Source: an optimization exercise on an open RTL-to-GDS flow (aim: small area). Production flows keep margins and buffers that such runs may drop. Where RTL was checked, it was by simulation tests only, not by an equivalence proof against the original. The series may have gaps, and a smaller design here may also do less where the tests do not look. For runs 2 to 7, only the layout was checked, not whether the RTL still works.

--- flow/config.mk ---
export PLATFORM = sky130hd
export DESIGN_NAME = inc_cond_mppt
export DESIGN_NICKNAME = inc_cond_mppt
export VERILOG_FILES = /design/flow/design.v
export SDC_FILE = /design/flow/constraint.sdc
export NUM_CORES = 4
export LEC_CHECK = 0
export CAP_MARGIN = 20
export CORE_MARGIN = 2
export CORE_UTILIZATION = 40
export SLEW_MARGIN = 20
--- flow/constraint.sdc ---
create_clock -name core_clock -period 10.0 [get_ports {clk}]
set_input_delay 2.0000 -clock core_clock [delete_from_list [all_inputs] [get_ports {clk}]]
set_output_delay 2.0000 -clock core_clock [all_outputs]
set_load 0.01 [all_outputs]
--- flow/design.v ---
module inc_cond_mppt (
    input wire clk,
    input wire reset,
    input wire start,
    input wire [15:0] voltage_in,
    input wire [15:0] current_in,
    output reg [15:0] duty_cycle,
    output reg mpp_found,
    output reg [15:0] power_out
);
    parameter DUTY_STEP = 16'h0040;  
    parameter DELTA_V = 16'h0008;    
    parameter MAX_DUTY = 16'h3FFF;   
    parameter MIN_DUTY = 16'h0001;   
    reg [15:0] v_prev, i_prev, p_prev;
    reg [16:0] dv, di;
    reg [16:0] duty_up, duty_dn;
    reg [31:0] power_calc;
    reg [1:0] state;
    localparam IDLE = 2'b00;
    localparam CALCULATE = 2'b01;
    localparam UPDATE = 2'b10;
    always @* begin
        power_calc = voltage_in * current_in;  
        power_out = power_calc[23:8];  
    end
    always @* begin
        dv = {1'b0, voltage_in} - {1'b0, v_prev};
        di = {1'b0, current_in} - {1'b0, i_prev};
        duty_up = {1'b0, duty_cycle} + {1'b0, DUTY_STEP};
        duty_dn = {1'b0, duty_cycle} - {1'b0, DUTY_STEP};
        if (duty_up > {1'b0, MAX_DUTY})
            duty_up = {1'b0, MAX_DUTY};
        if (duty_dn[16] || duty_dn < {1'b0, MIN_DUTY})
            duty_dn = {1'b0, MIN_DUTY};
    end
    always @(posedge clk or posedge reset) begin
        if (reset) begin
            state <= IDLE;
            v_prev <= 16'h0000;
            i_prev <= 16'h0000;
            p_prev <= 16'h0000;
            duty_cycle <= 16'h2000;  
            mpp_found <= 1'b0;
        end else begin
            case (state)
                IDLE: begin
                    if (start) begin
                        v_prev <= voltage_in;
                        i_prev <= current_in;
                        p_prev <= power_out;
                        state <= CALCULATE;
                    end
                end
                CALCULATE: begin
                    if (dv == 0) begin
                        if (di == 0) begin
                            mpp_found <= 1'b1;
                        end else begin
                            if (!di[16]) begin
                                duty_cycle <= duty_up[15:0];
                            end else begin
                                duty_cycle <= duty_dn[15:0];
                            end
                            mpp_found <= 1'b0;
                        end
                    end else begin
                        if (di == 0) begin
                            mpp_found <= 1'b1;
                        end else if (di[16] == dv[16]) begin
                            duty_cycle <= duty_up[15:0];
                            mpp_found <= 1'b0;
                        end else begin
                            duty_cycle <= duty_dn[15:0];
                            mpp_found <= 1'b0;
                        end
                    end
                    state <= UPDATE;
                end
                UPDATE: begin
                    v_prev <= voltage_in;
                    i_prev <= current_in;
                    p_prev <= power_out;
                    state <= IDLE;
                end
            endcase
        end
    end
endmodule
--- flow/run.sh ---
#!/bin/bash
# synth_recipe.tcl (not shown) runs the flow's synth.tcl, then flattens the netlist and writes it again
# the make line also repeats each setting of config.mk as NAME=value (left out here)
make -C /OpenROAD-flow-scripts/flow DESIGN_CONFIG=/design/flow/config.mk WORK_HOME=/design/flow/orfs CLKGATE_MAP_FILE= SYNTH_SCRIPT=/design/flow/synth_recipe.tcl finish
==> run_1/met1.png <==
The bar under the picture is 50 µm long. Cells faint in the background.
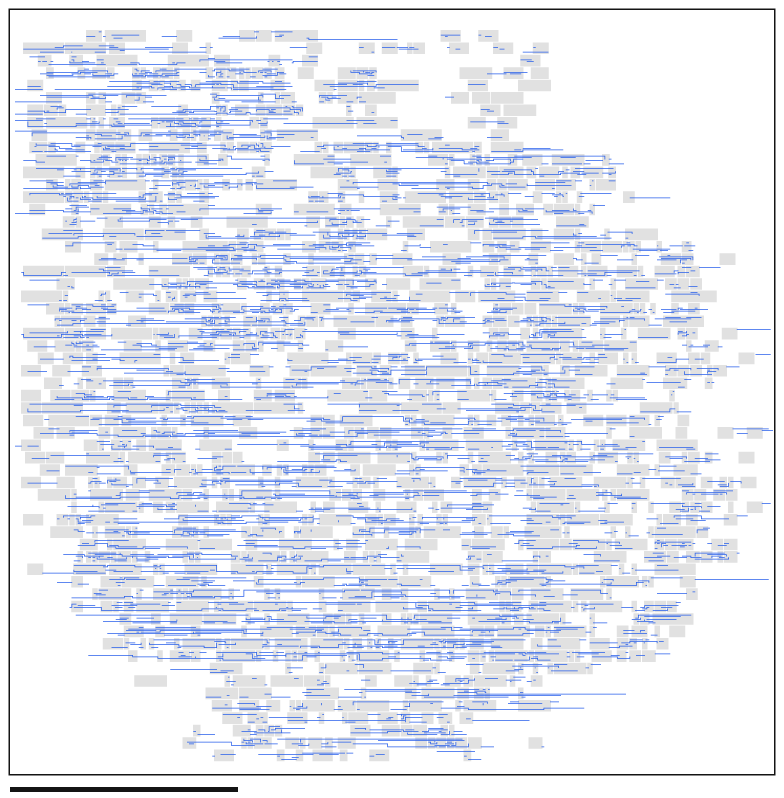
nets with wire on the layer: 1,548
longest straight run: 49.7 µm
wire length on this layer: 12,300 µm

==> run_1/cell_classes.png <==
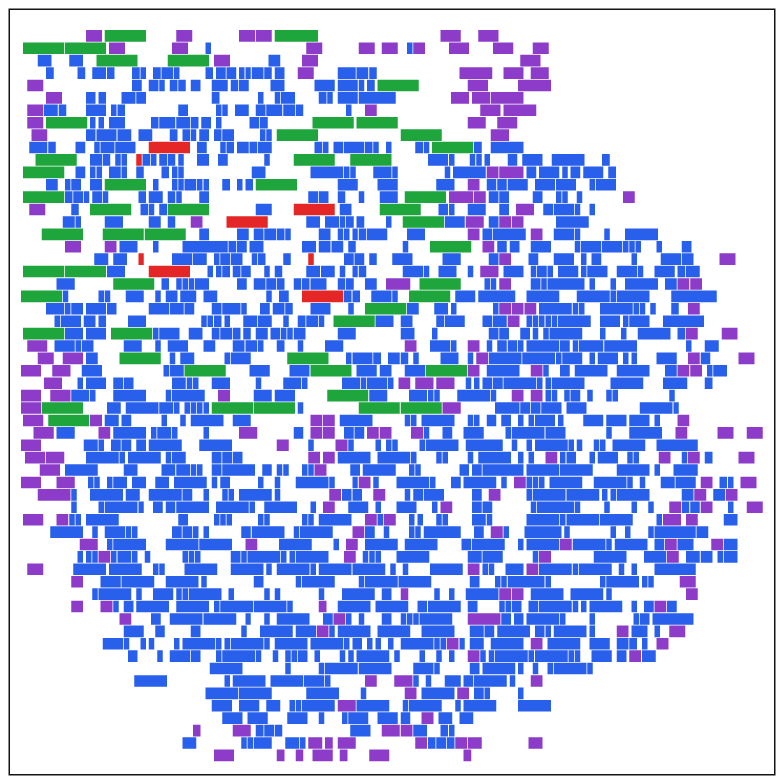
[green] flip-flops | cells: 51 | share of their area: 10%
[red] clock drivers and dummy loads | cells: 8 | share of their area: 1.1%
[blue] all other logic | cells: 1,128 | share of their area: 74%
[purple] other buffers and delay cells | cells: 207 | share of their area: 15%

==> run_1/final_worst_path.png <==
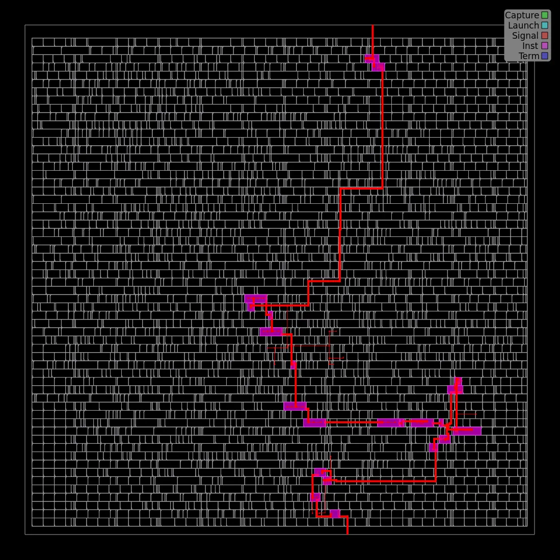
setup TNS: 0 ns
post-route insts no fill: 1,729
final core occ: 50.40%
Tmin final: 9.732 ns

==> out/qor.yml, run 1 <==
ios: 68
async_flop_share_pct: 100.0
core_mm2: 0.02613
max_freq_mhz: 102.8
worst-slew-pin-transition_ns: 0.9361
die_w_um: 167.5
whs_path_depth: 2
num_rows: 59
end_kind: "primary output"
firstDrtPassIters: 16
place.port_buffers: 67
ant_nets: 0
die_h_um: 167.5
wl_met1_um: 12330
clock_skew_ns: 0.007991
insertion_delay_ns: 0.29
synth_ff_type: "dfrtp_1"
synth_edf_count: 0
r2r-start: "duty_cycle[8]$_DFFE_PP0P_"
root_buffer: "clkbuf_16"
place.gp.congestion: 0.8615
worst_hold_path_type: "reg2reg"
clk_path_buf_depth: 2
cts_tree: "yes"
antenna_cells: 0
ys_seq_area_share_pct: 11.95
crit_fanout: 8
grt_pass1_vias: 8971
drt-initial-drc-count: 411
crit_chain: "dlymetal6s2s_1 -> buf_6 -> and2_1 -> fa_1 -> inv_1 -> fa_1 -> inv_1 -> fa_1 -> fa_1 -> fa_1 -> inv_1 -> fa_1 -> inv_1 -> ha_4 -> nand4_1 -> or4b_4 -> nand3_2 -> o211ai_1 -> buf_4 -> o21ba_2 -> xnor2_1 -> dlygate4sd2_1"
yosys.area.top_type_share_pct: 31.64
dp_cells: 1692
synth_area_leaders: "fa_1 (32%), ha_1 (12%), dfrtp_1 (12%), inv_1 (8.7%), nand2_1 (5.8%)"
cpMostUsedCell: "fa_1"
top_layer: "met4"
finalHoldViolCount: 0
use_met1_pct: 27.05
grt_use_met2_pct: 34.28
yosysTopAreaCell: "fa_1"
ys_top_cells_by_count: "inv_1 (248), fa_1 (169), nand2_1 (165), ha_1 (103), and2_1 (92)"
antenna_found_initial: 0
grt-ovfl-total: 0
yosys_warnings: 1
final_common_cell: "inv_1"
holdPathEnd: "v_prev[0]$_DFFE_PP0P_"
wl_met2_um: 13460
synth_cell_type_count: 64
hold_buffers: 0
dr_total_vias: 8769
postCtsSetupBuffers: 0
slew_headroom_pct: 37.59
cts_resized: 26
required_ns: 8.00
ys_ff_latch: 51
final_cell_area_mm2: 0.01317
top_usage_layer: "met2"
slowest_delay_ns: 0.56
drv_cap: 0
r2r_setup_slack_ns: 6.45
period_share_pct: 97.32
grt_use_total_pct: 19.55
htree_levels: 2
dp_slack_ns: -0.6466
syn_area_mm2: 0.01069
yosysMostFrequentCell: "inv_1"
grt_pass1_wl_um: 44620
clk_pin_slew_ns: 0.06
critical_path_class: "in2out"
rr_worst_depth: 9
setup_slack_ns: 0.2685
status: "finished clean"
initial_core_util_pct: 40.92
drt-total-wl_um: 26900
drv_slew: 0
syn-instance-count: 1230
place_hpwl_um: 22030
avgSynthCellArea_um2: 8.694
layout_common_cells: "inv_1 (237), fa_1 (162), nand2_1 (155), buf_4 (107), ha_1 (93)"
crit_path_start_kind: "input pin"
cts-buffers-inserted: 5
hold_slack_ns: 0.4912
area_delta_synth_final_pct: 23.15
place_area_mm2: 0.01248
drive_gt1_share_pct: 17.22
critical_path.slowest_cell: "fa_1"
clkSinkCount: 51
grt_max_degree: 52
layout.nets: 1700
setup_viol: 0
grt.met3_usage_pct: 1.442
dieArea_mm2: 0.02806
min_from: "v_prev[0]$_DFFE_PP0P_"
[run 1: kinds of logic after synthesis]
family / synth area share, %
mux: 3.732
buf+inv: 10.65
fa+ha+maj: 43.69
flops: 11.95
compound gates: 9.185
xor+xnor: 3.194
simple gates: 17.61
[run 1: layout make-up]
class / count / area [µm²]
Tap cell: 335 / 419.2
Fill cell: 2499 / 12960
Multi-Input combinational cell: 880 / 8479
Sequential cell: 51 / 1277
Clock buffer: 8 / 136.4
Timing Repair Buffer: 207 / 1927
Inverter: 248 / 930.9
[run 1: worst max path at each step]
stage | startpoint | to | slack [ns]
after floorplan | current_in[1] | power_out[14] | 0.48
after global placement | current_in[1] | power_out[15] | -0.57
after detailed placement | current_in[1] | power_out[15] | -0.65
after CTS | voltage_in[5] | power_out[12] | 0.009
after global routing | current_in[4] | power_out[15] | -0.007
final | voltage_in[5] | power_out[11] | 0.27
[run 1: sequential cells by signal (all words and copies together) (netlist names)]
register,cells
duty_cycle,16
i_prev,16
v_prev,16
state,2
mpp_found,1
[run 1: critical path, delay by kind of cell]
kind	cells	cell delay, ns
simple gates	4	0.91
buf+inv	8	0.97
xor+xnor	1	0.14
compound gates	2	0.36
fa+ha+maj	7	3.34
--- run 2 (changed files replaced; the others as in run 1) ---
removed: flow/run.sh
==> flow/design.v <==
module inc_cond_mppt (
    input wire clk,
    input wire reset,
    input wire start,
    input wire [15:0] voltage_in,
    input wire [15:0] current_in,
    output wire [15:0] duty_cycle,
    output reg mpp_found,
    output wire [15:0] power_out
);
    reg [7:0] duty_hi;    
    reg       duty_mid;   
    reg       duty_lo;    
    assign duty_cycle = {2'b00, duty_hi, {5{duty_mid}}, duty_lo};
    reg calc, upd;
    reg [15:0] v_prev, i_prev;
    always @(posedge clk) begin
        v_prev <= voltage_in;
        i_prev <= current_in;
    end
    wire i_eq = current_in == i_prev;
    wire i_gt = current_in > i_prev;
    wire v_eq = voltage_in == v_prev;
    wire v_gt = voltage_in > v_prev;
    wire up = v_eq ? i_gt : (i_gt == v_gt);
    wire hi_max = &duty_hi;
    wire dn_sat = (duty_hi[7:1] == 7'd0) & (duty_hi[0] ? ~duty_lo : 1'b1);
    always @(posedge clk or posedge reset) begin
        if (reset) begin
            calc <= 1'b0;
            upd <= 1'b0;
            duty_hi <= 8'h80;
            duty_mid <= 1'b0;
            duty_lo <= 1'b0;
            mpp_found <= 1'b0;
        end else begin
            calc <= ~calc & ~upd & start;
            upd <= calc;
            if (calc) begin
                mpp_found <= i_eq;
                if (!i_eq) begin
                    if (up) begin
                        if (hi_max) begin
                            duty_mid <= 1'b1;
                            duty_lo <= 1'b1;
                        end else begin
                            duty_hi <= duty_hi + 8'd1;
                        end
                    end else begin
                        if (dn_sat) begin
                            duty_hi <= 8'd0;
                            duty_mid <= 1'b0;
                            duty_lo <= 1'b1;
                        end else begin
                            duty_hi <= duty_hi - 8'd1;
                        end
                    end
                end
            end
        end
    end
    mul24 u_mul (.a(voltage_in), .b(current_in), .p(power_out));
endmodule
module mfa(input a, input b, input c, output s, output co);
  assign {co, s} = a + b + c;
endmodule
module mul24(input [15:0] a, input [15:0] b, output [15:0] p);
  wire [255:0] n;
  genvar gi, gj;
  generate for (gi = 0; gi < 16; gi = gi + 1) begin : g_pp
    for (gj = 0; gj < 16; gj = gj + 1) begin : g_ppj
      assign n[16*gi+gj] = ~(a[gi] & b[gj]);
    end
  end endgenerate
  wire s1, c2;
  assign s1 = ~(n[17] ^ n[2]);
  assign c2 = n[17] | n[2];
  wire s3, c4;
  mfa f4 (.a(n[18]), .b(n[33]), .c(n[3]), .s(s3), .co(c4));
  wire s5, c6;
  assign s5 = ~(n[48] ^ c2);
  assign c6 = n[48] | c2;
  wire s7, c8;
  mfa f8 (.a(n[19]), .b(n[34]), .c(n[49]), .s(s7), .co(c8));
  wire s9, c10;
  mfa f10 (.a(n[4]), .b(n[64]), .c(c4), .s(s9), .co(c10));
  wire s11, c12;
  assign s11 = ~(c6 ^ s7);
  assign c12 = c6 | s7;
  wire s13, c14;
  mfa f14 (.a(n[20]), .b(n[35]), .c(n[50]), .s(s13), .co(c14));
  wire s15, c16;
  mfa f16 (.a(n[5]), .b(n[65]), .c(n[80]), .s(s15), .co(c16));
  wire s17, c18;
  mfa f18 (.a(c8), .b(s13), .c(s15), .s(s17), .co(c18));
  wire s19, c20;
  assign s19 = ~(c12 ^ c10);
  assign c20 = c12 | c10;
  wire s21, c22;
  mfa f22 (.a(n[21]), .b(n[36]), .c(n[51]), .s(s21), .co(c22));
  wire s23, c24;
  mfa f24 (.a(n[66]), .b(n[6]), .c(n[81]), .s(s23), .co(c24));
  wire s25, c26;
  mfa f26 (.a(n[96]), .b(c14), .c(c16), .s(s25), .co(c26));
  wire s27, c28;
  mfa f28 (.a(s21), .b(s23), .c(c18), .s(s27), .co(c28));
  wire s29, c30;
  assign s29 = ~(s25 ^ c20);
  assign c30 = s25 | c20;
  wire s31, c32;
  mfa f32 (.a(n[112]), .b(n[22]), .c(n[37]), .s(s31), .co(c32));
  wire s33, c34;
  mfa f34 (.a(n[52]), .b(n[67]), .c(n[7]), .s(s33), .co(c34));
  wire s35, c36;
  mfa f36 (.a(n[82]), .b(n[97]), .c(c22), .s(s35), .co(c36));
  wire s37, c38;
  mfa f38 (.a(c24), .b(s31), .c(s33), .s(s37), .co(c38));
  wire s39, c40;
  mfa f40 (.a(c26), .b(s35), .c(s37), .s(s39), .co(c40));
  wire s41, c42;
  assign s41 = ~(c28 ^ c30);
  assign c42 = c28 | c30;
  wire s43, c44;
  mfa f44 (.a(n[113]), .b(n[128]), .c(n[23]), .s(s43), .co(c44));
  wire s45, c46;
  mfa f46 (.a(n[38]), .b(n[53]), .c(n[68]), .s(s45), .co(c46));
  wire s47, c48;
  mfa f48 (.a(n[83]), .b(n[8]), .c(n[98]), .s(s47), .co(c48));
  wire s49, c50;
  mfa f50 (.a(c32), .b(c34), .c(s43), .s(s49), .co(c50));
  wire s51, c52;
  mfa f52 (.a(s45), .b(s47), .c(c36), .s(s51), .co(c52));
  wire s53, c54;
  mfa f54 (.a(c38), .b(s49), .c(s51), .s(s53), .co(c54));
  wire s55, c56;
  assign s55 = ~(c40 ^ c42);
  assign c56 = c40 | c42;
  wire s57, c58;
  mfa f58 (.a(n[114]), .b(n[129]), .c(n[144]), .s(s57), .co(c58));
  wire s59, c60;
  mfa f60 (.a(n[24]), .b(n[39]), .c(n[54]), .s(s59), .co(c60));
  wire s61, c62;
  mfa f62 (.a(n[69]), .b(n[84]), .c(n[99]), .s(s61), .co(c62));
  wire s63, c64;
  mfa f64 (.a(n[9]), .b(c44), .c(c46), .s(s63), .co(c64));
  wire s65, c66;
  mfa f66 (.a(c48), .b(s57), .c(s59), .s(s65), .co(c66));
  wire s67, c68;
  mfa f68 (.a(s61), .b(c50), .c(s63), .s(s67), .co(c68));
  wire s69, c70;
  mfa f70 (.a(s65), .b(c52), .c(s67), .s(s69), .co(c70));
  wire s71, c72;
  assign s71 = ~(c54 ^ c56);
  assign c72 = c54 | c56;
  wire s73, c74;
  mfa f74 (.a(n[100]), .b(n[10]), .c(n[115]), .s(s73), .co(c74));
  wire s75, c76;
  mfa f76 (.a(n[130]), .b(n[145]), .c(n[160]), .s(s75), .co(c76));
  wire s77, c78;
  mfa f78 (.a(n[25]), .b(n[40]), .c(n[55]), .s(s77), .co(c78));
  wire s79, c80;
  mfa f80 (.a(n[70]), .b(n[85]), .c(c58), .s(s79), .co(c80));
  wire s81, c82;
  mfa f82 (.a(c60), .b(c62), .c(s73), .s(s81), .co(c82));
  wire s83, c84;
  mfa f84 (.a(s75), .b(s77), .c(c64), .s(s83), .co(c84));
  wire s85, c86;
  mfa f86 (.a(c66), .b(s79), .c(s81), .s(s85), .co(c86));
  wire s87, c88;
  mfa f88 (.a(c68), .b(s83), .c(s85), .s(s87), .co(c88));
  wire s89, c90;
  assign s89 = ~(c70 ^ s87);
  assign c90 = c70 | s87;
  wire s91, c92;
  mfa f92 (.a(n[101]), .b(n[116]), .c(n[11]), .s(s91), .co(c92));
  wire s93, c94;
  mfa f94 (.a(n[131]), .b(n[146]), .c(n[161]), .s(s93), .co(c94));
  wire s95, c96;
  mfa f96 (.a(n[176]), .b(n[26]), .c(n[41]), .s(s95), .co(c96));
  wire s97, c98;
  mfa f98 (.a(n[56]), .b(n[71]), .c(n[86]), .s(s97), .co(c98));
  wire s99, c100;
  mfa f100 (.a(c74), .b(c76), .c(c78), .s(s99), .co(c100));
  wire s101, c102;
  mfa f102 (.a(s91), .b(s93), .c(s95), .s(s101), .co(c102));
  wire s103, c104;
  mfa f104 (.a(s97), .b(c80), .c(c82), .s(s103), .co(c104));
  wire s105, c106;
  mfa f106 (.a(s99), .b(s101), .c(c84), .s(s105), .co(c106));
  wire s107, c108;
  mfa f108 (.a(c86), .b(s103), .c(s105), .s(s107), .co(c108));
  wire s109, c110;
  assign s109 = ~(c88 ^ c90);
  assign c110 = c88 | c90;
  wire s111, c112;
  mfa f112 (.a(n[102]), .b(n[117]), .c(n[12]), .s(s111), .co(c112));
  wire s113, c114;
  mfa f114 (.a(n[132]), .b(n[147]), .c(n[162]), .s(s113), .co(c114));
  wire s115, c116;
  mfa f116 (.a(n[177]), .b(n[192]), .c(n[27]), .s(s115), .co(c116));
  wire s117, c118;
  mfa f118 (.a(n[42]), .b(n[57]), .c(n[72]), .s(s117), .co(c118));
  wire s119, c120;
  mfa f120 (.a(n[87]), .b(c92), .c(c94), .s(s119), .co(c120));
  wire s121, c122;
  mfa f122 (.a(c96), .b(c98), .c(s111), .s(s121), .co(c122));
  wire s123, c124;
  mfa f124 (.a(s113), .b(s115), .c(s117), .s(s123), .co(c124));
  wire s125, c126;
  mfa f126 (.a(c100), .b(c102), .c(s119), .s(s125), .co(c126));
  wire s127, c128;
  mfa f128 (.a(s121), .b(s123), .c(c104), .s(s127), .co(c128));
  wire s129, c130;
  mfa f130 (.a(s125), .b(c106), .c(s127), .s(s129), .co(c130));
  wire s131, c132;
  assign s131 = ~(c108 ^ s129);
  assign c132 = c108 | s129;
  wire s133, c134;
  mfa f134 (.a(n[103]), .b(n[118]), .c(n[133]), .s(s133), .co(c134));
  wire s135, c136;
  mfa f136 (.a(n[13]), .b(n[148]), .c(n[163]), .s(s135), .co(c136));
  wire s137, c138;
  mfa f138 (.a(n[178]), .b(n[193]), .c(n[208]), .s(s137), .co(c138));
  wire s139, c140;
  mfa f140 (.a(n[28]), .b(n[43]), .c(n[58]), .s(s139), .co(c140));
  wire s141, c142;
  mfa f142 (.a(n[73]), .b(n[88]), .c(c112), .s(s141), .co(c142));
  wire s143, c144;
  mfa f144 (.a(c114), .b(c116), .c(c118), .s(s143), .co(c144));
  wire s145, c146;
  mfa f146 (.a(s133), .b(s135), .c(s137), .s(s145), .co(c146));
  wire s147, c148;
  mfa f148 (.a(s139), .b(c120), .c(c122), .s(s147), .co(c148));
  wire s149, c150;
  mfa f150 (.a(c124), .b(s141), .c(s143), .s(s149), .co(c150));
  wire s151, c152;
  mfa f152 (.a(s145), .b(c126), .c(s147), .s(s151), .co(c152));
  wire s153, c154;
  mfa f154 (.a(s149), .b(c128), .c(s151), .s(s153), .co(c154));
  wire s155, c156;
  assign s155 = ~(c130 ^ s153);
  assign c156 = c130 | s153;
  wire s157, c158;
  mfa f158 (.a(n[104]), .b(n[119]), .c(n[134]), .s(s157), .co(c158));
  wire s159, c160;
  mfa f160 (.a(n[149]), .b(n[14]), .c(n[164]), .s(s159), .co(c160));
  wire s161, c162;
  mfa f162 (.a(n[179]), .b(n[194]), .c(n[209]), .s(s161), .co(c162));
  wire s163, c164;
  mfa f164 (.a(n[224]), .b(n[29]), .c(n[44]), .s(s163), .co(c164));
  wire s165, c166;
  mfa f166 (.a(n[59]), .b(n[74]), .c(n[89]), .s(s165), .co(c166));
  wire s167, c168;
  mfa f168 (.a(c134), .b(c136), .c(c138), .s(s167), .co(c168));
  wire s169, c170;
  mfa f170 (.a(c140), .b(s157), .c(s159), .s(s169), .co(c170));
  wire s171, c172;
  mfa f172 (.a(s161), .b(s163), .c(s165), .s(s171), .co(c172));
  wire s173, c174;
  mfa f174 (.a(c142), .b(c144), .c(c146), .s(s173), .co(c174));
  wire s175, c176;
  mfa f176 (.a(s167), .b(s169), .c(s171), .s(s175), .co(c176));
  wire s177, c178;
  mfa f178 (.a(c148), .b(c150), .c(s173), .s(s177), .co(c178));
  wire s179, c180;
  mfa f180 (.a(s175), .b(c152), .c(s177), .s(s179), .co(c180));
  wire s181, c182;
  assign s181 = ~(c154 ^ s179);
  assign c182 = c154 | s179;
  wire s183, c184;
  mfa f184 (.a(n[105]), .b(n[120]), .c(n[135]), .s(s183), .co(c184));
  wire s185, c186;
  mfa f186 (.a(n[150]), .b(n[15]), .c(n[165]), .s(s185), .co(c186));
  wire s187, c188;
  mfa f188 (.a(n[180]), .b(n[195]), .c(n[210]), .s(s187), .co(c188));
  wire s189, c190;
  mfa f190 (.a(n[225]), .b(n[240]), .c(n[30]), .s(s189), .co(c190));
  wire s191, c192;
  mfa f192 (.a(n[45]), .b(n[60]), .c(n[75]), .s(s191), .co(c192));
  wire s193, c194;
  mfa f194 (.a(n[90]), .b(c158), .c(c160), .s(s193), .co(c194));
  wire s195, c196;
  mfa f196 (.a(c162), .b(c164), .c(c166), .s(s195), .co(c196));
  wire s197, c198;
  mfa f198 (.a(s183), .b(s185), .c(s187), .s(s197), .co(c198));
  wire s199, c200;
  mfa f200 (.a(s189), .b(s191), .c(c168), .s(s199), .co(c200));
  wire s201, c202;
  mfa f202 (.a(c170), .b(c172), .c(s193), .s(s201), .co(c202));
  wire s203, c204;
  mfa f204 (.a(s195), .b(s197), .c(c174), .s(s203), .co(c204));
  wire s205, c206;
  mfa f206 (.a(s199), .b(c176), .c(s201), .s(s205), .co(c206));
  wire s207, c208;
  mfa f208 (.a(c178), .b(s203), .c(s205), .s(s207), .co(c208));
  wire s209, c210;
  assign s209 = ~(c180 ^ s207);
  assign c210 = c180 | s207;
  wire s211, c212;
  mfa f212 (.a(n[106]), .b(n[121]), .c(n[136]), .s(s211), .co(c212));
  wire s213, c214;
  mfa f214 (.a(n[151]), .b(n[166]), .c(n[181]), .s(s213), .co(c214));
  wire s215, c216;
  mfa f216 (.a(n[196]), .b(n[211]), .c(n[226]), .s(s215), .co(c216));
  wire s217, c218;
  mfa f218 (.a(n[241]), .b(n[31]), .c(n[46]), .s(s217), .co(c218));
  wire s219, c220;
  mfa f220 (.a(n[61]), .b(n[76]), .c(n[91]), .s(s219), .co(c220));
  wire s221, c222;
  mfa f222 (.a(c184), .b(c186), .c(c188), .s(s221), .co(c222));
  wire s223, c224;
  mfa f224 (.a(c190), .b(c192), .c(s211), .s(s223), .co(c224));
  wire s225, c226;
  mfa f226 (.a(s213), .b(s215), .c(s217), .s(s225), .co(c226));
  wire s227, c228;
  mfa f228 (.a(s219), .b(c194), .c(c196), .s(s227), .co(c228));
  wire s229, c230;
  mfa f230 (.a(c198), .b(s221), .c(s223), .s(s229), .co(c230));
  wire s231, c232;
  mfa f232 (.a(s225), .b(c200), .c(c202), .s(s231), .co(c232));
  wire s233, c234;
  mfa f234 (.a(s227), .b(s229), .c(c204), .s(s233), .co(c234));
  wire s235, c236;
  mfa f236 (.a(c206), .b(s231), .c(s233), .s(s235), .co(c236));
  wire s237, c238;
  assign s237 = ~(c208 ^ c210);
  assign c238 = c208 | c210;
  wire s239, c240;
  mfa f240 (.a(n[107]), .b(n[122]), .c(n[137]), .s(s239), .co(c240));
  wire s241, c242;
  mfa f242 (.a(n[152]), .b(n[167]), .c(n[182]), .s(s241), .co(c242));
  wire s243, c244;
  mfa f244 (.a(n[197]), .b(n[212]), .c(n[227]), .s(s243), .co(c244));
  wire s245, c246;
  mfa f246 (.a(n[242]), .b(n[47]), .c(n[62]), .s(s245), .co(c246));
  wire s247, c248;
  mfa f248 (.a(n[77]), .b(n[92]), .c(c212), .s(s247), .co(c248));
  wire s249, c250;
  mfa f250 (.a(c214), .b(c216), .c(c218), .s(s249), .co(c250));
  wire s251, c252;
  mfa f252 (.a(c220), .b(s239), .c(s241), .s(s251), .co(c252));
  wire s253, c254;
  mfa f254 (.a(s243), .b(s245), .c(c222), .s(s253), .co(c254));
  wire s255, c256;
  mfa f256 (.a(c224), .b(c226), .c(s247), .s(s255), .co(c256));
  wire s257, c258;
  mfa f258 (.a(s249), .b(s251), .c(c228), .s(s257), .co(c258));
  wire s259, c260;
  mfa f260 (.a(s253), .b(c230), .c(s255), .s(s259), .co(c260));
  wire s261, c262;
  mfa f262 (.a(c232), .b(s257), .c(s259), .s(s261), .co(c262));
  wire s263, c264;
  mfa f264 (.a(c234), .b(s261), .c(c236), .s(s263), .co(c264));
  wire s265, c266;
  mfa f266 (.a(n[108]), .b(n[123]), .c(n[138]), .s(s265), .co(c266));
  wire s267, c268;
  mfa f268 (.a(n[153]), .b(n[168]), .c(n[183]), .s(s267), .co(c268));
  wire s269, c270;
  mfa f270 (.a(n[198]), .b(n[213]), .c(n[228]), .s(s269), .co(c270));
  wire s271, c272;
  mfa f272 (.a(n[243]), .b(n[63]), .c(n[78]), .s(s271), .co(c272));
  wire s273, c274;
  mfa f274 (.a(n[93]), .b(c240), .c(c242), .s(s273), .co(c274));
  wire s275, c276;
  mfa f276 (.a(c244), .b(c246), .c(s265), .s(s275), .co(c276));
  wire s277, c278;
  mfa f278 (.a(s267), .b(s269), .c(s271), .s(s277), .co(c278));
  wire s279, c280;
  mfa f280 (.a(c248), .b(c250), .c(c252), .s(s279), .co(c280));
  wire s281, c282;
  mfa f282 (.a(s273), .b(s275), .c(s277), .s(s281), .co(c282));
  wire s283, c284;
  mfa f284 (.a(c254), .b(c256), .c(s279), .s(s283), .co(c284));
  wire s285, c286;
  mfa f286 (.a(s281), .b(c258), .c(c260), .s(s285), .co(c286));
  wire s287, c288;
  mfa f288 (.a(s283), .b(c262), .c(s285), .s(s287), .co(c288));
  wire s289, c290;
  mfa f290 (.a(n[109]), .b(n[124]), .c(n[139]), .s(s289), .co(c290));
  wire s291, c292;
  mfa f292 (.a(n[154]), .b(n[169]), .c(n[184]), .s(s291), .co(c292));
  wire s293, c294;
  mfa f294 (.a(n[199]), .b(n[214]), .c(n[229]), .s(s293), .co(c294));
  wire s295, c296;
  mfa f296 (.a(n[244]), .b(n[79]), .c(n[94]), .s(s295), .co(c296));
  wire s297, c298;
  mfa f298 (.a(c266), .b(c268), .c(c270), .s(s297), .co(c298));
  wire s299, c300;
  mfa f300 (.a(c272), .b(s289), .c(s291), .s(s299), .co(c300));
  wire s301, c302;
  mfa f302 (.a(s293), .b(s295), .c(c274), .s(s301), .co(c302));
  wire s303, c304;
  mfa f304 (.a(c276), .b(c278), .c(s297), .s(s303), .co(c304));
  wire s305, c306;
  mfa f306 (.a(s299), .b(c280), .c(s301), .s(s305), .co(c306));
  wire s307, c308;
  mfa f308 (.a(c282), .b(s303), .c(c284), .s(s307), .co(c308));
  wire s309, c310;
  mfa f310 (.a(s305), .b(c286), .c(s307), .s(s309), .co(c310));
  wire s311, c312;
  mfa f312 (.a(n[110]), .b(n[125]), .c(n[140]), .s(s311), .co(c312));
  wire s313, c314;
  mfa f314 (.a(n[155]), .b(n[170]), .c(n[185]), .s(s313), .co(c314));
  wire s315, c316;
  mfa f316 (.a(n[200]), .b(n[215]), .c(n[230]), .s(s315), .co(c316));
  wire s317, c318;
  mfa f318 (.a(n[245]), .b(n[95]), .c(c290), .s(s317), .co(c318));
  wire s319, c320;
  mfa f320 (.a(c292), .b(c294), .c(c296), .s(s319), .co(c320));
  wire s321, c322;
  mfa f322 (.a(s311), .b(s313), .c(s315), .s(s321), .co(c322));
  wire s323, c324;
  mfa f324 (.a(c298), .b(c300), .c(s317), .s(s323), .co(c324));
  wire s325, c326;
  mfa f326 (.a(s319), .b(s321), .c(c302), .s(s325), .co(c326));
  wire s327, c328;
  mfa f328 (.a(c304), .b(s323), .c(c306), .s(s327), .co(c328));
  wire s329, c330;
  mfa f330 (.a(s325), .b(c308), .c(s327), .s(s329), .co(c330));
  wire s331, c332;
  mfa f332 (.a(n[111]), .b(n[126]), .c(n[141]), .s(s331), .co(c332));
  wire s333, c334;
  mfa f334 (.a(n[156]), .b(n[171]), .c(n[186]), .s(s333), .co(c334));
  wire s335, c336;
  mfa f336 (.a(n[201]), .b(n[216]), .c(n[231]), .s(s335), .co(c336));
  wire s337, c338;
  mfa f338 (.a(n[246]), .b(c312), .c(c314), .s(s337), .co(c338));
  wire s339, c340;
  mfa f340 (.a(c316), .b(s331), .c(s333), .s(s339), .co(c340));
  wire s341, c342;
  mfa f342 (.a(s335), .b(c318), .c(c320), .s(s341), .co(c342));
  wire s343, c344;
  mfa f344 (.a(c322), .b(s337), .c(s339), .s(s343), .co(c344));
  wire s345, c346;
  mfa f346 (.a(c324), .b(s341), .c(s343), .s(s345), .co(c346));
  wire s347, c348;
  mfa f348 (.a(c326), .b(s345), .c(c328), .s(s347), .co(c348));
  wire s349, c350;
  mfa f350 (.a(n[127]), .b(n[142]), .c(n[157]), .s(s349), .co(c350));
  wire s351, c352;
  mfa f352 (.a(n[172]), .b(n[187]), .c(n[202]), .s(s351), .co(c352));
  wire s353, c354;
  mfa f354 (.a(n[217]), .b(n[232]), .c(n[247]), .s(s353), .co(c354));
  wire s355, c356;
  mfa f356 (.a(c332), .b(c334), .c(c336), .s(s355), .co(c356));
  wire s357, c358;
  mfa f358 (.a(s349), .b(s351), .c(s353), .s(s357), .co(c358));
  wire s359, c360;
  mfa f360 (.a(c338), .b(c340), .c(s355), .s(s359), .co(c360));
  wire s361, c362;
  mfa f362 (.a(s357), .b(c342), .c(c344), .s(s361), .co(c362));
  wire s363, c364;
  mfa f364 (.a(s359), .b(c346), .c(s361), .s(s363), .co(c364));
  wire s365, c366;
  mfa f366 (.a(n[143]), .b(n[158]), .c(n[173]), .s(s365), .co(c366));
  wire s367, c368;
  mfa f368 (.a(n[188]), .b(n[203]), .c(n[218]), .s(s367), .co(c368));
  wire s369, c370;
  mfa f370 (.a(n[233]), .b(n[248]), .c(c350), .s(s369), .co(c370));
  wire s371, c372;
  mfa f372 (.a(c352), .b(c354), .c(s365), .s(s371), .co(c372));
  wire s373, c374;
  mfa f374 (.a(s367), .b(c356), .c(c358), .s(s373), .co(c374));
  wire s375, c376;
  mfa f376 (.a(s369), .b(s371), .c(c360), .s(s375), .co(c376));
  wire s377, c378;
  mfa f378 (.a(s373), .b(c362), .c(s375), .s(s377), .co(c378));
  wire [23:0] rx = {c364, s363, c330, c310, c288, s287, c238, s235, c182, c156, c132, c110, s107, c72, s69, s53, s39, s29, s17, s11, s3, n[32], n[16], n[0]};
  wire [23:0] ry = {s377, c348, s347, s329, s309, c264, s263, s237, s209, s181, s155, s131, s109, s89, s71, s55, s41, s27, s19, s9, s5, s1, n[1], 1'b1};
  wire [8:0] lc;
  assign lc[0] = 1'b1;
  genvar gk;
  generate for (gk = 0; gk < 8; gk = gk + 1) begin : g_lc
    assign lc[gk+1] = (rx[gk] & ry[gk]) | (lc[gk] & (rx[gk] | ry[gk]));
  end endgenerate
  wire [15:0] g0 = rx[23:8] & ry[23:8];
  wire [15:0] p0 = rx[23:8] ^ ry[23:8];
  wire pg379 = g0[0] | (p0[0] & lc[8]);
  wire pp380 = p0[0] & 1'b0;
  wire pg381 = g0[2] | (p0[2] & g0[1]);
  wire pp382 = p0[2] & p0[1];
  wire pg383 = g0[4] | (p0[4] & g0[3]);
  wire pp384 = p0[4] & p0[3];
  wire pg385 = g0[6] | (p0[6] & g0[5]);
  wire pp386 = p0[6] & p0[5];
  wire pg387 = g0[8] | (p0[8] & g0[7]);
  wire pp388 = p0[8] & p0[7];
  wire pg389 = g0[10] | (p0[10] & g0[9]);
  wire pp390 = p0[10] & p0[9];
  wire pg391 = g0[12] | (p0[12] & g0[11]);
  wire pp392 = p0[12] & p0[11];
  wire pg393 = g0[14] | (p0[14] & g0[13]);
  wire pp394 = p0[14] & p0[13];
  wire pg395 = pg381 | (pp382 & pg379);
  wire pp396 = pp382 & pp380;
  wire pg397 = pg385 | (pp386 & pg383);
  wire pp398 = pp386 & pp384;
  wire pg399 = pg389 | (pp390 & pg387);
  wire pp400 = pp390 & pp388;
  wire pg401 = pg393 | (pp394 & pg391);
  wire pp402 = pp394 & pp392;
  wire pg403 = pg397 | (pp398 & pg395);
  wire pp404 = pp398 & pp396;
  wire pg405 = pg401 | (pp402 & pg399);
  wire pp406 = pp402 & pp400;
  wire pg407 = pg405 | (pp406 & pg403);
  wire pp408 = pp406 & pp404;
  wire pg409 = pg399 | (pp400 & pg403);
  wire pp410 = pp400 & pp404;
  wire pg411 = pg383 | (pp384 & pg395);
  wire pp412 = pp384 & pp396;
  wire pg413 = pg387 | (pp388 & pg403);
  wire pp414 = pp388 & pp404;
  wire pg415 = pg391 | (pp392 & pg409);
  wire pp416 = pp392 & pp410;
  wire pg417 = g0[1] | (p0[1] & pg379);
  wire pp418 = p0[1] & pp380;
  wire pg419 = g0[3] | (p0[3] & pg395);
  wire pp420 = p0[3] & pp396;
  wire pg421 = g0[5] | (p0[5] & pg411);
  wire pp422 = p0[5] & pp412;
  wire pg423 = g0[7] | (p0[7] & pg403);
  wire pp424 = p0[7] & pp404;
  wire pg425 = g0[9] | (p0[9] & pg413);
  wire pp426 = p0[9] & pp414;
  wire pg427 = g0[11] | (p0[11] & pg409);
  wire pp428 = p0[11] & pp410;
  wire pg429 = g0[13] | (p0[13] & pg415);
  wire pp430 = p0[13] & pp416;
  wire pg431 = g0[15] | (p0[15] & pg407);
  wire pp432 = p0[15] & pp408;
  wire [15:0] hc = {pg407, pg429, pg415, pg427, pg409, pg425, pg413, pg423, pg403, pg421, pg411, pg419, pg395, pg417, pg379, lc[8]};
  assign p = ~(p0 ^ hc);
endmodule
==> flow/flow/run.sh <==
#!/bin/bash
# Layout flow: the standard ORFS flow, except that
#  - the adder cells mfa/mha of the RTL are mapped straight onto the
#    sky130 full/half adder cells (map.py), and Yosys's own full-adder
#    extraction is off (the design's adders are already explicit),
#  - ABC uses an area-oriented mapping script (abc.script),
#  - port buffers use the smallest buffer cell.
# Each tool's output goes to a log in this folder (make.log, orfs/logs/).
set -euo pipefail
W=$(pwd)
F=$W/flow
python3 $F/map.py $W/design.v $W/design_mapped.v
sed "s#^\(\s*\)log_cmd abc {\*}\$abc_args#\1log_cmd abc {*}[lreplace \$abc_args 1 1 $F/abc.script]#" \
  $FLOW_HOME/scripts/synth.tcl > $W/flow_synth.tcl
grep -q "lreplace" $W/flow_synth.tcl
sed "s#source \$::env(SCRIPTS_DIR)/synth.tcl#source $W/flow_synth.tcl#" $W/synth_recipe.tcl > $W/flow_synth_recipe.tcl
grep -q "flow_synth.tcl" $W/flow_synth_recipe.tcl
sed "s#^export VERILOG_FILES = .*#export VERILOG_FILES = $W/design_mapped.v#" $W/config.mk > $W/flow_config.mk
source $F/settings.sh
make -C $FLOW_HOME DESIGN_CONFIG=$W/flow_config.mk WORK_HOME=$W/orfs CLKGATE_MAP_FILE= \
  SYNTH_SCRIPT=$W/flow_synth_recipe.tcl ADDER_MAP_FILE= \
  "${MAKE_ARGS[@]}" finish > $W/make.log 2>&1
: # left out here: write the final layout as DEF
==> flow/flow/abc.script <==
strash
&get -n
&fraig -x
&put
scorr
dc2
strash
&get -n
&dch -f
&nf
&put
topo
stime -c
==> flow/flow/map.py <==
#!/usr/bin/env python3
# Replace the bodies of the adder modules mfa/mha with sky130 cells.
import re, sys
src = open(sys.argv[1]).read()
cells = {
    'mfa': "  sky130_fd_sc_hd__fa_1 u (.A(a), .B(b), .CIN(c), .SUM(s), .COUT(co));\n",
    'mha': "  sky130_fd_sc_hd__ha_1 u (.A(a), .B(b), .SUM(s), .COUT(co));\n",
}
def rep(m):
    name, ports = m.group(1), m.group(2)
    if name in cells:
        return f"module {name}({ports});\n{cells[name]}endmodule"
    return m.group(0)
out = re.sub(r"module\s+(\w+)\s*\(([^;]*?)\);(.*?)endmodule", rep, src, flags=re.S)
open(sys.argv[2], 'w').write(out)
==> flow/flow/settings.sh <==
MAKE_ARGS=(CAP_MARGIN=20 CORE_MARGIN=2 CORE_UTILIZATION=40 SLEW_MARGIN=20
  "BUFFER_PORTS_ARGS=-buffer_cell sky130_fd_sc_hd__buf_1")
==> flow/standard.sh <==
#!/bin/bash
# synth_recipe.tcl (not shown) runs the flow's synth.tcl, then flattens the netlist and writes it again
# the make line also repeats each setting of config.mk as NAME=value (left out here)
make -C /OpenROAD-flow-scripts/flow DESIGN_CONFIG=/design/flow/config.mk WORK_HOME=/design/flow/orfs CLKGATE_MAP_FILE= SYNTH_SCRIPT=/design/flow/synth_recipe.tcl "${@:-finish}"
==> run_2/drive_strength.png <==
The bar under the picture is 50 µm long.
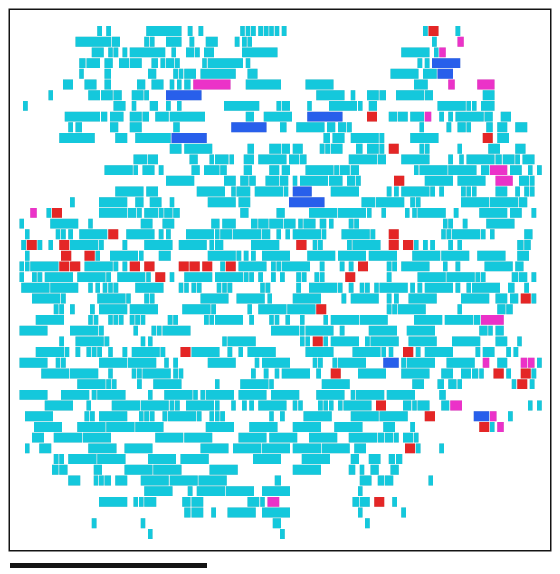
[cyan] drive 1 or less | cells: 777 | most used: nand2_1
[blue] drive 6 and up | cells: 10 | most used: clkbuf_16
[red] drive 3 to 4 | cells: 40 | most used: buf_4
[magenta] drive 2 | cells: 17 | most used: clkbuf_2

==> run_2/metal_stack.png <==
The bar under the picture is 50 µm long. Only two layers are drawn.
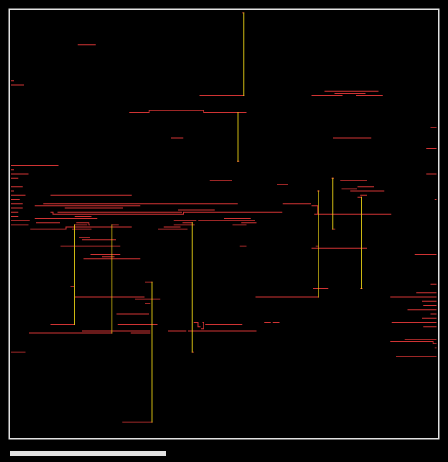
[red] met3 | wire length: 1,080 µm
[yellow] met4 | wire length: 275 µm

==> out/qor.yml, run 2 <==
top_layer: "met4"
dp_slack_ns: 0.1046
critPathArrivalTime_ns: 7.52
num_rows: 48
status: "finished clean"
dr_wl_met3_um: 1079
period_share_pct: 95.19
drive_gt1_share_pct: 7.938
hold_slack_ns: 0.4050
dieArea_mm2: 0.01884
grt-ovfl-total: 0
final_common_cell: "nand2_1"
syn_area_mm2: 0.007103
dr_total_vias: 5607
antenna_cells: 0
grt_pass1_wl_um: 29410
required_ns: 8.00
synth_area_leaders: "fa_1 (49%), nand2_1 (13%), dfxtp_1 (9.0%), dfrtp_1 (4.2%), xnor2_1 (3.5%)"
drv_slew: 0
initial_core_util_pct: 40.92
synth_compound_area_share_pct: 6.993
worst_hold_path_type: "reg2reg"
layout.nets: 1052
cpMostUsedCell: "fa_1"
fin_setup_tns_ns: 0
top_usage_layer: "met2"
clkSinkCount: 45
ys_ff_latch: 45
clk_path_buf_depth: 2
grt_use_met2_pct: 33.75
end_kind: "primary output"
synth_ff_type: "dfxtp_1"
synth_xor_area_share_pct: 5.179
avgSynthCellArea_um2: 9.677
cts_tree: "yes"
clk_pin_slew_ns: 0.06
die_h_um: 137.3
grt.met3_usage_pct: 2.759
top_regs: "i_prev: 16 flops, v_prev: 16 flops, duty_hi: 8 flops"
ys_seq_area_share_pct: 13.62
layout_min_cycle_time_ns: 9.519
yosys_warnings: 1
critical_path.slowest_cell: "fa_1"
postCtsSetupBuffers: 0
dp_cells: 1061
area_delta_synth_final_pct: 14.30
crit_family: "adder cells"
async_flop_share_pct: 28.89
wl_met1_um: 8003
core_mm2: 0.01736
syn-instance-count: 734
wl_per_cell_um: 17.07
crit_buf_inv: 3
crit_chain: "clkbuf_2 -> buf_4 -> nand2_1 -> fa_1 -> fa_1 -> fa_1 -> fa_1 -> fa_1 -> xnor2_1 -> or3_1 -> nand2_1 -> a21o_1 -> a21oi_2 -> o21bai_1 -> a21oi_1 -> o21ai_0 -> a21o_1 -> a21oi_2 -> o21ai_0 -> nand2_1 -> a21oi_1 -> o21ai_0 -> xnor2_1 -> buf_1"
synthMuxAreaShare_pct: 0.1585
worst-slew-pin-transition_ns: 0.9290
slowest_delay_ns: 0.54
clock_skew_ns: 0.004923
wl_met2_um: 8891
antenna_found_initial: 0
synth_cell_type_count: 51
ant_nets: 0
place_hpwl_um: 14730
yosysMostFrequentCell: "nand2_1"
die_w_um: 137.3
slew_headroom_pct: 37.94
ios: 68
crit_fanout: 12
layout_common_cells: "nand2_1 (251), fa_1 (174), buf_1 (55), buf_4 (40), dfxtp_1 (32)"
synth_edf_count: 0
yosys.area.top_type_share_pct: 49.04
insertion_delay_ns: 0.28
use_met1_pct: 28.71
crit_path_start_kind: "input pin"
firstDrtPassIters: 5
setup_viol: 0
grt_use_total_pct: 20.21
ys_top_cells_by_count: "nand2_1 (251), fa_1 (174), dfxtp_1 (32), clkinv_1 (28), xnor2_1 (28)"
yosys.area_share.adder_pct: 50.59
final_cell_area_mm2: 0.008119
htree_levels: 2
hold_buffers: 0
place.port_buffers: 65
synth-simple-area-share_pct: 21.09
yosysTopAreaCell: "fa_1"
synth_top_family_by_area: "adder cells"
grt_pass1_vias: 5708
drt-total-wl_um: 18250
max_freq_mhz: 105.1
place_area_mm2: 0.007915
drt-initial-drc-count: 292
finalHoldViolCount: 0
grt_max_degree: 21
critical_path_class: "in2out"
root_buffer: "clkbuf_16"
drv_cap: 0
cts_resized: 0
place.gp.congestion: 0.8517
cts-buffers-inserted: 5
==> run_2/final_worst_path.png <==
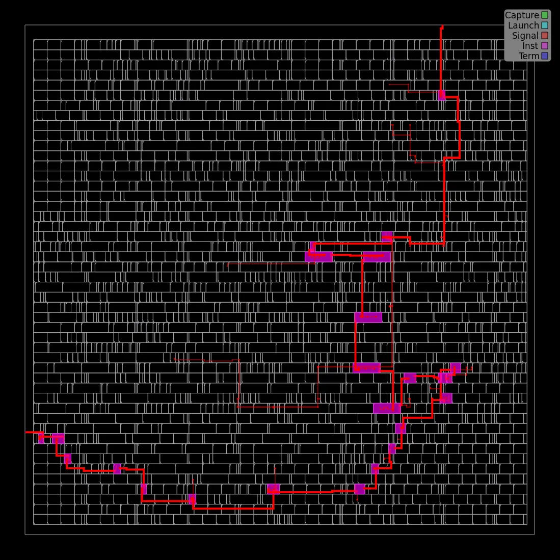
slack of the critical path: 0.4814 ns
post-route insts no fill: 1,069
final core occ: 46.78%

==> run_2/cell_classes.png <==
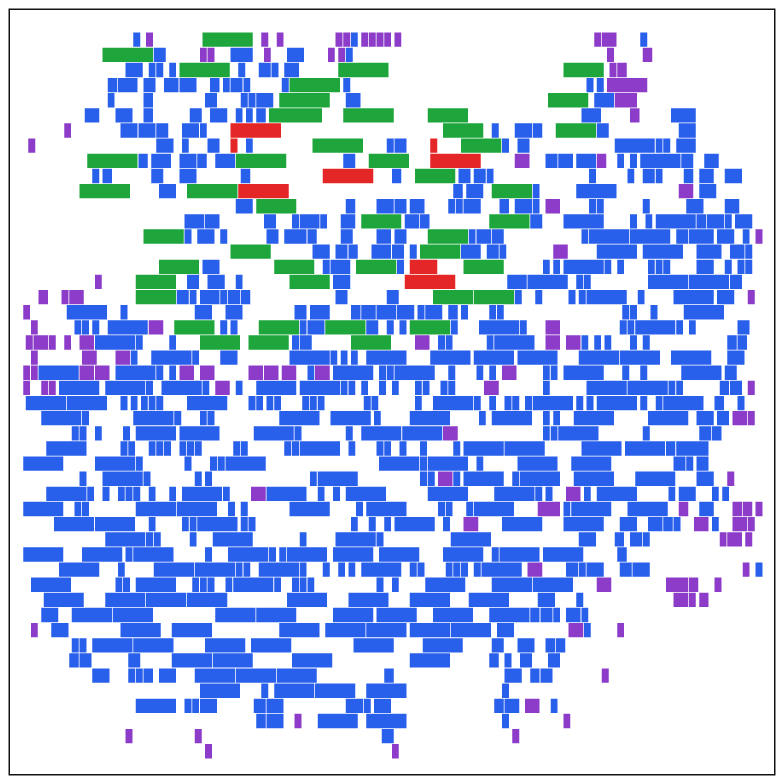
[red] clock drivers and dummy loads | cells: 8 | share of their area: 1.9%
[purple] other buffers and delay cells | cells: 109 | share of their area: 7.8%
[green] flip-flops | cells: 45 | share of their area: 12%
[blue] all other logic | cells: 682 | share of their area: 78%

-- run 2: changes by cell type after synthesis, sizes merged, moves of 26 or more --
cell / before / now
clkbuf: 41 / 0
dfxtp: 0 / 32
inv: 248 / 0
mux2: 31 / 1
nand2: 165 / 251
and2: 92 / 6
ha: 103 / 0
dfrtp: 50 / 12
o21ai: 40 / 14
clkinv: 0 / 28
-- run 2: worst paths after layout --
kind                                    from  slack (ns)  cells after the start                      to
max in group asynchronous              reset        8.05                      2  duty_hi[7]$_DFFE_PP1P_
hold reg to reg                upd$_DFF_PP0_        0.41                      1          calc$_DFF_PP0_
setup / recovery               voltage_in[2]        0.48                     24           power_out[15]
hold / removal                 upd$_DFF_PP0_        0.41                      1          calc$_DFF_PP0_
setup reg to reg           v_prev[0]$_DFF_P_        5.55                     16  duty_hi[5]$_DFFE_PP0P_
min in group asynchronous              reset        1.65                      2   mpp_found$_DFFE_PP0P_
-- run 2: final cells by class --
cell class	count	area [µm²]
multi-input combinational	654	6008
sequential	45	967.2
tap	225	281.5
clock buffer	8	146.4
fill	1690	9238
inverter	28	105.1
timing repair buffer	109	610.6
==> run 2 -> run 3 <==
==> flow/flow/settings.sh (replaced) <==
MAKE_ARGS=(CAP_MARGIN=20 CORE_MARGIN=2 CORE_UTILIZATION=40 SLEW_MARGIN=20
"BUFFER_PORTS_ARGS=-buffer_cell sky130_fd_sc_hd__buf_2"
)
==> out/qor.yml, run 3 <==
status: "finished clean"
insertion_delay_ns: 0.28
cts-buffers-inserted: 5
synth_compound_area_share_pct: 6.993
wl_per_cell_um: 17.79
grt_use_total_pct: 20.98
place.gp.congestion: 0.8517
fin_setup_tns_ns: 0
period_share_pct: 94.45
cts_resized: 0
finalHoldViolCount: 0
synthMuxAreaShare_pct: 0.1585
wl_met1_um: 7924
hold_buffers: 0
yosys_warnings: 1
clk_path_buf_depth: 2
syn-instance-count: 734
synth_cell_type_count: 51
antenna_found_initial: 0
hold_slack_ns: 0.3979
r2r_end: "duty_hi[5]$_DFFE_PP0P_"
dr_total_vias: 5549
ys_ff_latch: 45
crit_family: "adder cells"
htree_levels: 2
crit_buf_inv: 3
drv_cap: 0
initial_core_util_pct: 40.92
antenna_cells: 0
crit_fanout: 11
place_area_mm2: 0.007804
synth_ff_type: "dfxtp_1"
layout.nets: 1028
yosys.area_share.adder_pct: 50.59
synth_edf_count: 0
clock_skew_ns: 0.004108
die_w_um: 137.3
yosysMostFrequentCell: "nand2_1"
worst-slew-pin-transition_ns: 0.9056
ant_nets: 0
slew_headroom_pct: 39.50
critical_path.slowest_cell: "fa_1"
synth_area_leaders: "fa_1 (49%), nand2_1 (13%), dfxtp_1 (9.0%), dfrtp_1 (4.2%), xnor2_1 (3.5%)"
grt-ovfl-total: 0
place_hpwl_um: 14530
critPathArrivalTime_ns: 7.44
drive_gt1_share_pct: 11.95
top_layer: "met4"
final_cell_area_mm2: 0.007995
ios: 68
layout_common_cells: "nand2_1 (251), fa_1 (174), buf_2 (55), dfxtp_1 (32)"
dieArea_mm2: 0.01884
cp.depth: 24
rr_worst_depth: 16
top_regs: "i_prev: 16 flops, v_prev: 16 flops, duty_hi: 8 flops"
cpMostUsedCell: "fa_1"
critical_path.endpoint: "power_out[15]"
ys_top_cells_by_count: "nand2_1 (251), fa_1 (174), dfxtp_1 (32), clkinv_1 (28), xnor2_1 (28)"
fill_cells: 1664
yosysTopAreaCell: "fa_1"
synth-simple-area-share_pct: 21.09
die_h_um: 137.3
end_kind: "primary output"
dp_cells: 1037
crit_chain: "buf_2 -> buf_4 -> nand2_1 -> fa_1 -> fa_1 -> fa_1 -> fa_1 -> fa_1 -> xnor2_1 -> o21ai_0 -> nand2_1 -> a21o_1 -> a21oi_2 -> o21bai_2 -> a21oi_1 -> o21ai_1 -> a21o_1 -> a21oi_2 -> o21ai_0 -> nand2_1 -> a21oi_1 -> o21ai_0 -> xnor2_1 -> buf_2"
r2r_setup_slack_ns: 5.66
wl_met2_um: 9049
worst_hold_path_type: "reg2reg"
dp_slack_ns: 0.1812
firstDrtPassIters: 5
drt-initial-drc-count: 285
root_buffer: "clkbuf_16"
clkSinkCount: 45
cts_tree: "yes"
syn_area_mm2: 0.007103
grt_max_degree: 21
==> run 3: worst min path at each step <==
stage	slack, ns	startpoint	to	depth (start not counted)
finish	0.40	upd$_DFF_PP0_	calc$_DFF_PP0_	1
global route	0.42	upd$_DFF_PP0_	calc$_DFF_PP0_	1
CTS	0.40	upd$_DFF_PP0_	calc$_DFF_PP0_	1
detailed placement	0.39	upd$_DFF_PP0_	calc$_DFF_PP0_	1
global placement	0.38	upd$_DFF_PP0_	calc$_DFF_PP0_	1
floorplan	0.38	upd$_DFF_PP0_	calc$_DFF_PP0_	1
==> run 3: area by class of cell <==
cell class              instances  area (µm²)  share of cell area [%]
inverters                      28       105.1                   1.315
clock inverters                 2       13.76                  0.1721
clock buffers                   6       128.9                   1.612
repair buffers                 85       500.5                   6.260
multi-input cells             654        5998                   75.02
flip-flops and latches         45       967.2                   12.10
well taps                     225       281.5                   3.521
==> run 3: routing by layer <==
metal	vias to the layer above	global-route usage, %
li1	2524	-
met1	2803	28.96
met2	196	34.00
met3	26	4.673
met4	0	4.868
met5	-	0
==> run_3/final_worst_path.png <==
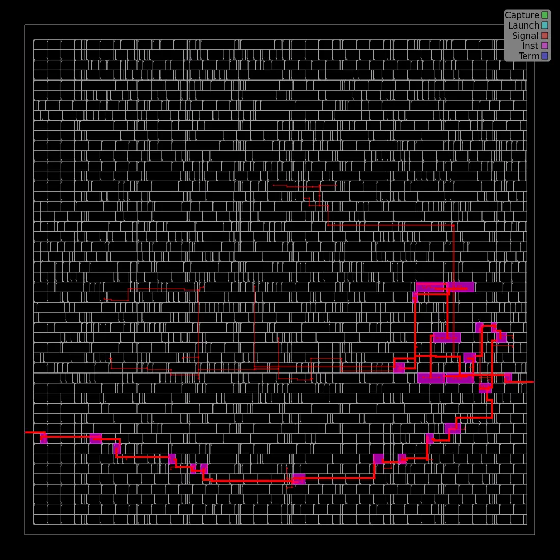
slack of the critical path: 0.5555 ns
Tmin final: 9.445 ns
final core occ: 46.06%
post-route insts no fill: 1,045

==> run_3/cell_classes.png <==
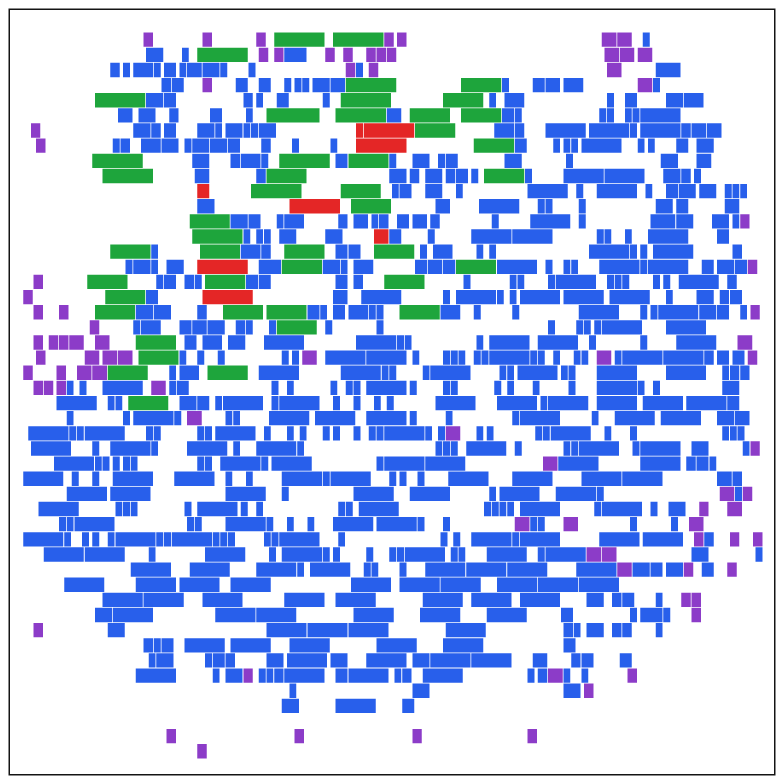
fraction of area in registers: 12.10%
row cnt: 48
core region area: 0.01736 mm²

==> run_3/metal_stack.png <==
The bar under the picture is 50 µm long. Only two layers are drawn.
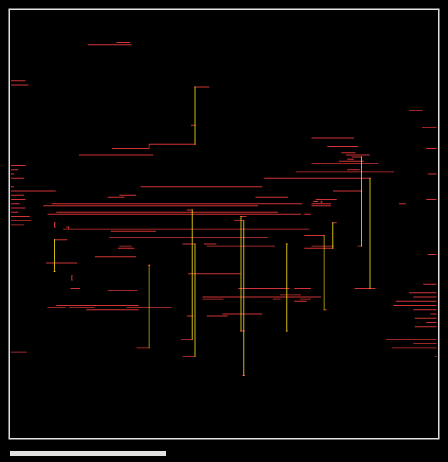
[yellow] met4 | wire length: 343 µm
[red] met3 | wire length: 1,270 µm

==> run_3/drive_strength.png <==
The bar under the picture is 50 µm long.
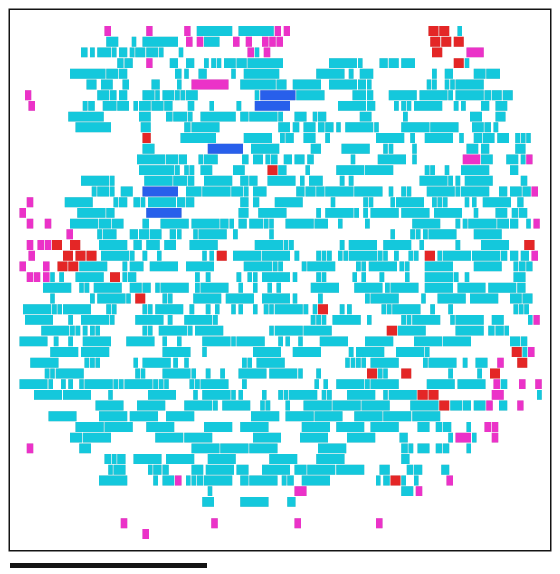
[cyan] drive 1 or less | cells: 722 | most used: nand2_1
[magenta] drive 2 | cells: 61 | most used: buf_2
[blue] drive 6 and up | cells: 5 | most used: clkbuf_16
[red] drive 3 to 4 | cells: 32 | most used: buf_4

==> run_3/met1.png <==
The bar under the picture is 50 µm long. Cells faint in the background.
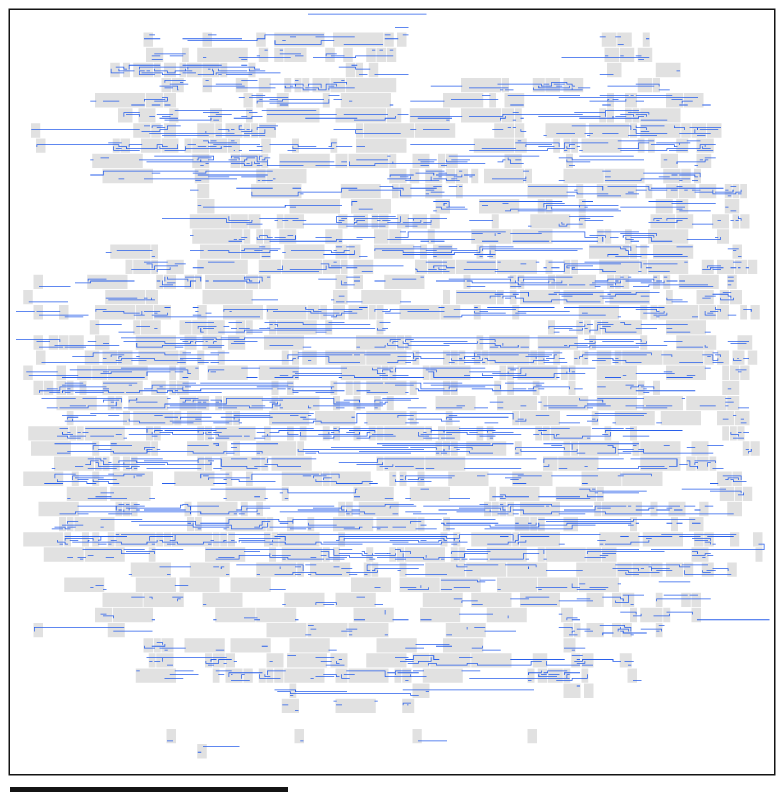

==> run 3 -> run 4 <==
--- a/flow/design.v
+++ b/flow/design.v
@@ -21,8 +21,16 @@
     wire i_eq = current_in == i_prev;
-    wire i_gt = current_in > i_prev;
-    wire v_eq = voltage_in == v_prev;
-    wire v_gt = voltage_in > v_prev;
-    wire up = v_eq ? i_gt : (i_gt == v_gt);
-    wire hi_max = &duty_hi;
-    wire dn_sat = (duty_hi[7:1] == 7'd0) & (duty_hi[0] ? ~duty_lo : 1'b1);
+    wire i_ge = current_in >= i_prev;
+    wire v_ge = voltage_in >= v_prev;
+    wire up = ~(i_ge ^ v_ge);
+    wire step = calc & ~i_eq;
+    wire [7:0] m = ~(duty_hi ^ {8{up}});
+    wire [8:0] t;
+    assign t[0] = 1'b1;
+    genvar k;
+    generate for (k = 0; k < 8; k = k + 1) begin : g_t
+        assign t[k+1] = t[k] & m[k];
+    end endgenerate
+    wire sat = t[8];                        
+    wire lo_zero = (duty_hi == 8'd1) & ~duty_lo;  
+    wire set_l = sat | (~up & lo_zero);
     always @(posedge clk or posedge reset) begin
@@ -38,22 +46,9 @@
             upd <= calc;
-            if (calc) begin
+            if (calc)
                 mpp_found <= i_eq;
-                if (!i_eq) begin
-                    if (up) begin
-                        if (hi_max) begin
-                            duty_mid <= 1'b1;
-                            duty_lo <= 1'b1;
-                        end else begin
-                            duty_hi <= duty_hi + 8'd1;
-                        end
-                    end else begin
-                        if (dn_sat) begin
-                            duty_hi <= 8'd0;
-                            duty_mid <= 1'b0;
-                            duty_lo <= 1'b1;
-                        end else begin
-                            duty_hi <= duty_hi - 8'd1;
-                        end
-                    end
-                end
+            if (step & ~sat)
+                duty_hi <= duty_hi ^ t[7:0];
+            if (step & set_l) begin
+                duty_mid <= up;
+                duty_lo <= 1'b1;
             end
==> flow/flow/settings.sh (replaced) <==
MAKE_ARGS=(CAP_MARGIN=20 CORE_MARGIN=2 CORE_UTILIZATION=40 SLEW_MARGIN=20
"BUFFER_PORTS_ARGS=-buffer_cell sky130_fd_sc_hd__buf_2"
"CTS_BUF_LIST=sky130_fd_sc_hd__clkbuf_8"
"MIN_BUF_CELL_AND_PORTS=sky130_fd_sc_hd__buf_1 A X"
"GPL_TIMING_DRIVEN=0"
)
==> run_4/met1.png <==
The bar under the picture is 50 µm long. Cells faint in the background.
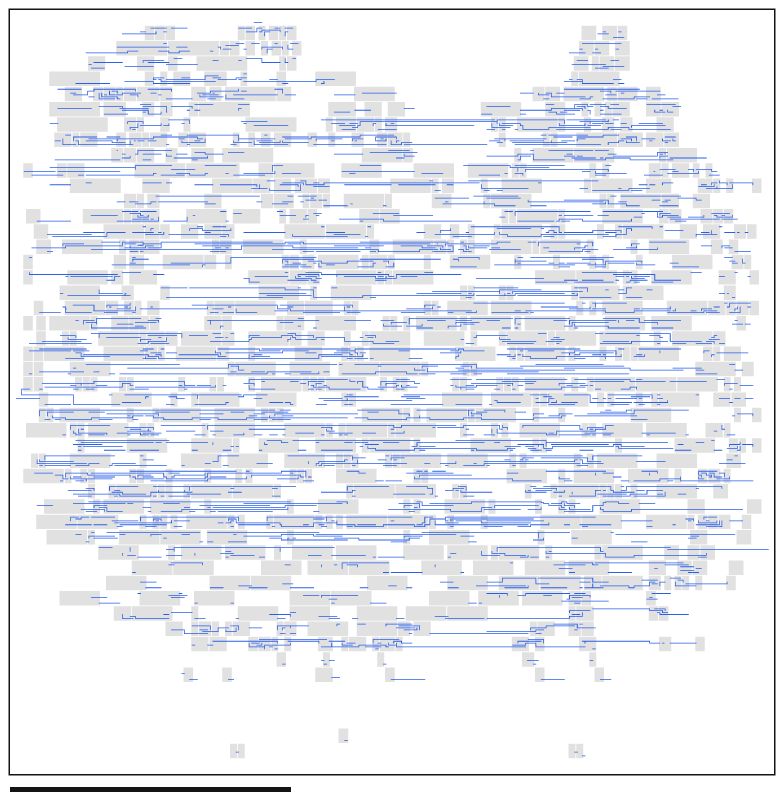
grt met1 use: 27.80%
total routed wirelength: 17,490 µm
routed vias: 5,380

==> run_4/drive_strength.png <==
The bar under the picture is 50 µm long.
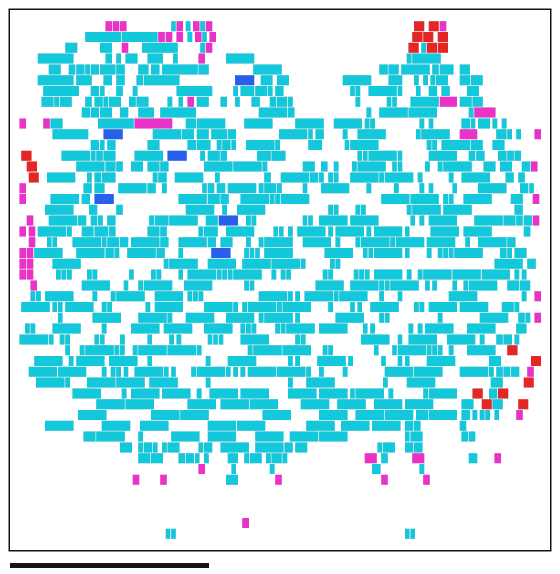
[cyan] drive 1 or less | cells: 710 | most used: nand2_1
[magenta] drive 2 | cells: 53 | most used: buf_2
[red] drive 3 to 4 | cells: 18 | most used: clkbuf_4
[blue] drive 6 and up | cells: 6 | most used: clkbuf_8

==> out/qor.yml, run 4 <==
worst-slew-pin-transition_ns: 0.7985
setup_viol: 0
crit_family: "compound AO/OA/AOI/OAI gates"
slowest_delay_ns: 0.56
die_h_um: 136.0
synth_area_leaders: "fa_1 (50%), nand2_1 (13%), dfxtp_1 (9.2%), dfrtp_1 (4.3%), xnor2_1 (3.3%)"
clkSinkCount: 45
critical_path.slowest_cell: "fa_1"
cts_tree: "yes"
dp_cells: 1004
place.port_buffers: 65
clock_skew_ns: 0.004224
layout.nets: 995
core_mm2: 0.01718
period_share_pct: 95.05
grt_max_degree: 22
dr_wl_met3_um: 1054
synth_compound_area_share_pct: 5.404
grt-ovfl-total: 0
antenna_cells: 0
hold_slack_ns: 0.4057
grt_pass1_vias: 5654
ys_top_cells_by_count: "nand2_1 (249), fa_1 (174), dfxtp_1 (32), clkinv_1 (27), xnor2_1 (26)"
layout_min_cycle_time_ns: 9.505
area_delta_synth_final_pct: 11.08
dieArea_mm2: 0.01849
worst_hold_path_type: "reg2reg"
num_rows: 48
antenna_found_initial: 0
dp_slack_ns: -0.03925
synth_edf_count: 0
status: "finished clean"
yosysTopAreaCell: "fa_1"
final_common_cell: "nand2_1"
synth_cell_type_count: 45
postCtsSetupBuffers: 0
htree_levels: 2
synth-simple-area-share_pct: 20.81
drt-initial-drc-count: 329
insertion_delay_ns: 0.30
end_kind: "primary output"
async_flop_share_pct: 28.89
wl_per_cell_um: 17.28
initial_core_util_pct: 40.57
slew_headroom_pct: 46.59
wl_met1_um: 7607
place_area_mm2: 0.007580
synth_xor_area_share_pct: 5.907
finalHoldViolCount: 0
grt_pass1_wl_um: 28780
ios: 68
crit_fanout: 17
ant_nets: 0
fin_setup_tns_ns: 0
crit_buf_inv: 2
ys_seq_area_share_pct: 13.88
drv_slew: 0
clk_path_buf_depth: 2
yosys.area_share.adder_pct: 51.42
critPathArrivalTime_ns: 7.51
place.gp.congestion: 0.8082
utilization_pct: 45.07
setup_slack_ns: 0.4947
final_cell_area_mm2: 0.007741
synth_top_family_by_area: "adder cells"
final-instance-count-excl-fill: 1012
syn-instance-count: 713
avgSynthCellArea_um2: 9.774
cts_resized: 4
root_buffer: "clkbuf_8"
top_usage_layer: "met2"
clk_pin_slew_ns: 0.08
required_ns: 8.00
crit_path_start_kind: "input pin"
max_freq_mhz: 105.2
die_w_um: 136.0
cts-buffers-inserted: 5
crit_chain: "buf_2 -> nand2_1 -> fa_1 -> fa_1 -> fa_1 -> fa_1 -> or3_1 -> nand2_1 -> xnor2_1 -> a21oi_1 -> o21bai_1 -> a21o_1 -> a21oi_1 -> o21bai_1 -> a21oi_1 -> o21ai_2 -> a21oi_2 -> o21bai_1 -> a21boi_1 -> o21ai_1 -> a31oi_1 -> xnor2_1 -> buf_2"
place_hpwl_um: 12490
layout_common_cells: "nand2_1 (249), fa_1 (174), buf_2 (47), dfxtp_1 (32), clkinv_1 (27)"
yosysMostFrequentCell: "nand2_1"
firstDrtPassIters: 5
hold_buffers: 0
top_regs: "i_prev: 16 flops, v_prev: 16 flops, duty_hi: 8 flops"
yosys.area.top_type_share_pct: 49.98
drv_cap: 0
critical_path_class: "in2out"
wl_met2_um: 8532
syn_area_mm2: 0.006969
yosys_warnings: 1
cpMostUsedCell: "fa_1"
drive_gt1_share_pct: 9.784
ys_ff_latch: 45
grt.met3_usage_pct: 2.908
synth_ff_type: "dfxtp_1"
==> run_4/cell_classes.png <==
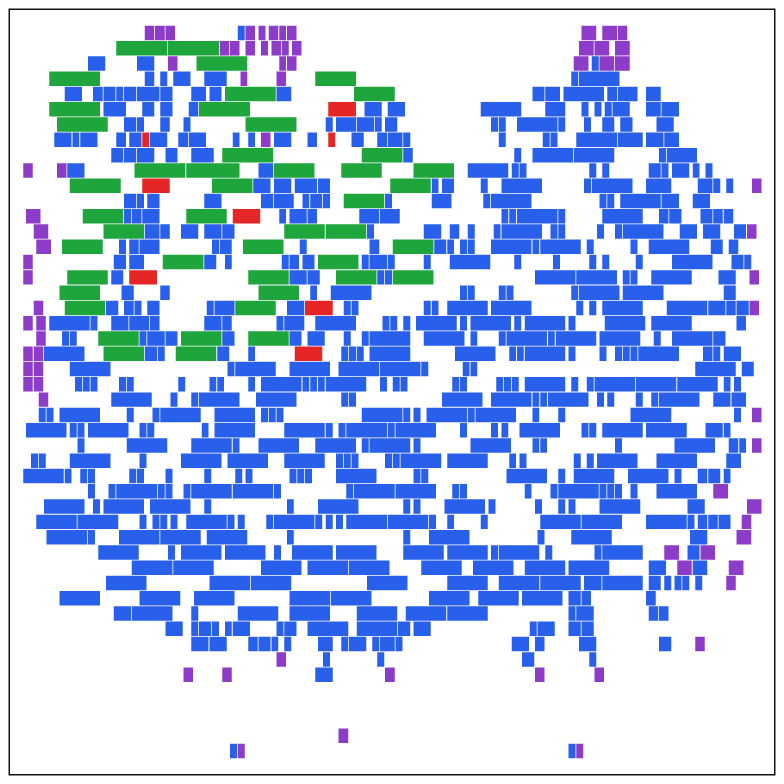
[purple] other buffers and delay cells | cells: 73 | share of their area: 5.4%
[red] clock drivers and dummy loads | cells: 8 | share of their area: 1.2%
[blue] all other logic | cells: 661 | share of their area: 80%
[green] flip-flops | cells: 45 | share of their area: 13%

==> run_4/metal_stack.png <==
The bar under the picture is 50 µm long. Only two layers are drawn.
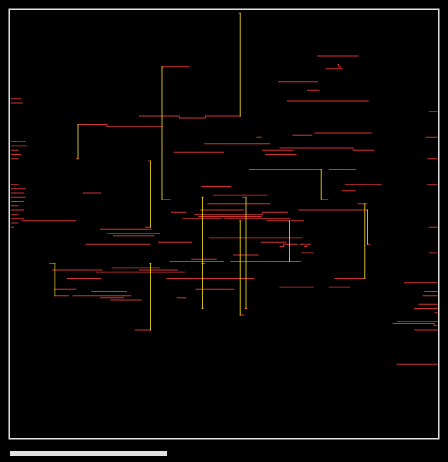
[red] met3 | wire length: 1,050 µm
[yellow] met4 | wire length: 296 µm

run 4: path summary, 6_finish.rpt:
check / endpoint / slack [ns] / startpoint / depth (start not counted)
min: calc$_DFF_PP0_ / 0.41 / upd$_DFF_PP0_ / 1
max in group asynchronous: duty_hi[7]$_DFFE_PP1P_ / 8.06 / reset / 2
min reg2reg: calc$_DFF_PP0_ / 0.41 / upd$_DFF_PP0_ / 1
max: power_out[15] / 0.49 / voltage_in[9] / 23
min in group asynchronous: duty_mid$_DFFE_PP0P_ / 1.64 / reset / 2
max reg2reg: duty_hi[3]$_DFFE_PP0P_ / 5.27 / v_prev[0]$_DFF_P_ / 20
run 4: logic make-up after synthesis:
kind of cell	after synthesis
compound gates	59
xor+xnor	47
fa+ha+maj	184
buf+inv	35
flops	45
mux	4
other cells	1
simple gates	338
run 4: layout make-up:
type / count / area (µm²)
Inverter: 27 / 101.3
Tap cell: 225 / 281.5
Buffer: 8 / 30.03
Clock inverter: 2 / 7.507
Sequential cell: 45 / 967.2
Timing Repair Buffer: 65 / 370.4
Clock buffer: 6 / 82.58
Multi-Input combinational cell: 634 / 5901
Fill cell: 1647 / 9435
==> run 4 -> run 5 <==
--- a/flow/flow/settings.sh
+++ b/flow/flow/settings.sh
@@ -4,3 +4,2 @@
 "MIN_BUF_CELL_AND_PORTS=sky130_fd_sc_hd__buf_1 A X"
-"GPL_TIMING_DRIVEN=0"
 )
==> run_5/cell_classes.png <==
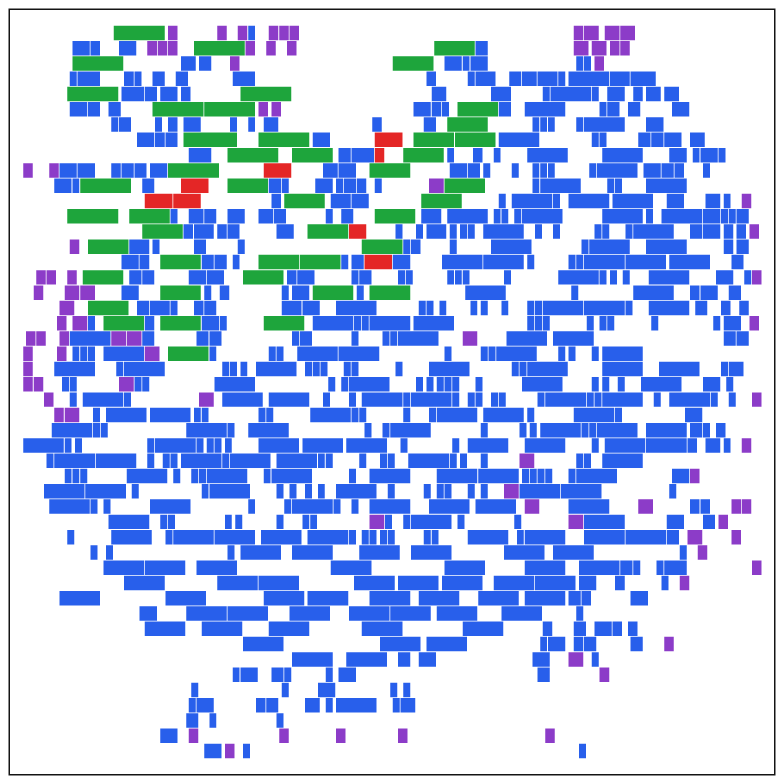
final core occ: 45.51%
fraction of area in registers: 12.37%
design area: 0.007818 mm²
core region area: 0.01718 mm²

==> run_5/drive_strength.png <==
The bar under the picture is 50 µm long.
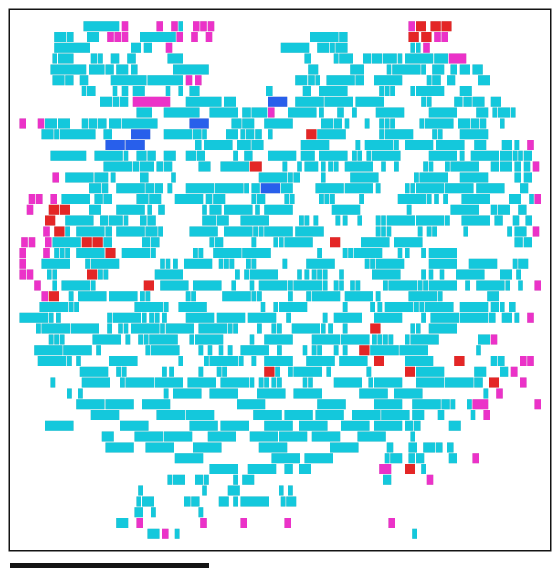
[blue] drive 6 and up | cells: 6 | most used: clkbuf_8
[red] drive 3 to 4 | cells: 26 | most used: buf_4
[cyan] drive 1 or less | cells: 702 | most used: nand2_1
[magenta] drive 2 | cells: 64 | most used: buf_2

==> out/qor.yml, run 5 <==
top_usage_layer: "met2"
htree_levels: 2
synth_edf_count: 0
period_share_pct: 94.88
max_freq_mhz: 105.4
holdPathEnd: "calc$_DFF_PP0_"
status: "finished clean"
ant_nets: 0
ys_top_cells_by_count: "nand2_1 (249), fa_1 (174), dfxtp_1 (32), clkinv_1 (27), xnor2_1 (26)"
wl_per_cell_um: 17.37
finalHoldViolCount: 0
grt_use_total_pct: 20.29
hold_buffers: 0
yosys_warnings: 1
fill_cells: 1689
syn-instance-count: 713
grt.met3_usage_pct: 2.759
root_buffer: "clkbuf_8"
slew_headroom_pct: 35.87
critical_path.endpoint: "power_out[15]"
async_flop_share_pct: 28.89
dieArea_mm2: 0.01849
cts_tree: "yes"
synth_cell_type_count: 45
place_area_mm2: 0.007692
crit_buf_inv: 2
drv_slew: 0
grt_pass1_wl_um: 29280
place_hpwl_um: 14180
drive_gt1_share_pct: 12.03
drt-initial-drc-count: 320
whs_path_depth: 1
ys_ff_latch: 45
wl_met1_um: 7955
num_rows: 48
synth_area_leaders: "fa_1 (50%), nand2_1 (13%), dfxtp_1 (9.2%), dfrtp_1 (4.3%), xnor2_1 (3.3%)"
area_delta_synth_final_pct: 12.17
place.gp.congestion: 0.8329
yosysMostFrequentCell: "nand2_1"
initial_core_util_pct: 40.57
critical_path.slowest_cell: "fa_1"
layout_common_cells: "nand2_1 (249), fa_1 (174), buf_2 (59), dfxtp_1 (32), clkinv_1 (27)"
antenna_found_initial: 0
firstDrtPassIters: 5
grt_use_met2_pct: 33.19
avgSynthCellArea_um2: 9.774
die_h_um: 136.0
final_common_cell: "nand2_1"
ys_seq_area_share_pct: 13.88
grt_setup_unrepaired: "no"
grt_max_degree: 21
worst-slew-pin-transition_ns: 0.9587
dp_slack_ns: 0.1164
top_layer: "met4"
clkSinkCount: 45
cpMostUsedCell: "a21oi_1"
crit_path_start_kind: "input pin"
r2r_end: "duty_hi[3]$_DFFE_PP0P_"
yosysTopAreaCell: "fa_1"
grt_pass1_vias: 5693
clock_skew_ns: 0.01057
syn_area_mm2: 0.006969
required_ns: 8.00
fin_setup_tns_ns: 0
hold_slack_ns: 0.4139
viasPerCell: 5.302
critPathArrivalTime_ns: 7.49
dr_total_vias: 5424
layout.nets: 1006
ios: 68
slowest_delay_ns: 0.49
crit_start: "voltage_in[4]"
clk_pin_slew_ns: 0.09
dr_wl_met3_um: 954
r2r-start: "v_prev[0]$_DFF_P_"
die_w_um: 136.0
r2r_setup_slack_ns: 5.11
use_met1_pct: 29.08
worst_hold_path_type: "reg2reg"
insertion_delay_ns: 0.29
rr_worst_depth: 20
setup_viol: 0
crit_fanout: 18
drt-total-wl_um: 17770
seqCellArea_um2: 967.2
multi_input_area_mm2: 0.005888
top_regs: "i_prev: 16 flops, v_prev: 16 flops, duty_hi: 8 flops"
drcViolationCount: 0
synth_ff_type: "dfxtp_1"
end_kind: "primary output"
antenna_cells: 0
wl_met2_um: 8544
cp.depth: 25
grt-ovfl-total: 0
cts-buffers-inserted: 5
critical_path_class: "in2out"
crit_family: "compound AO/OA/AOI/OAI gates"
yosys.area.top_type_share_pct: 49.98
drv_cap: 0
clk_path_buf_depth: 2
place.port_buffers: 65
min_from: "upd$_DFF_PP0_"
==> run_5/metal_stack.png <==
The bar under the picture is 50 µm long. Only two layers are drawn.
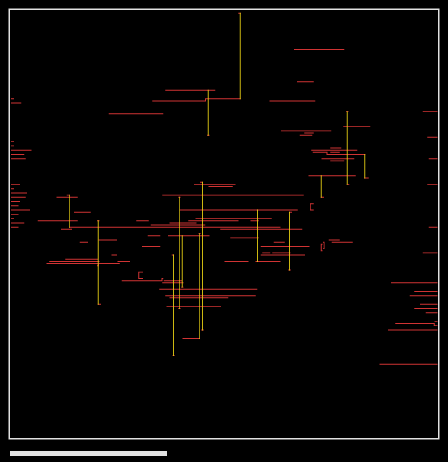
[red] met3 | wire length: 955 µm
[yellow] met4 | wire length: 314 µm

==> run_5/final_worst_path.png <==
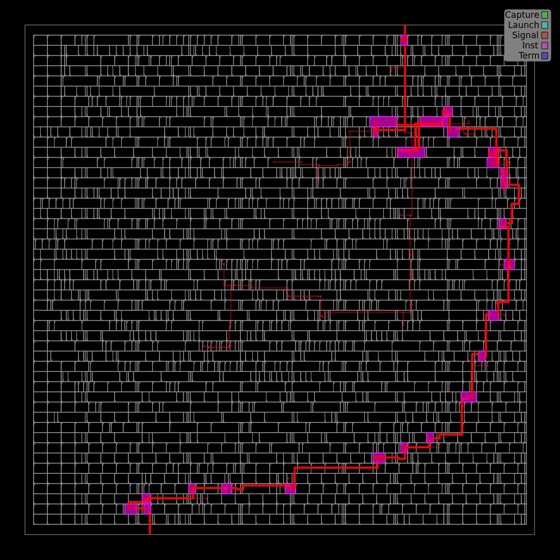
Tmin final: 9.488 ns
post-route insts no fill: 1,023
slack of the critical path: 0.5120 ns

run 5: cell types whose count changed in the layout (fill, tap and decap cells not counted), moves of 2 or more:
cell	before	now
buf_1	8	0
clkbuf_4	14	6
buf_2	47	59
inv_1	2	0
buf_4	4	19
run 5: kinds of logic (layout without fill, tap and decap cells):
kind of cell	Yosys count	count (layout)	share of synthesized area (%)
simple gates	338	338	20.81
fa+ha+maj	184	184	51.42
compound gates	59	59	5.404
xor+xnor	47	47	5.907
flops	45	45	13.88
buf+inv	35	119	1.885
mux	4	4	0.6463
other cells	1	2	0.05381
run 5: repair_timing:
action,in CTS,in global routing
setup endpoints to repair,0,3
gates resized for setup,0,12
setup buffers,0,0
run 5: per-stage QoR:
stage / std cells / utilization [%]
3_5_place_dp: 1015 / 44.78
6_report: 1023 / 45.51
2_1_floorplan: 714 / -
4_1_cts: 1023 / 45.35
3_3_place_gp: 1015 / 44.78
5_1_grt: 1023 / 45.51
run 5: layout make-up:
cell class,count,area share [%]
clock inverter,2,0.1761
timing repair buffer,84,6.178
multi-input combinational,634,75.32
inverter,27,1.296
sequential,45,12.37
tap,225,3.601
clock buffer,6,1.056
==> run 5 -> run 6 <==
==> flow/flow/place_pre.tcl (new file) <==
# Buffer every input and output port (as the standard flow does), with a
# buffer cell sized for each side: inputs drive many loads, outputs one pin.
buffer_ports -inputs -buffer_cell sky130_fd_sc_hd__buf_2
buffer_ports -outputs -buffer_cell sky130_fd_sc_hd__buf_1
==> flow/flow/settings.sh (replaced) <==
MAKE_ARGS=(CAP_MARGIN=20 CORE_MARGIN=2 CORE_UTILIZATION=40 SLEW_MARGIN=20
DONT_BUFFER_PORTS=1 PRE_GLOBAL_PLACE_TCL=$F/place_pre.tcl
"MIN_BUF_CELL_AND_PORTS=sky130_fd_sc_hd__buf_1 A X"
"GPL_TIMING_DRIVEN=0"
"CTS_BUF_LIST=sky130_fd_sc_hd__clkbuf_8"
)
==> run_6/final_worst_path.png <==
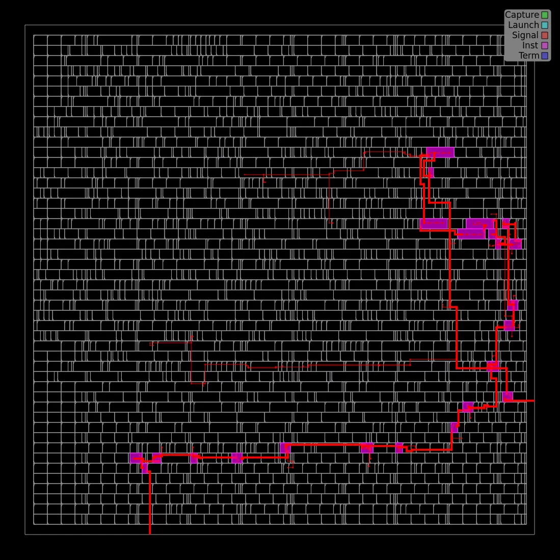
post-route insts no fill: 1,012
Tmin final: 9.520 ns
final core occ: 44.79%

==> run_6/cell_classes.png <==
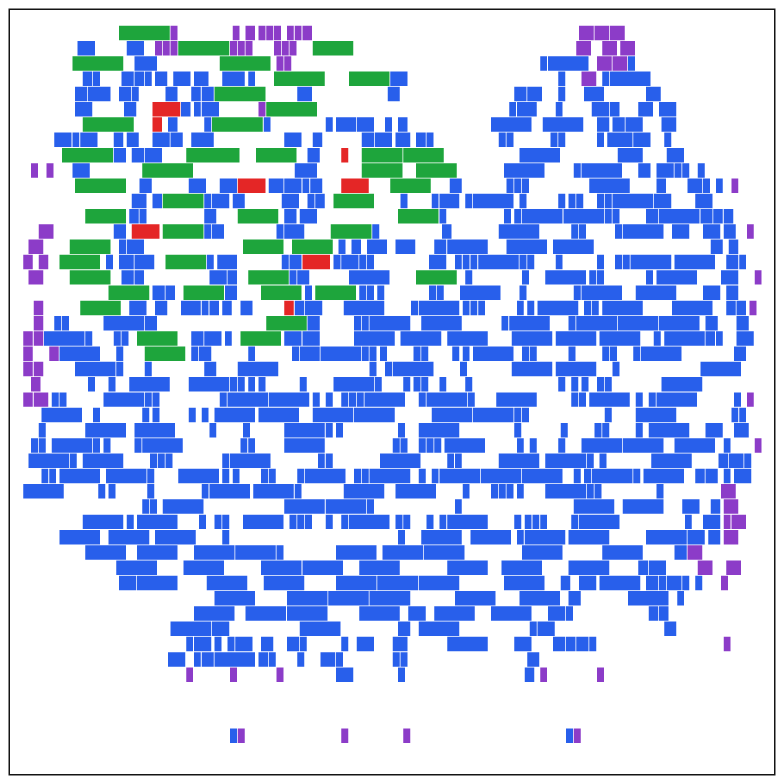
design area: 0.007694 mm²
fraction of area in registers: 12.57%

==> run_6/met1.png <==
The bar under the picture is 50 µm long. Cells faint in the background.
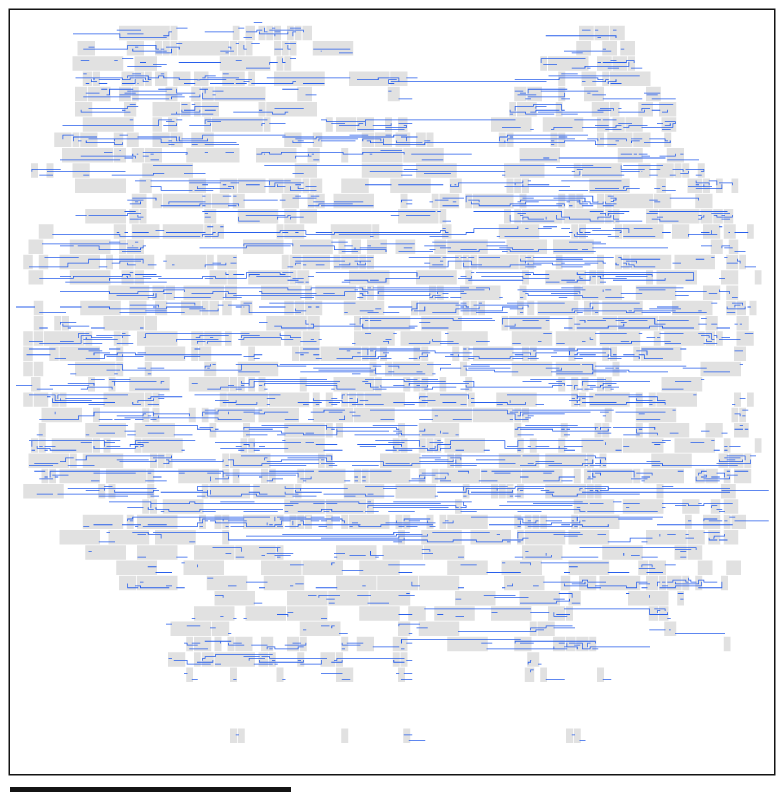
share of all routed wire: 43%
nets with wire on the layer: 855
longest straight run: 58.4 µm

==> run_6/metal_stack.png <==
The bar under the picture is 50 µm long. Only two layers are drawn.
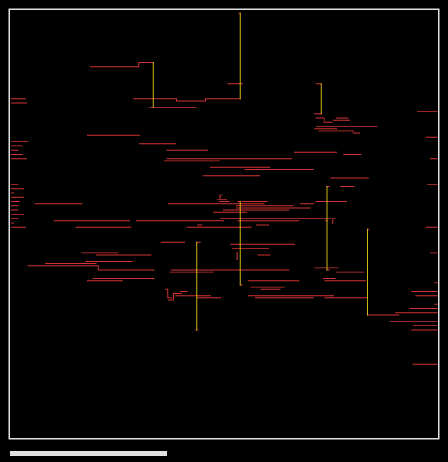
[red] met3 | wire length: 1,180 µm
[yellow] met4 | wire length: 159 µm

==> out/qor.yml, run 6 <==
crit_chain: "clkbuf_4 -> nand2_1 -> fa_1 -> fa_1 -> fa_1 -> fa_1 -> or3_1 -> nand2_1 -> xnor2_1 -> a21oi_1 -> o21bai_1 -> a21o_1 -> a21oi_2 -> o21bai_1 -> a21oi_1 -> o21ai_1 -> a21oi_2 -> o21bai_1 -> a21boi_1 -> o21ai_1 -> a31oi_1 -> xnor2_1 -> buf_1"
wl_per_cell_um: 17.10
cp.depth: 23
synth_compound_area_share_pct: 5.404
clock_skew_ns: 0.004759
cts_resized: 4
worst_hold_path_type: "reg2reg"
hold_slack_ns: 0.4012
whs_path_depth: 1
r2r_end: "duty_hi[3]$_DFFE_PP0P_"
ys_top_cells_by_count: "nand2_1 (249), fa_1 (174), dfxtp_1 (32), clkinv_1 (27), xnor2_1 (26)"
slowest_delay_ns: 0.56
status: "finished clean"
clk_pin_slew_ns: 0.08
synth_area_leaders: "fa_1 (50%), nand2_1 (13%), dfxtp_1 (9.2%), dfrtp_1 (4.3%), xnor2_1 (3.3%)"
crit_path_start_kind: "input pin"
yosys.area_share.adder_pct: 51.42
postCtsSetupBuffers: 0
yosysMostFrequentCell: "nand2_1"
synth_edf_count: 0
clkSinkCount: 45
crit_fanout: 18
drv_cap: 0
synth-simple-area-share_pct: 20.81
slew_headroom_pct: 45.88
viasPerCell: 5.304
multi_input_area_mm2: 0.005894
drt-initial-drc-count: 331
num_rows: 48
die_w_um: 136.0
synthMuxAreaShare_pct: 0.6463
yosysTopAreaCell: "fa_1"
clk_path_buf_depth: 2
period_share_pct: 95.20
drive_gt1_share_pct: 5.845
hold_buffers: 0
fill_cells: 1710
setup_viol: 0
area_delta_synth_final_pct: 10.39
grt_pass1_vias: 5650
ys_seq_area_share_pct: 13.88
core_mm2: 0.01718
place.gp.congestion: 0.8072
root_buffer: "clkbuf_8"
layout_common_cells: "nand2_1 (249), fa_1 (174), buf_1 (39), dfxtp_1 (32), clkinv_1 (27)"
ios: 68
holdPathEnd: "calc$_DFF_PP0_"
cpMostUsedCell: "fa_1"
grt-ovfl-total: 0
end_kind: "primary output"
critical_path.endpoint: "power_out[15]"
min_from: "upd$_DFF_PP0_"
grt_max_degree: 22
htree_levels: 2
syn_area_mm2: 0.006969
final_common_cell: "nand2_1"
yosys_warnings: 1
cts-buffers-inserted: 5
antenna_cells: 0
synth_xor_area_share_pct: 5.907
drv_slew: 0
dp_cells: 1004
critPathArrivalTime_ns: 7.52
ant_nets: 0
setup_slack_ns: 0.4801
run 6: cell counts after synthesis:
Identical to the previous run, type by type.
run 6: area by class of cell:
cell class	instances	share of cell area, %
plain buffers	8	0.3903
clock buffers	5	0.8945
clock inverters	3	0.1789
inverters	27	1.317
multi-input cells	634	76.61
flip-flops and latches	45	12.57
well taps	225	3.659
repair buffers	65	4.375
run 6: per-layer routing:
metal | wire length (µm) | up-vias | share of wire [%] | track usage, %
li1 | - | 2404 | - | -
met1 | 7436 | 2747 | 43 | 27.77
met2 | 8538 | 201 | 49 | 33.59
met3 | 1175 | 16 | 6.8 | 2.685
met4 | 159 | 0 | 0.92 | 3.530
met5 | 0 | - | 0 | 0
run 6: kinds of logic (layout without fill, tap and decap cells):
family,Yosys count,in the layout
flip-flops,45,45
AO/OA/AOI/OAI,59,59
other,1,2
buffers and inverters,35,108
XOR/XNOR,47,47
multiplexers,4,4
AND/OR/NAND/NOR,338,338
adder cells (fa/ha/maj),184,184
==> run 6 -> run 7 <==
--- a/flow/design.v
+++ b/flow/design.v
@@ -61,2 +61,5 @@
 endmodule
+module mha(input a, input b, output s, output co);
+  assign {co, s} = a + b;
+endmodule
 module mul24(input [15:0] a, input [15:0] b, output [15:0] p);
@@ -464,12 +467,5 @@
   wire [23:0] ry = {s377, c348, s347, s329, s309, c264, s263, s237, s209, s181, s155, s131, s109, s89, s71, s55, s41, s27, s19, s9, s5, s1, n[1], 1'b1};
-  wire [8:0] lc;
-  assign lc[0] = 1'b1;
-  genvar gk;
-  generate for (gk = 0; gk < 8; gk = gk + 1) begin : g_lc
-    assign lc[gk+1] = (rx[gk] & ry[gk]) | (lc[gk] & (rx[gk] | ry[gk]));
-  end endgenerate
-  wire [15:0] g0 = rx[23:8] & ry[23:8];
-  wire [15:0] p0 = rx[23:8] ^ ry[23:8];
-  wire pg379 = g0[0] | (p0[0] & lc[8]);
-  wire pp380 = p0[0] & 1'b0;
+  wire [23:0] g0 = rx & ry;
+  wire [23:0] p0 = rx ^ ry;
+  wire pg379 = g0[0] | (p0[0] & 1'b1);
   wire pg381 = g0[2] | (p0[2] & g0[1]);
@@ -488,42 +484,49 @@
   wire pp394 = p0[14] & p0[13];
-  wire pg395 = pg381 | (pp382 & pg379);
-  wire pp396 = pp382 & pp380;
-  wire pg397 = pg385 | (pp386 & pg383);
-  wire pp398 = pp386 & pp384;
-  wire pg399 = pg389 | (pp390 & pg387);
-  wire pp400 = pp390 & pp388;
-  wire pg401 = pg393 | (pp394 & pg391);
-  wire pp402 = pp394 & pp392;
-  wire pg403 = pg397 | (pp398 & pg395);
-  wire pp404 = pp398 & pp396;
-  wire pg405 = pg401 | (pp402 & pg399);
-  wire pp406 = pp402 & pp400;
-  wire pg407 = pg405 | (pp406 & pg403);
-  wire pp408 = pp406 & pp404;
-  wire pg409 = pg399 | (pp400 & pg403);
-  wire pp410 = pp400 & pp404;
-  wire pg411 = pg383 | (pp384 & pg395);
-  wire pp412 = pp384 & pp396;
-  wire pg413 = pg387 | (pp388 & pg403);
-  wire pp414 = pp388 & pp404;
-  wire pg415 = pg391 | (pp392 & pg409);
-  wire pp416 = pp392 & pp410;
-  wire pg417 = g0[1] | (p0[1] & pg379);
-  wire pp418 = p0[1] & pp380;
-  wire pg419 = g0[3] | (p0[3] & pg395);
-  wire pp420 = p0[3] & pp396;
-  wire pg421 = g0[5] | (p0[5] & pg411);
-  wire pp422 = p0[5] & pp412;
-  wire pg423 = g0[7] | (p0[7] & pg403);
-  wire pp424 = p0[7] & pp404;
-  wire pg425 = g0[9] | (p0[9] & pg413);
-  wire pp426 = p0[9] & pp414;
-  wire pg427 = g0[11] | (p0[11] & pg409);
-  wire pp428 = p0[11] & pp410;
-  wire pg429 = g0[13] | (p0[13] & pg415);
-  wire pp430 = p0[13] & pp416;
-  wire pg431 = g0[15] | (p0[15] & pg407);
-  wire pp432 = p0[15] & pp408;
-  wire [15:0] hc = {pg407, pg429, pg415, pg427, pg409, pg425, pg413, pg423, pg403, pg421, pg411, pg419, pg395, pg417, pg379, lc[8]};
-  assign p = ~(p0 ^ hc);
+  wire pg395 = g0[16] | (p0[16] & g0[15]);
+  wire pp396 = p0[16] & p0[15];
+  wire pg397 = g0[18] | (p0[18] & g0[17]);
+  wire pp398 = p0[18] & p0[17];
+  wire pg399 = g0[20] | (p0[20] & g0[19]);
+  wire pp400 = p0[20] & p0[19];
+  wire pg401 = g0[22] | (p0[22] & g0[21]);
+  wire pp402 = p0[22] & p0[21];
+  wire pg403 = pg381 | (pp382 & pg379);
+  wire pg405 = pg385 | (pp386 & pg383);
+  wire pp406 = pp386 & pp384;
+  wire pg407 = pg389 | (pp390 & pg387);
+  wire pp408 = pp390 & pp388;
+  wire pg409 = pg393 | (pp394 & pg391);
+  wire pp410 = pp394 & pp392;
+  wire pg411 = pg397 | (pp398 & pg395);
+  wire pp412 = pp398 & pp396;
+  wire pg413 = pg401 | (pp402 & pg399);
+  wire pp414 = pp402 & pp400;
+  wire pg415 = pg405 | (pp406 & pg403);
+  wire pg417 = pg409 | (pp410 & pg407);
+  wire pp418 = pp410 & pp408;
+  wire pg419 = pg413 | (pp414 & pg411);
+  wire pp420 = pp414 & pp412;
+  wire pg421 = pg417 | (pp418 & pg415);
+  wire pg423 = pg419 | (pp420 & pg421);
+  wire pg425 = pg407 | (pp408 & pg415);
+  wire pg427 = pg411 | (pp412 & pg421);
+  wire pg429 = pg383 | (pp384 & pg403);
+  wire pg431 = pg387 | (pp388 & pg415);
+  wire pg433 = pg391 | (pp392 & pg425);
+  wire pg435 = pg395 | (pp396 & pg421);
+  wire pg437 = pg399 | (pp400 & pg427);
+  wire pg439 = g0[1] | (p0[1] & pg379);
+  wire pg441 = g0[3] | (p0[3] & pg403);
+  wire pg443 = g0[5] | (p0[5] & pg429);
+  wire pg445 = g0[7] | (p0[7] & pg415);
+  wire pg447 = g0[9] | (p0[9] & pg431);
+  wire pg449 = g0[11] | (p0[11] & pg425);
+  wire pg451 = g0[13] | (p0[13] & pg433);
+  wire pg453 = g0[15] | (p0[15] & pg421);
+  wire pg455 = g0[17] | (p0[17] & pg435);
+  wire pg457 = g0[19] | (p0[19] & pg427);
+  wire pg459 = g0[21] | (p0[21] & pg437);
+  wire pg461 = g0[23] | (p0[23] & pg423);
+  wire [15:0] hc = {pg423, pg459, pg437, pg457, pg427, pg455, pg435, pg453, pg421, pg451, pg433, pg449, pg425, pg447, pg431, pg445};
+  assign p = ~(p0[23:8] ^ hc);
 endmodule
==> flow/flow/abc.script (replaced) <==
strash
dch
map -a
topo
stime -c
--- a/flow/flow/settings.sh
+++ b/flow/flow/settings.sh
@@ -5,2 +5,3 @@
 "CTS_BUF_LIST=sky130_fd_sc_hd__clkbuf_8"
+"SYNTH_INSBUF=0"
 )
==> out/qor.yml, run 7 <==
status: "finished clean"
syn_area_mm2: 0.007153
htree_levels: 2
r2r_end: "duty_hi[5]$_DFFE_PP0P_"
grt_pass1_wl_um: 30280
ys_top_cells_by_count: "nand2_1 (314), fa_1 (174), clkinv_1 (82), nor2_1 (64), dfxtp_1 (32)"
clk_pin_slew_ns: 0.08
firstDrtPassIters: 4
dp_cells: 1119
place.port_buffers: 65
wl_per_cell_um: 16.01
place_hpwl_um: 13190
antenna_cells: 0
ant_nets: 0
finalHoldViolCount: 0
ys_seq_area_share_pct: 13.52
clkSinkCount: 45
layout_common_cells: "nand2_1 (314), fa_1 (174), clkinv_1 (82), nor2_1 (64), buf_2 (34)"
antenna_found_initial: 0
yosys.area.top_type_share_pct: 48.70
r2r_setup_slack_ns: 6.60
slew_headroom_pct: 65.81
grt_max_degree: 20
crit_family: "adder cells"
clock_skew_ns: 0.003560
r2r-start: "v_prev[1]$_DFF_P_"
synth_edf_count: 0
dieArea_mm2: 0.01897
multi_input_area_mm2: 0.005882
cts-buffers-inserted: 5
crit_start: "voltage_in[6]"
drive_gt1_share_pct: 7.103
postCtsSetupBuffers: 0
whs_path_depth: 1
async_flop_share_pct: 28.89
ys_ff_latch: 45
drcViolationCount: 0
dr_total_vias: 5791
grt_use_total_pct: 20.59
yosysMostFrequentCell: "nand2_1"
num_rows: 48
place_area_mm2: 0.007725
drv_cap: 0
cts_tree: "yes"
critical_path.slowest_cell: "fa_1"
top_regs: "i_prev: 16 flops, v_prev: 16 flops, duty_hi: 8 flops"
worst_hold_path_type: "reg2reg"
cts_resized: 0
hold_buffers: 0
required_ns: 8.00
yosysTopAreaCell: "fa_1"
fin_setup_tns_ns: 0
initial_core_util_pct: 41.07
seqCellArea_um2: 967.2
setup_viol: 0
ios: 68
drt-initial-drc-count: 346
synth_cell_type_count: 36
viasPerCell: 5.143
cpMostUsedCell: "fa_1"
final_cell_area_mm2: 0.007829
root_buffer: "clkbuf_8"
wl_met2_um: 9041
dp_slack_ns: 0.5878
crit_buf_inv: 2
end_kind: "primary output"
area_delta_synth_final_pct: 9.446
top_layer: "met4"
period_share_pct: 93.15
rr_worst_depth: 16
core_mm2: 0.01742
crit_path_start_kind: "input pin"
yosys_warnings: 1
grt_setup_unrepaired: "no"
hold_slack_ns: 0.4038
avgSynthCellArea_um2: 8.639
slowest_delay_ns: 0.54
place.gp.congestion: 0.7978
critical_path_class: "in2out"
min_from: "upd$_DFF_PP0_"
layout_min_cycle_time_ns: 9.315
synth_area_leaders: "fa_1 (49%), nand2_1 (16%), dfxtp_1 (9.0%), clkinv_1 (4.3%), dfrtp_1 (4.2%)"
max_freq_mhz: 107.4
grt-ovfl-total: 0
synth_ff_type: "dfxtp_1"
die_w_um: 137.7
crit_fanout: 19
final_common_cell: "nand2_1"
fill_cells: 1753
holdPathEnd: "calc$_DFF_PP0_"
drv_slew: 0
dr_wl_met3_um: 936
[run 7: layout make-up]
class / instances / share of cell area (%)
multi-input cells: 702 / 75.13
flip-flops and latches: 45 / 12.35
inverters: 82 / 3.932
repair buffers: 65 / 3.660
well taps: 225 / 3.596
clock buffers: 5 / 0.8790
clock inverters: 2 / 0.4475
[run 7: worst max path at each step]
stage               endpoint  depth (start not counted)  slack, ns
4_1_cts        power_out[15]                         20       0.58
2_1_floorplan  power_out[15]                         15       1.61
3_5_place_dp   power_out[15]                         21       0.59
6_report       power_out[15]                         17       0.69
3_3_place_gp   power_out[15]                         21       0.61
5_1_grt        power_out[15]                         20       0.15
[run 7: kinds of logic (layout without fill, tap and decap cells)]
group                    Yosys count  count (layout)  share of synthesized area (%)
AO/OA/AOI/OAI                     67              67                          5.807
buffers and inverters             82             154                          4.303
AND/OR/NAND/NOR                  432             432                          24.31
other                              1               2                        0.05242
adder cells (fa/ha/maj)          174             174                          48.70
flip-flops                        45              45                          13.52
XOR/XNOR                          27              27                          3.306
[run 7: routing by layer]
metal  track usage [%]  vias to the layer above
met1             28.73                     2891
met5                 0                        -
met4             3.288                        0
li1                  -                     2716
met3             1.766                       13
met2             35.82                      171
==> run_7/cell_classes.png <==
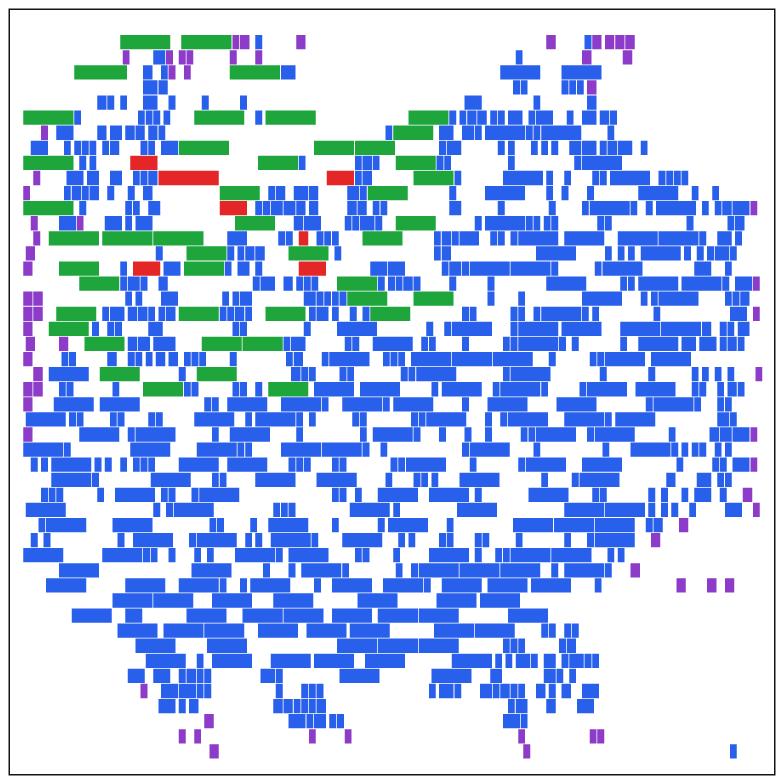
[purple] other buffers and delay cells | cells: 65 | share of their area: 3.8%
[green] flip-flops | cells: 45 | share of their area: 13%
[blue] all other logic | cells: 784 | share of their area: 82%
[red] clock drivers and dummy loads | cells: 7 | share of their area: 1.4%

==> run_7/metal_stack.png <==
The bar under the picture is 50 µm long. Only two layers are drawn.
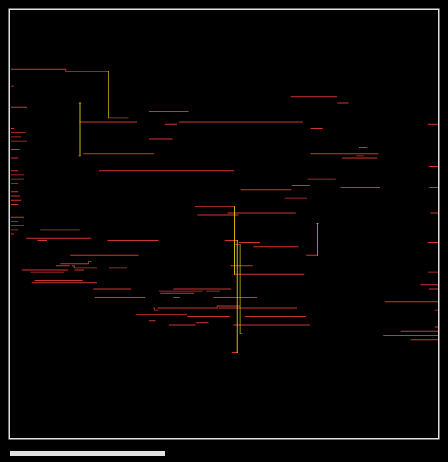
[red] met3 | wire length: 937 µm
[yellow] met4 | wire length: 129 µm

==> run_7/final_worst_path.png <==
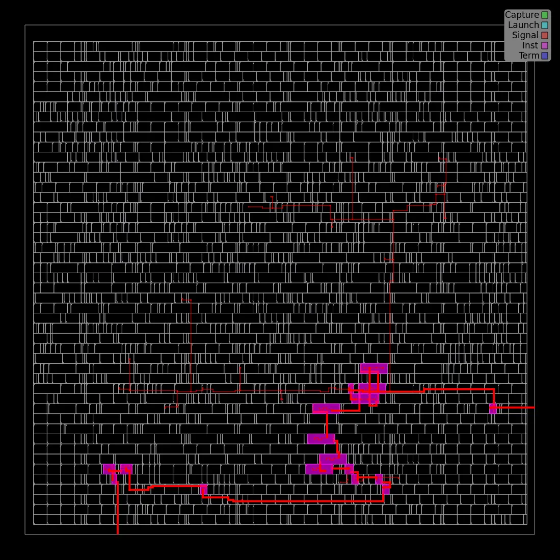
post-route insts no fill: 1,126
final core occ: 44.95%
slack of the critical path: 0.6850 ns

==> run_7/drive_strength.png <==
The bar under the picture is 50 µm long.
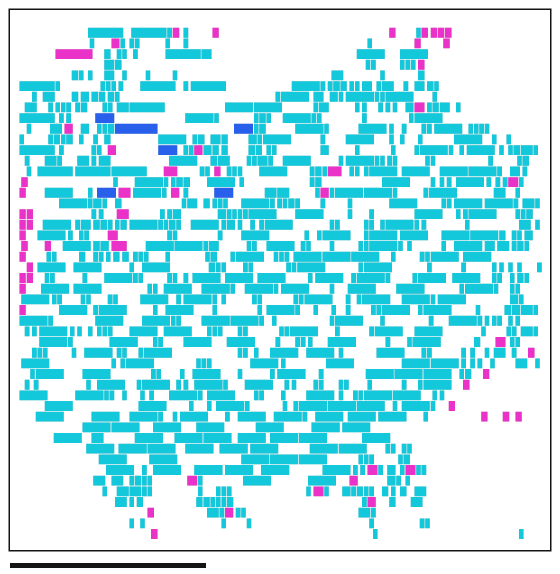
[cyan] drive 1 or less | cells: 837 | most used: nand2_1
[magenta] drive 2 | cells: 58 | most used: buf_2
[blue] drive 6 and up | cells: 6 | most used: clkbuf_8

==> run_7/met1.png <==
The bar under the picture is 50 µm long. Cells faint in the background.
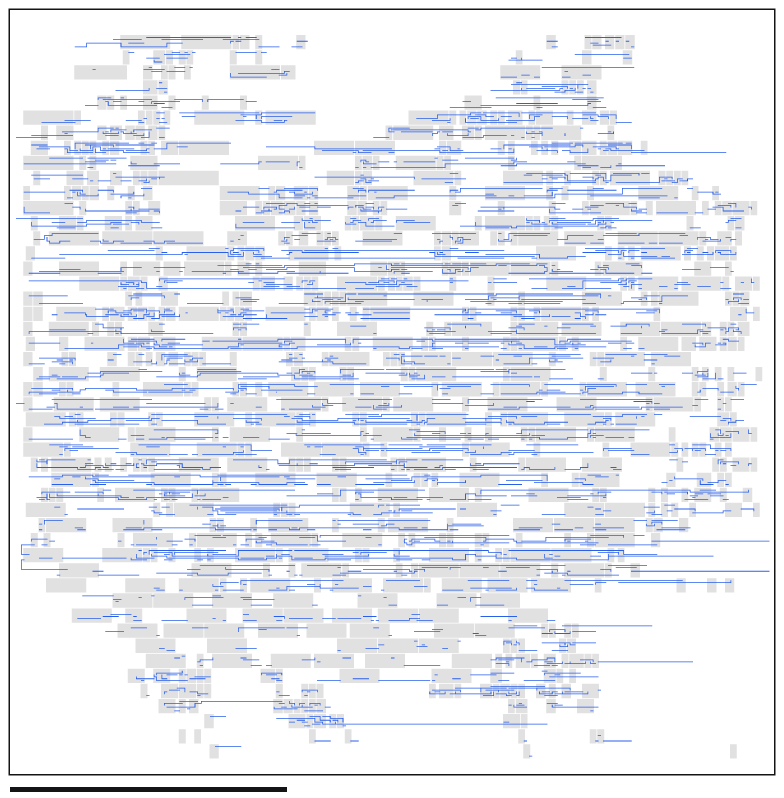

--- run 8: outline of the changes from run 7 ---
flow/design.v: 532 -> 468 lines; modules unchanged: 0
  inc_cond_mppt: edited, 58 -> 63 lines
  mul24: edited, 468 -> 405 lines
  removed: mfa, mha
==> module inc_cond_mppt as of run 8 <==
module inc_cond_mppt (
    input wire clk,
    input wire reset,
    input wire start,
    input wire [15:0] voltage_in,
    input wire [15:0] current_in,
    output wire [15:0] duty_cycle,
    output reg mpp_found,
    output wire [15:0] power_out
);
    reg [7:0] duty_hi;    
    reg       duty_mid;   
    reg       duty_lo;    
    assign duty_cycle = {2'b00, duty_hi, {5{duty_mid}}, duty_lo};
    reg calc, upd;
    reg [15:0] v_prev, i_prev;
    always @(posedge clk) begin
        v_prev <= voltage_in;
        i_prev <= current_in;
    end
    wire i_eq = current_in == i_prev;
    wire i_gt = current_in > i_prev;
    wire v_eq = voltage_in == v_prev;
    wire v_gt = voltage_in > v_prev;
    wire up = v_eq ? i_gt : (i_gt == v_gt);
    wire hi_max = &duty_hi;
    wire dn_sat = (duty_hi[7:1] == 7'd0) & (duty_hi[0] ? ~duty_lo : 1'b1);
    always @(posedge clk or posedge reset) begin
        if (reset) begin
            calc <= 1'b0;
            upd <= 1'b0;
            duty_hi <= 8'h80;
            duty_mid <= 1'b0;
            duty_lo <= 1'b0;
            mpp_found <= 1'b0;
        end else begin
            calc <= ~calc & ~upd & start;
            upd <= calc;
            if (calc) begin
                mpp_found <= i_eq;
                if (!i_eq) begin
                    if (up) begin
                        if (hi_max) begin
                            duty_mid <= 1'b1;
                            duty_lo <= 1'b1;
                        end else begin
                            duty_hi <= duty_hi + 8'd1;
                        end
                    end else begin
                        if (dn_sat) begin
                            duty_hi <= 8'd0;
                            duty_mid <= 1'b0;
                            duty_lo <= 1'b1;
                        end else begin
                            duty_hi <= duty_hi - 8'd1;
                        end
                    end
                end
            end
        end
    end
    mul24 u_mul (.a(voltage_in), .b(current_in), .p(power_out));
endmodule
==> flow/run.sh (new file) <==
#!/bin/bash
# synth_recipe.tcl (not shown) runs the flow's synth.tcl, then flattens the netlist and writes it again
# the make line also repeats each setting of config.mk as NAME=value (left out here)
make -C /OpenROAD-flow-scripts/flow DESIGN_CONFIG=/design/flow/config.mk WORK_HOME=/design/flow/orfs CLKGATE_MAP_FILE= SYNTH_SCRIPT=/design/flow/synth_recipe.tcl finish
--- a/flow/config.mk
+++ b/flow/config.mk
@@ -8,4 +8,4 @@
 export CAP_MARGIN = 20
 export CORE_MARGIN = 2
-export CORE_UTILIZATION = 40
+export CORE_UTILIZATION = 70
 export SLEW_MARGIN = 20
removed: flow/flow/run.sh
removed: flow/flow/abc.script
removed: flow/flow/map.py
removed: flow/flow/place_pre.tcl
removed: flow/flow/settings.sh
removed: flow/standard.sh
==> run_8/met1.png <==
The bar under the picture is 20 µm long. Cells faint in the background.
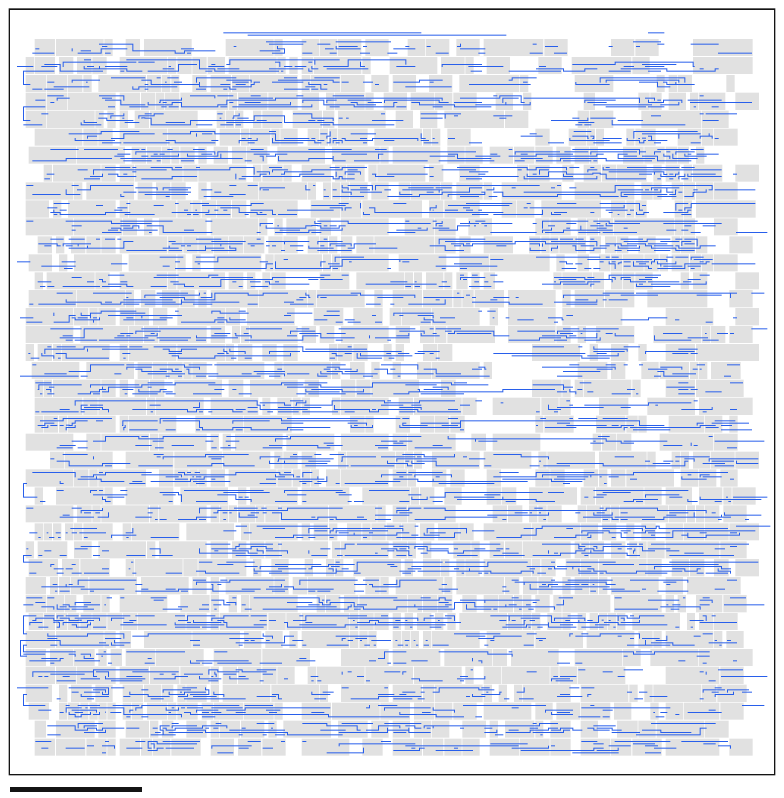
share of all routed wire: 36%
nets with wire on the layer: 1,197
main direction: horizontal

==> run_8/final_worst_path.png <==
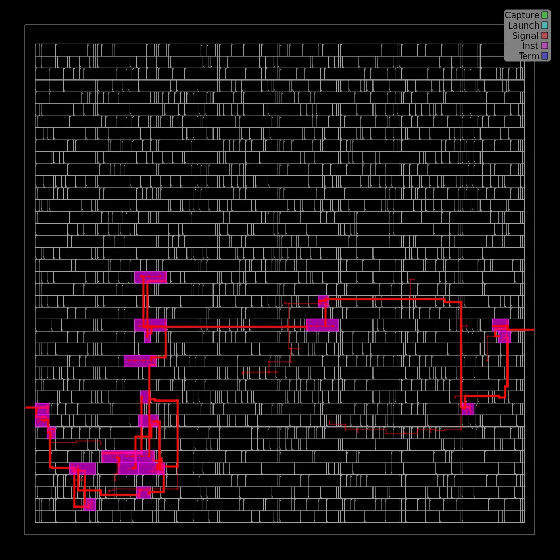
post-route insts no fill: 1,206
slack of the critical path: 0.1464 ns

==> run_8/cell_classes.png <==
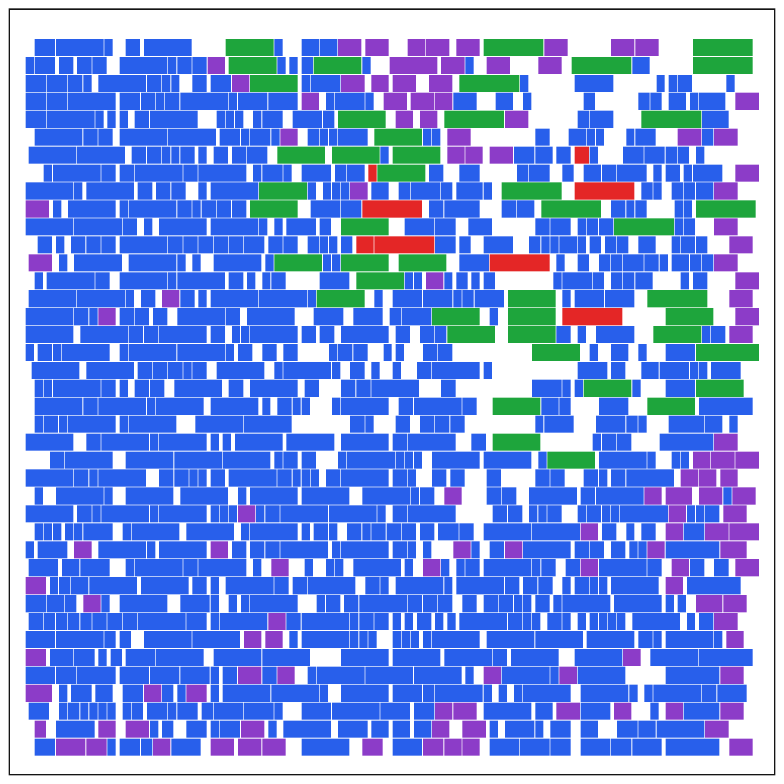
row cnt: 40
core region area: 0.01211 mm²

==> run_8/metal_stack.png <==
The bar under the picture is 20 µm long. Only two layers are drawn.
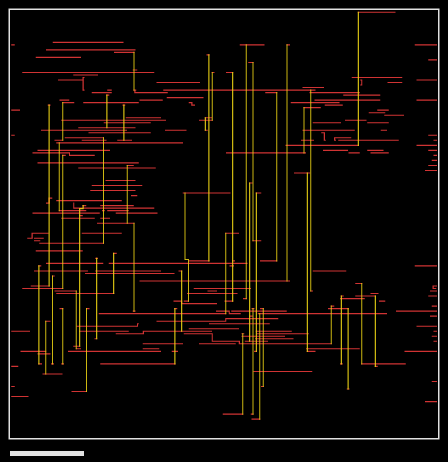
[red] met3 | wire length: 1,770 µm
[yellow] met4 | wire length: 1,270 µm

==> out/qor.yml, run 8 <==
status: "finished clean"
drcViolationCount: 0
ant_nets: 0
seq_area_share_pct: 9.585
viasPerCell: 5.789
drt-initial-drc-count: 541
setup_viol: 0
dr_total_vias: 6982
min_from: "upd$_DFF_PP0_"
cts-buffers-inserted: 5
critical_path_class: "in2out"
end_kind: "primary output"
crit_fanout: 13
ys_top_cells_by_count: "inv_1 (193), and2_1 (178), fa_1 (175), nand2_1 (65), ha_1 (57)"
dp_cells: 1189
drt-total-wl_um: 22990
firstDrtPassIters: 5
required_ns: 8.00
place.gp.congestion: 0.9514
drive_gt1_share_pct: 8.960
crit_path_start_kind: "input pin"
drv_cap: 0
grt.met3_usage_pct: 5.701
antenna_found_initial: 0
place_area_mm2: 0.009796
period_share_pct: 98.54
yosysMostFrequentCell: "inv_1"
multi_input_cells: 670
layout_common_cells: "inv_1 (193), and2_1 (177), fa_1 (168), nand2_1 (65), ha_1 (56)"
cpMostUsedCell: "fa_1"
critPathArrivalTime_ns: 7.85
num-nonclk-buffers: 122
clkSinkCount: 45
async_flop_share_pct: 28.89
clk_path_buf_depth: 2
final_common_cell: "inv_1"
grt_use_total_pct: 36.44
yosys_warnings: 2
final_cell_area_mm2: 0.01009
yosys.area.top_type_share_pct: 40.00
utilization_pct: 83.32
r2r_setup_slack_ns: 6.87
fin_setup_tns_ns: 0
die_w_um: 115.9
root_buffer: "clkbuf_16"
avgSynthCellArea_um2: 9.219
top_regs: "i_prev: 16 flops, v_prev: 16 flops, duty_hi: 8 flops"
yosysTopAreaCell: "fa_1"
worst_hold_path_type: "reg2reg"
ios: 68
bufAreaShareNonClock_pct: 10.86
top_usage_layer: "met2"
grt_pass1_vias: 7598
multi_input_area_share_pct: 68.88
syn_area_mm2: 0.008758
clock_skew_ns: 0.005167
layout_min_cycle_time_ns: 9.854
critical_path.slowest_cell: "fa_1"
worst-slew-pin-transition_ns: 0.6759
layout.nets: 1304
holdPathEnd: "calc$_DFF_PP0_"
die_h_um: 115.9
top_layer: "met4"
cts_tree: "yes"
synth_edf_count: 0
grt_pass1_wl_um: 37290
r2r_end: "duty_hi[0]$_DFFE_PP0P_"
wl_met1_um: 8363
wl_met2_um: 11590
seq_cell_count: 45
seqCellArea_um2: 967.2
use_met1_pct: 45.51
dieArea_mm2: 0.01342
taps: 168
synth_ff_type: "dfxtp_1"
r2r-start: "v_prev[9]$_DFF_P_"
dr_wl_met3_um: 1771
place_hpwl_um: 17980
ys_ff_latch: 45
place.port_buffers: 65
n_all_inverters: 193
area_delta_synth_final_pct: 15.21
synth_area_leaders: "fa_1 (40%), and2_1 (13%), inv_1 (8.3%), ha_1 (8.1%), dfxtp_1 (7.3%)"
crit_chain: "clkdlybuf4s50_1 -> buf_4 -> buf_4 -> and2_1 -> fa_1 -> fa_1 -> inv_1 -> fa_1 -> fa_1 -> fa_1 -> inv_1 -> ha_1 -> ha_1 -> ha_1 -> and2_1 -> a31oi_2 -> o21ai_2 -> o41ai_2 -> buf_4 -> o21ai_1 -> xnor2_1 -> dlygate4sd2_1"
multi_input_area_mm2: 0.006950
syn-instance-count: 950
finalHoldViolCount: 0
insertion_delay_ns: 0.28
## run 8: worst max-delay path: cells and delay by family
| family | cells | cell delay, ns |
|---|---|---|
| compound gates | 4 | 0.57 |
| fa+ha+maj | 8 | 3.45 |
| xor+xnor | 1 | 0.12 |
| buf+inv | 7 | 1.35 |
| simple gates | 2 | 0.36 |
## run 8: logic make-up (layout without fill, tap and decap cells)
family / Yosys count / after routing / synth area share (%)
compound gates: 91 / 91 / 7.300
fa+ha+maj: 232 / 232 / 48.14
xor+xnor: 28 / 28 / 2.800
buf+inv: 236 / 323 / 10.56
mux: 4 / 4 / 0.4857
other cells: 1 / 2 / 0.04282
flops: 45 / 45 / 11.04
simple gates: 313 / 313 / 19.63
## run 8: how the worst max path moves through the flow
stage	slack [ns]	to	cells past startpoint
after CTS	-0.03	power_out[12]	22
after global routing	-0.05	power_out[12]	23
after floorplan	0.44	power_out[12]	21
after detailed placement	-0.79	power_out[12]	22
final	0.15	power_out[15]	22
after global placement	-0.66	power_out[12]	22
## run 8: repair_timing
action / 4_1_cts / 5_1_grt
gates resized for setup: 25 / 16
pin swaps: 7 / 9
setup endpoints to repair: 9 / 11
setup buffers: 4 / 5

==> gallery <==
Sizing map.
panel A
The bar under the picture is 50 µm long.
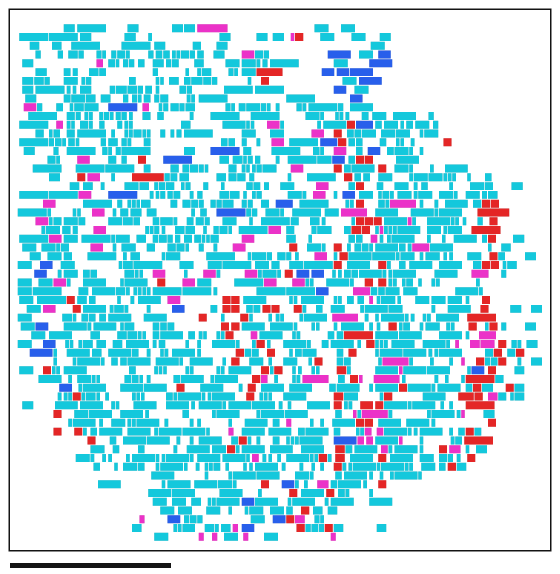
panel B
The bar under the picture is 50 µm long.
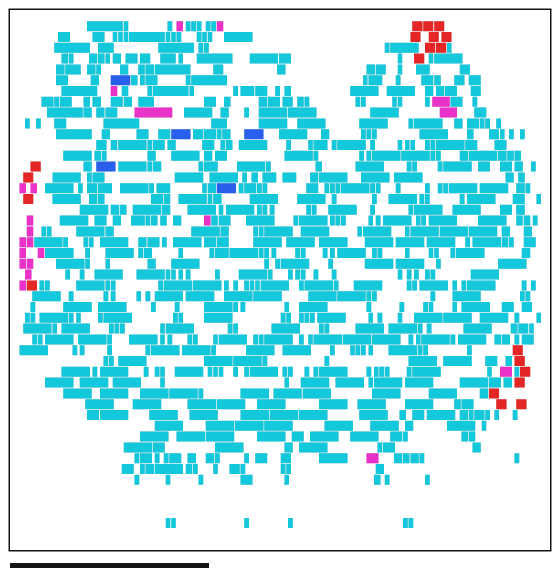
panel C
The bar under the picture is 20 µm long.
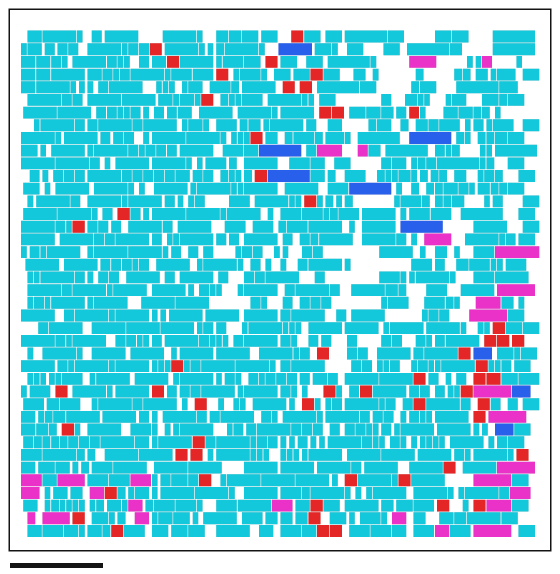
panel B: run 6
panel A: run 1
panel C: run 8

[afterwards: timing with drivers on the ports]
Ports are ideal in the flow. The routed layouts listed here were re-timed in OpenROAD. Step 1 (the two cells are an assumption about what drives the block):
set clk [get_ports {clk}]
set_driving_cell -lib_cell sky130_fd_sc_hd__clkbuf_16 $clk
set_driving_cell -lib_cell sky130_fd_sc_hd__buf_2 [delete_from_list [all_inputs] $clk]
Step 2 adds t to the input delays and takes it off the output delays; t is the mean of the earliest and latest rising clock arrival at the registers after step 1. Input paths then give back, and output paths get back, about the clock's delay inside the block. Three values: no drivers, after step 1, after step 2; two values: the first two.
run | shift t [ns] | setup WS [ns] | worst hold slack (ns) | clock arrival spread, ns | cell pins on the clock port's net
run 1 | 0.324 | 0.268 / 0.247 / 0.247 | 0.491 / 0.491 / 0.491 | 0.009 / 0.008 | 1
run 2 | 0.304 | 0.481 / 0.449 / 0.449 | 0.405 / 0.405 / 0.405 | 0.005 / 0.006 | 1
run 3 | 0.308 | 0.555 / 0.531 / 0.531 | 0.398 / 0.398 / 0.398 | 0.005 / 0.005 | 1
run 4 | 0.322 | 0.495 / 0.473 / 0.473 | 0.406 / 0.406 / 0.406 | 0.004 / 0.004 | 1
run 5 | 0.315 | 0.512 / 0.491 / 0.491 | 0.414 / 0.414 / 0.414 | 0.010 / 0.011 | 1
run 6 | 0.322 | 0.480 / 0.453 / 0.453 | 0.401 / 0.401 / 0.401 | 0.006 / 0.005 | 1
run 7 | 0.315 | 0.685 / 0.656 / 0.656 | 0.404 / 0.404 / 0.404 | 0.003 / 0.003 | 1
run 8 | 0.314 | 0.146 / 0.119 / 0.119 | 0.406 / 0.406 / 0.406 | 0.005 / 0.006 | 1
After both steps setup and hold are still met in every run listed. The setup slack of run 2, which loses most, moves by -0.032 ns with the drivers and by -0.032 ns with both steps.
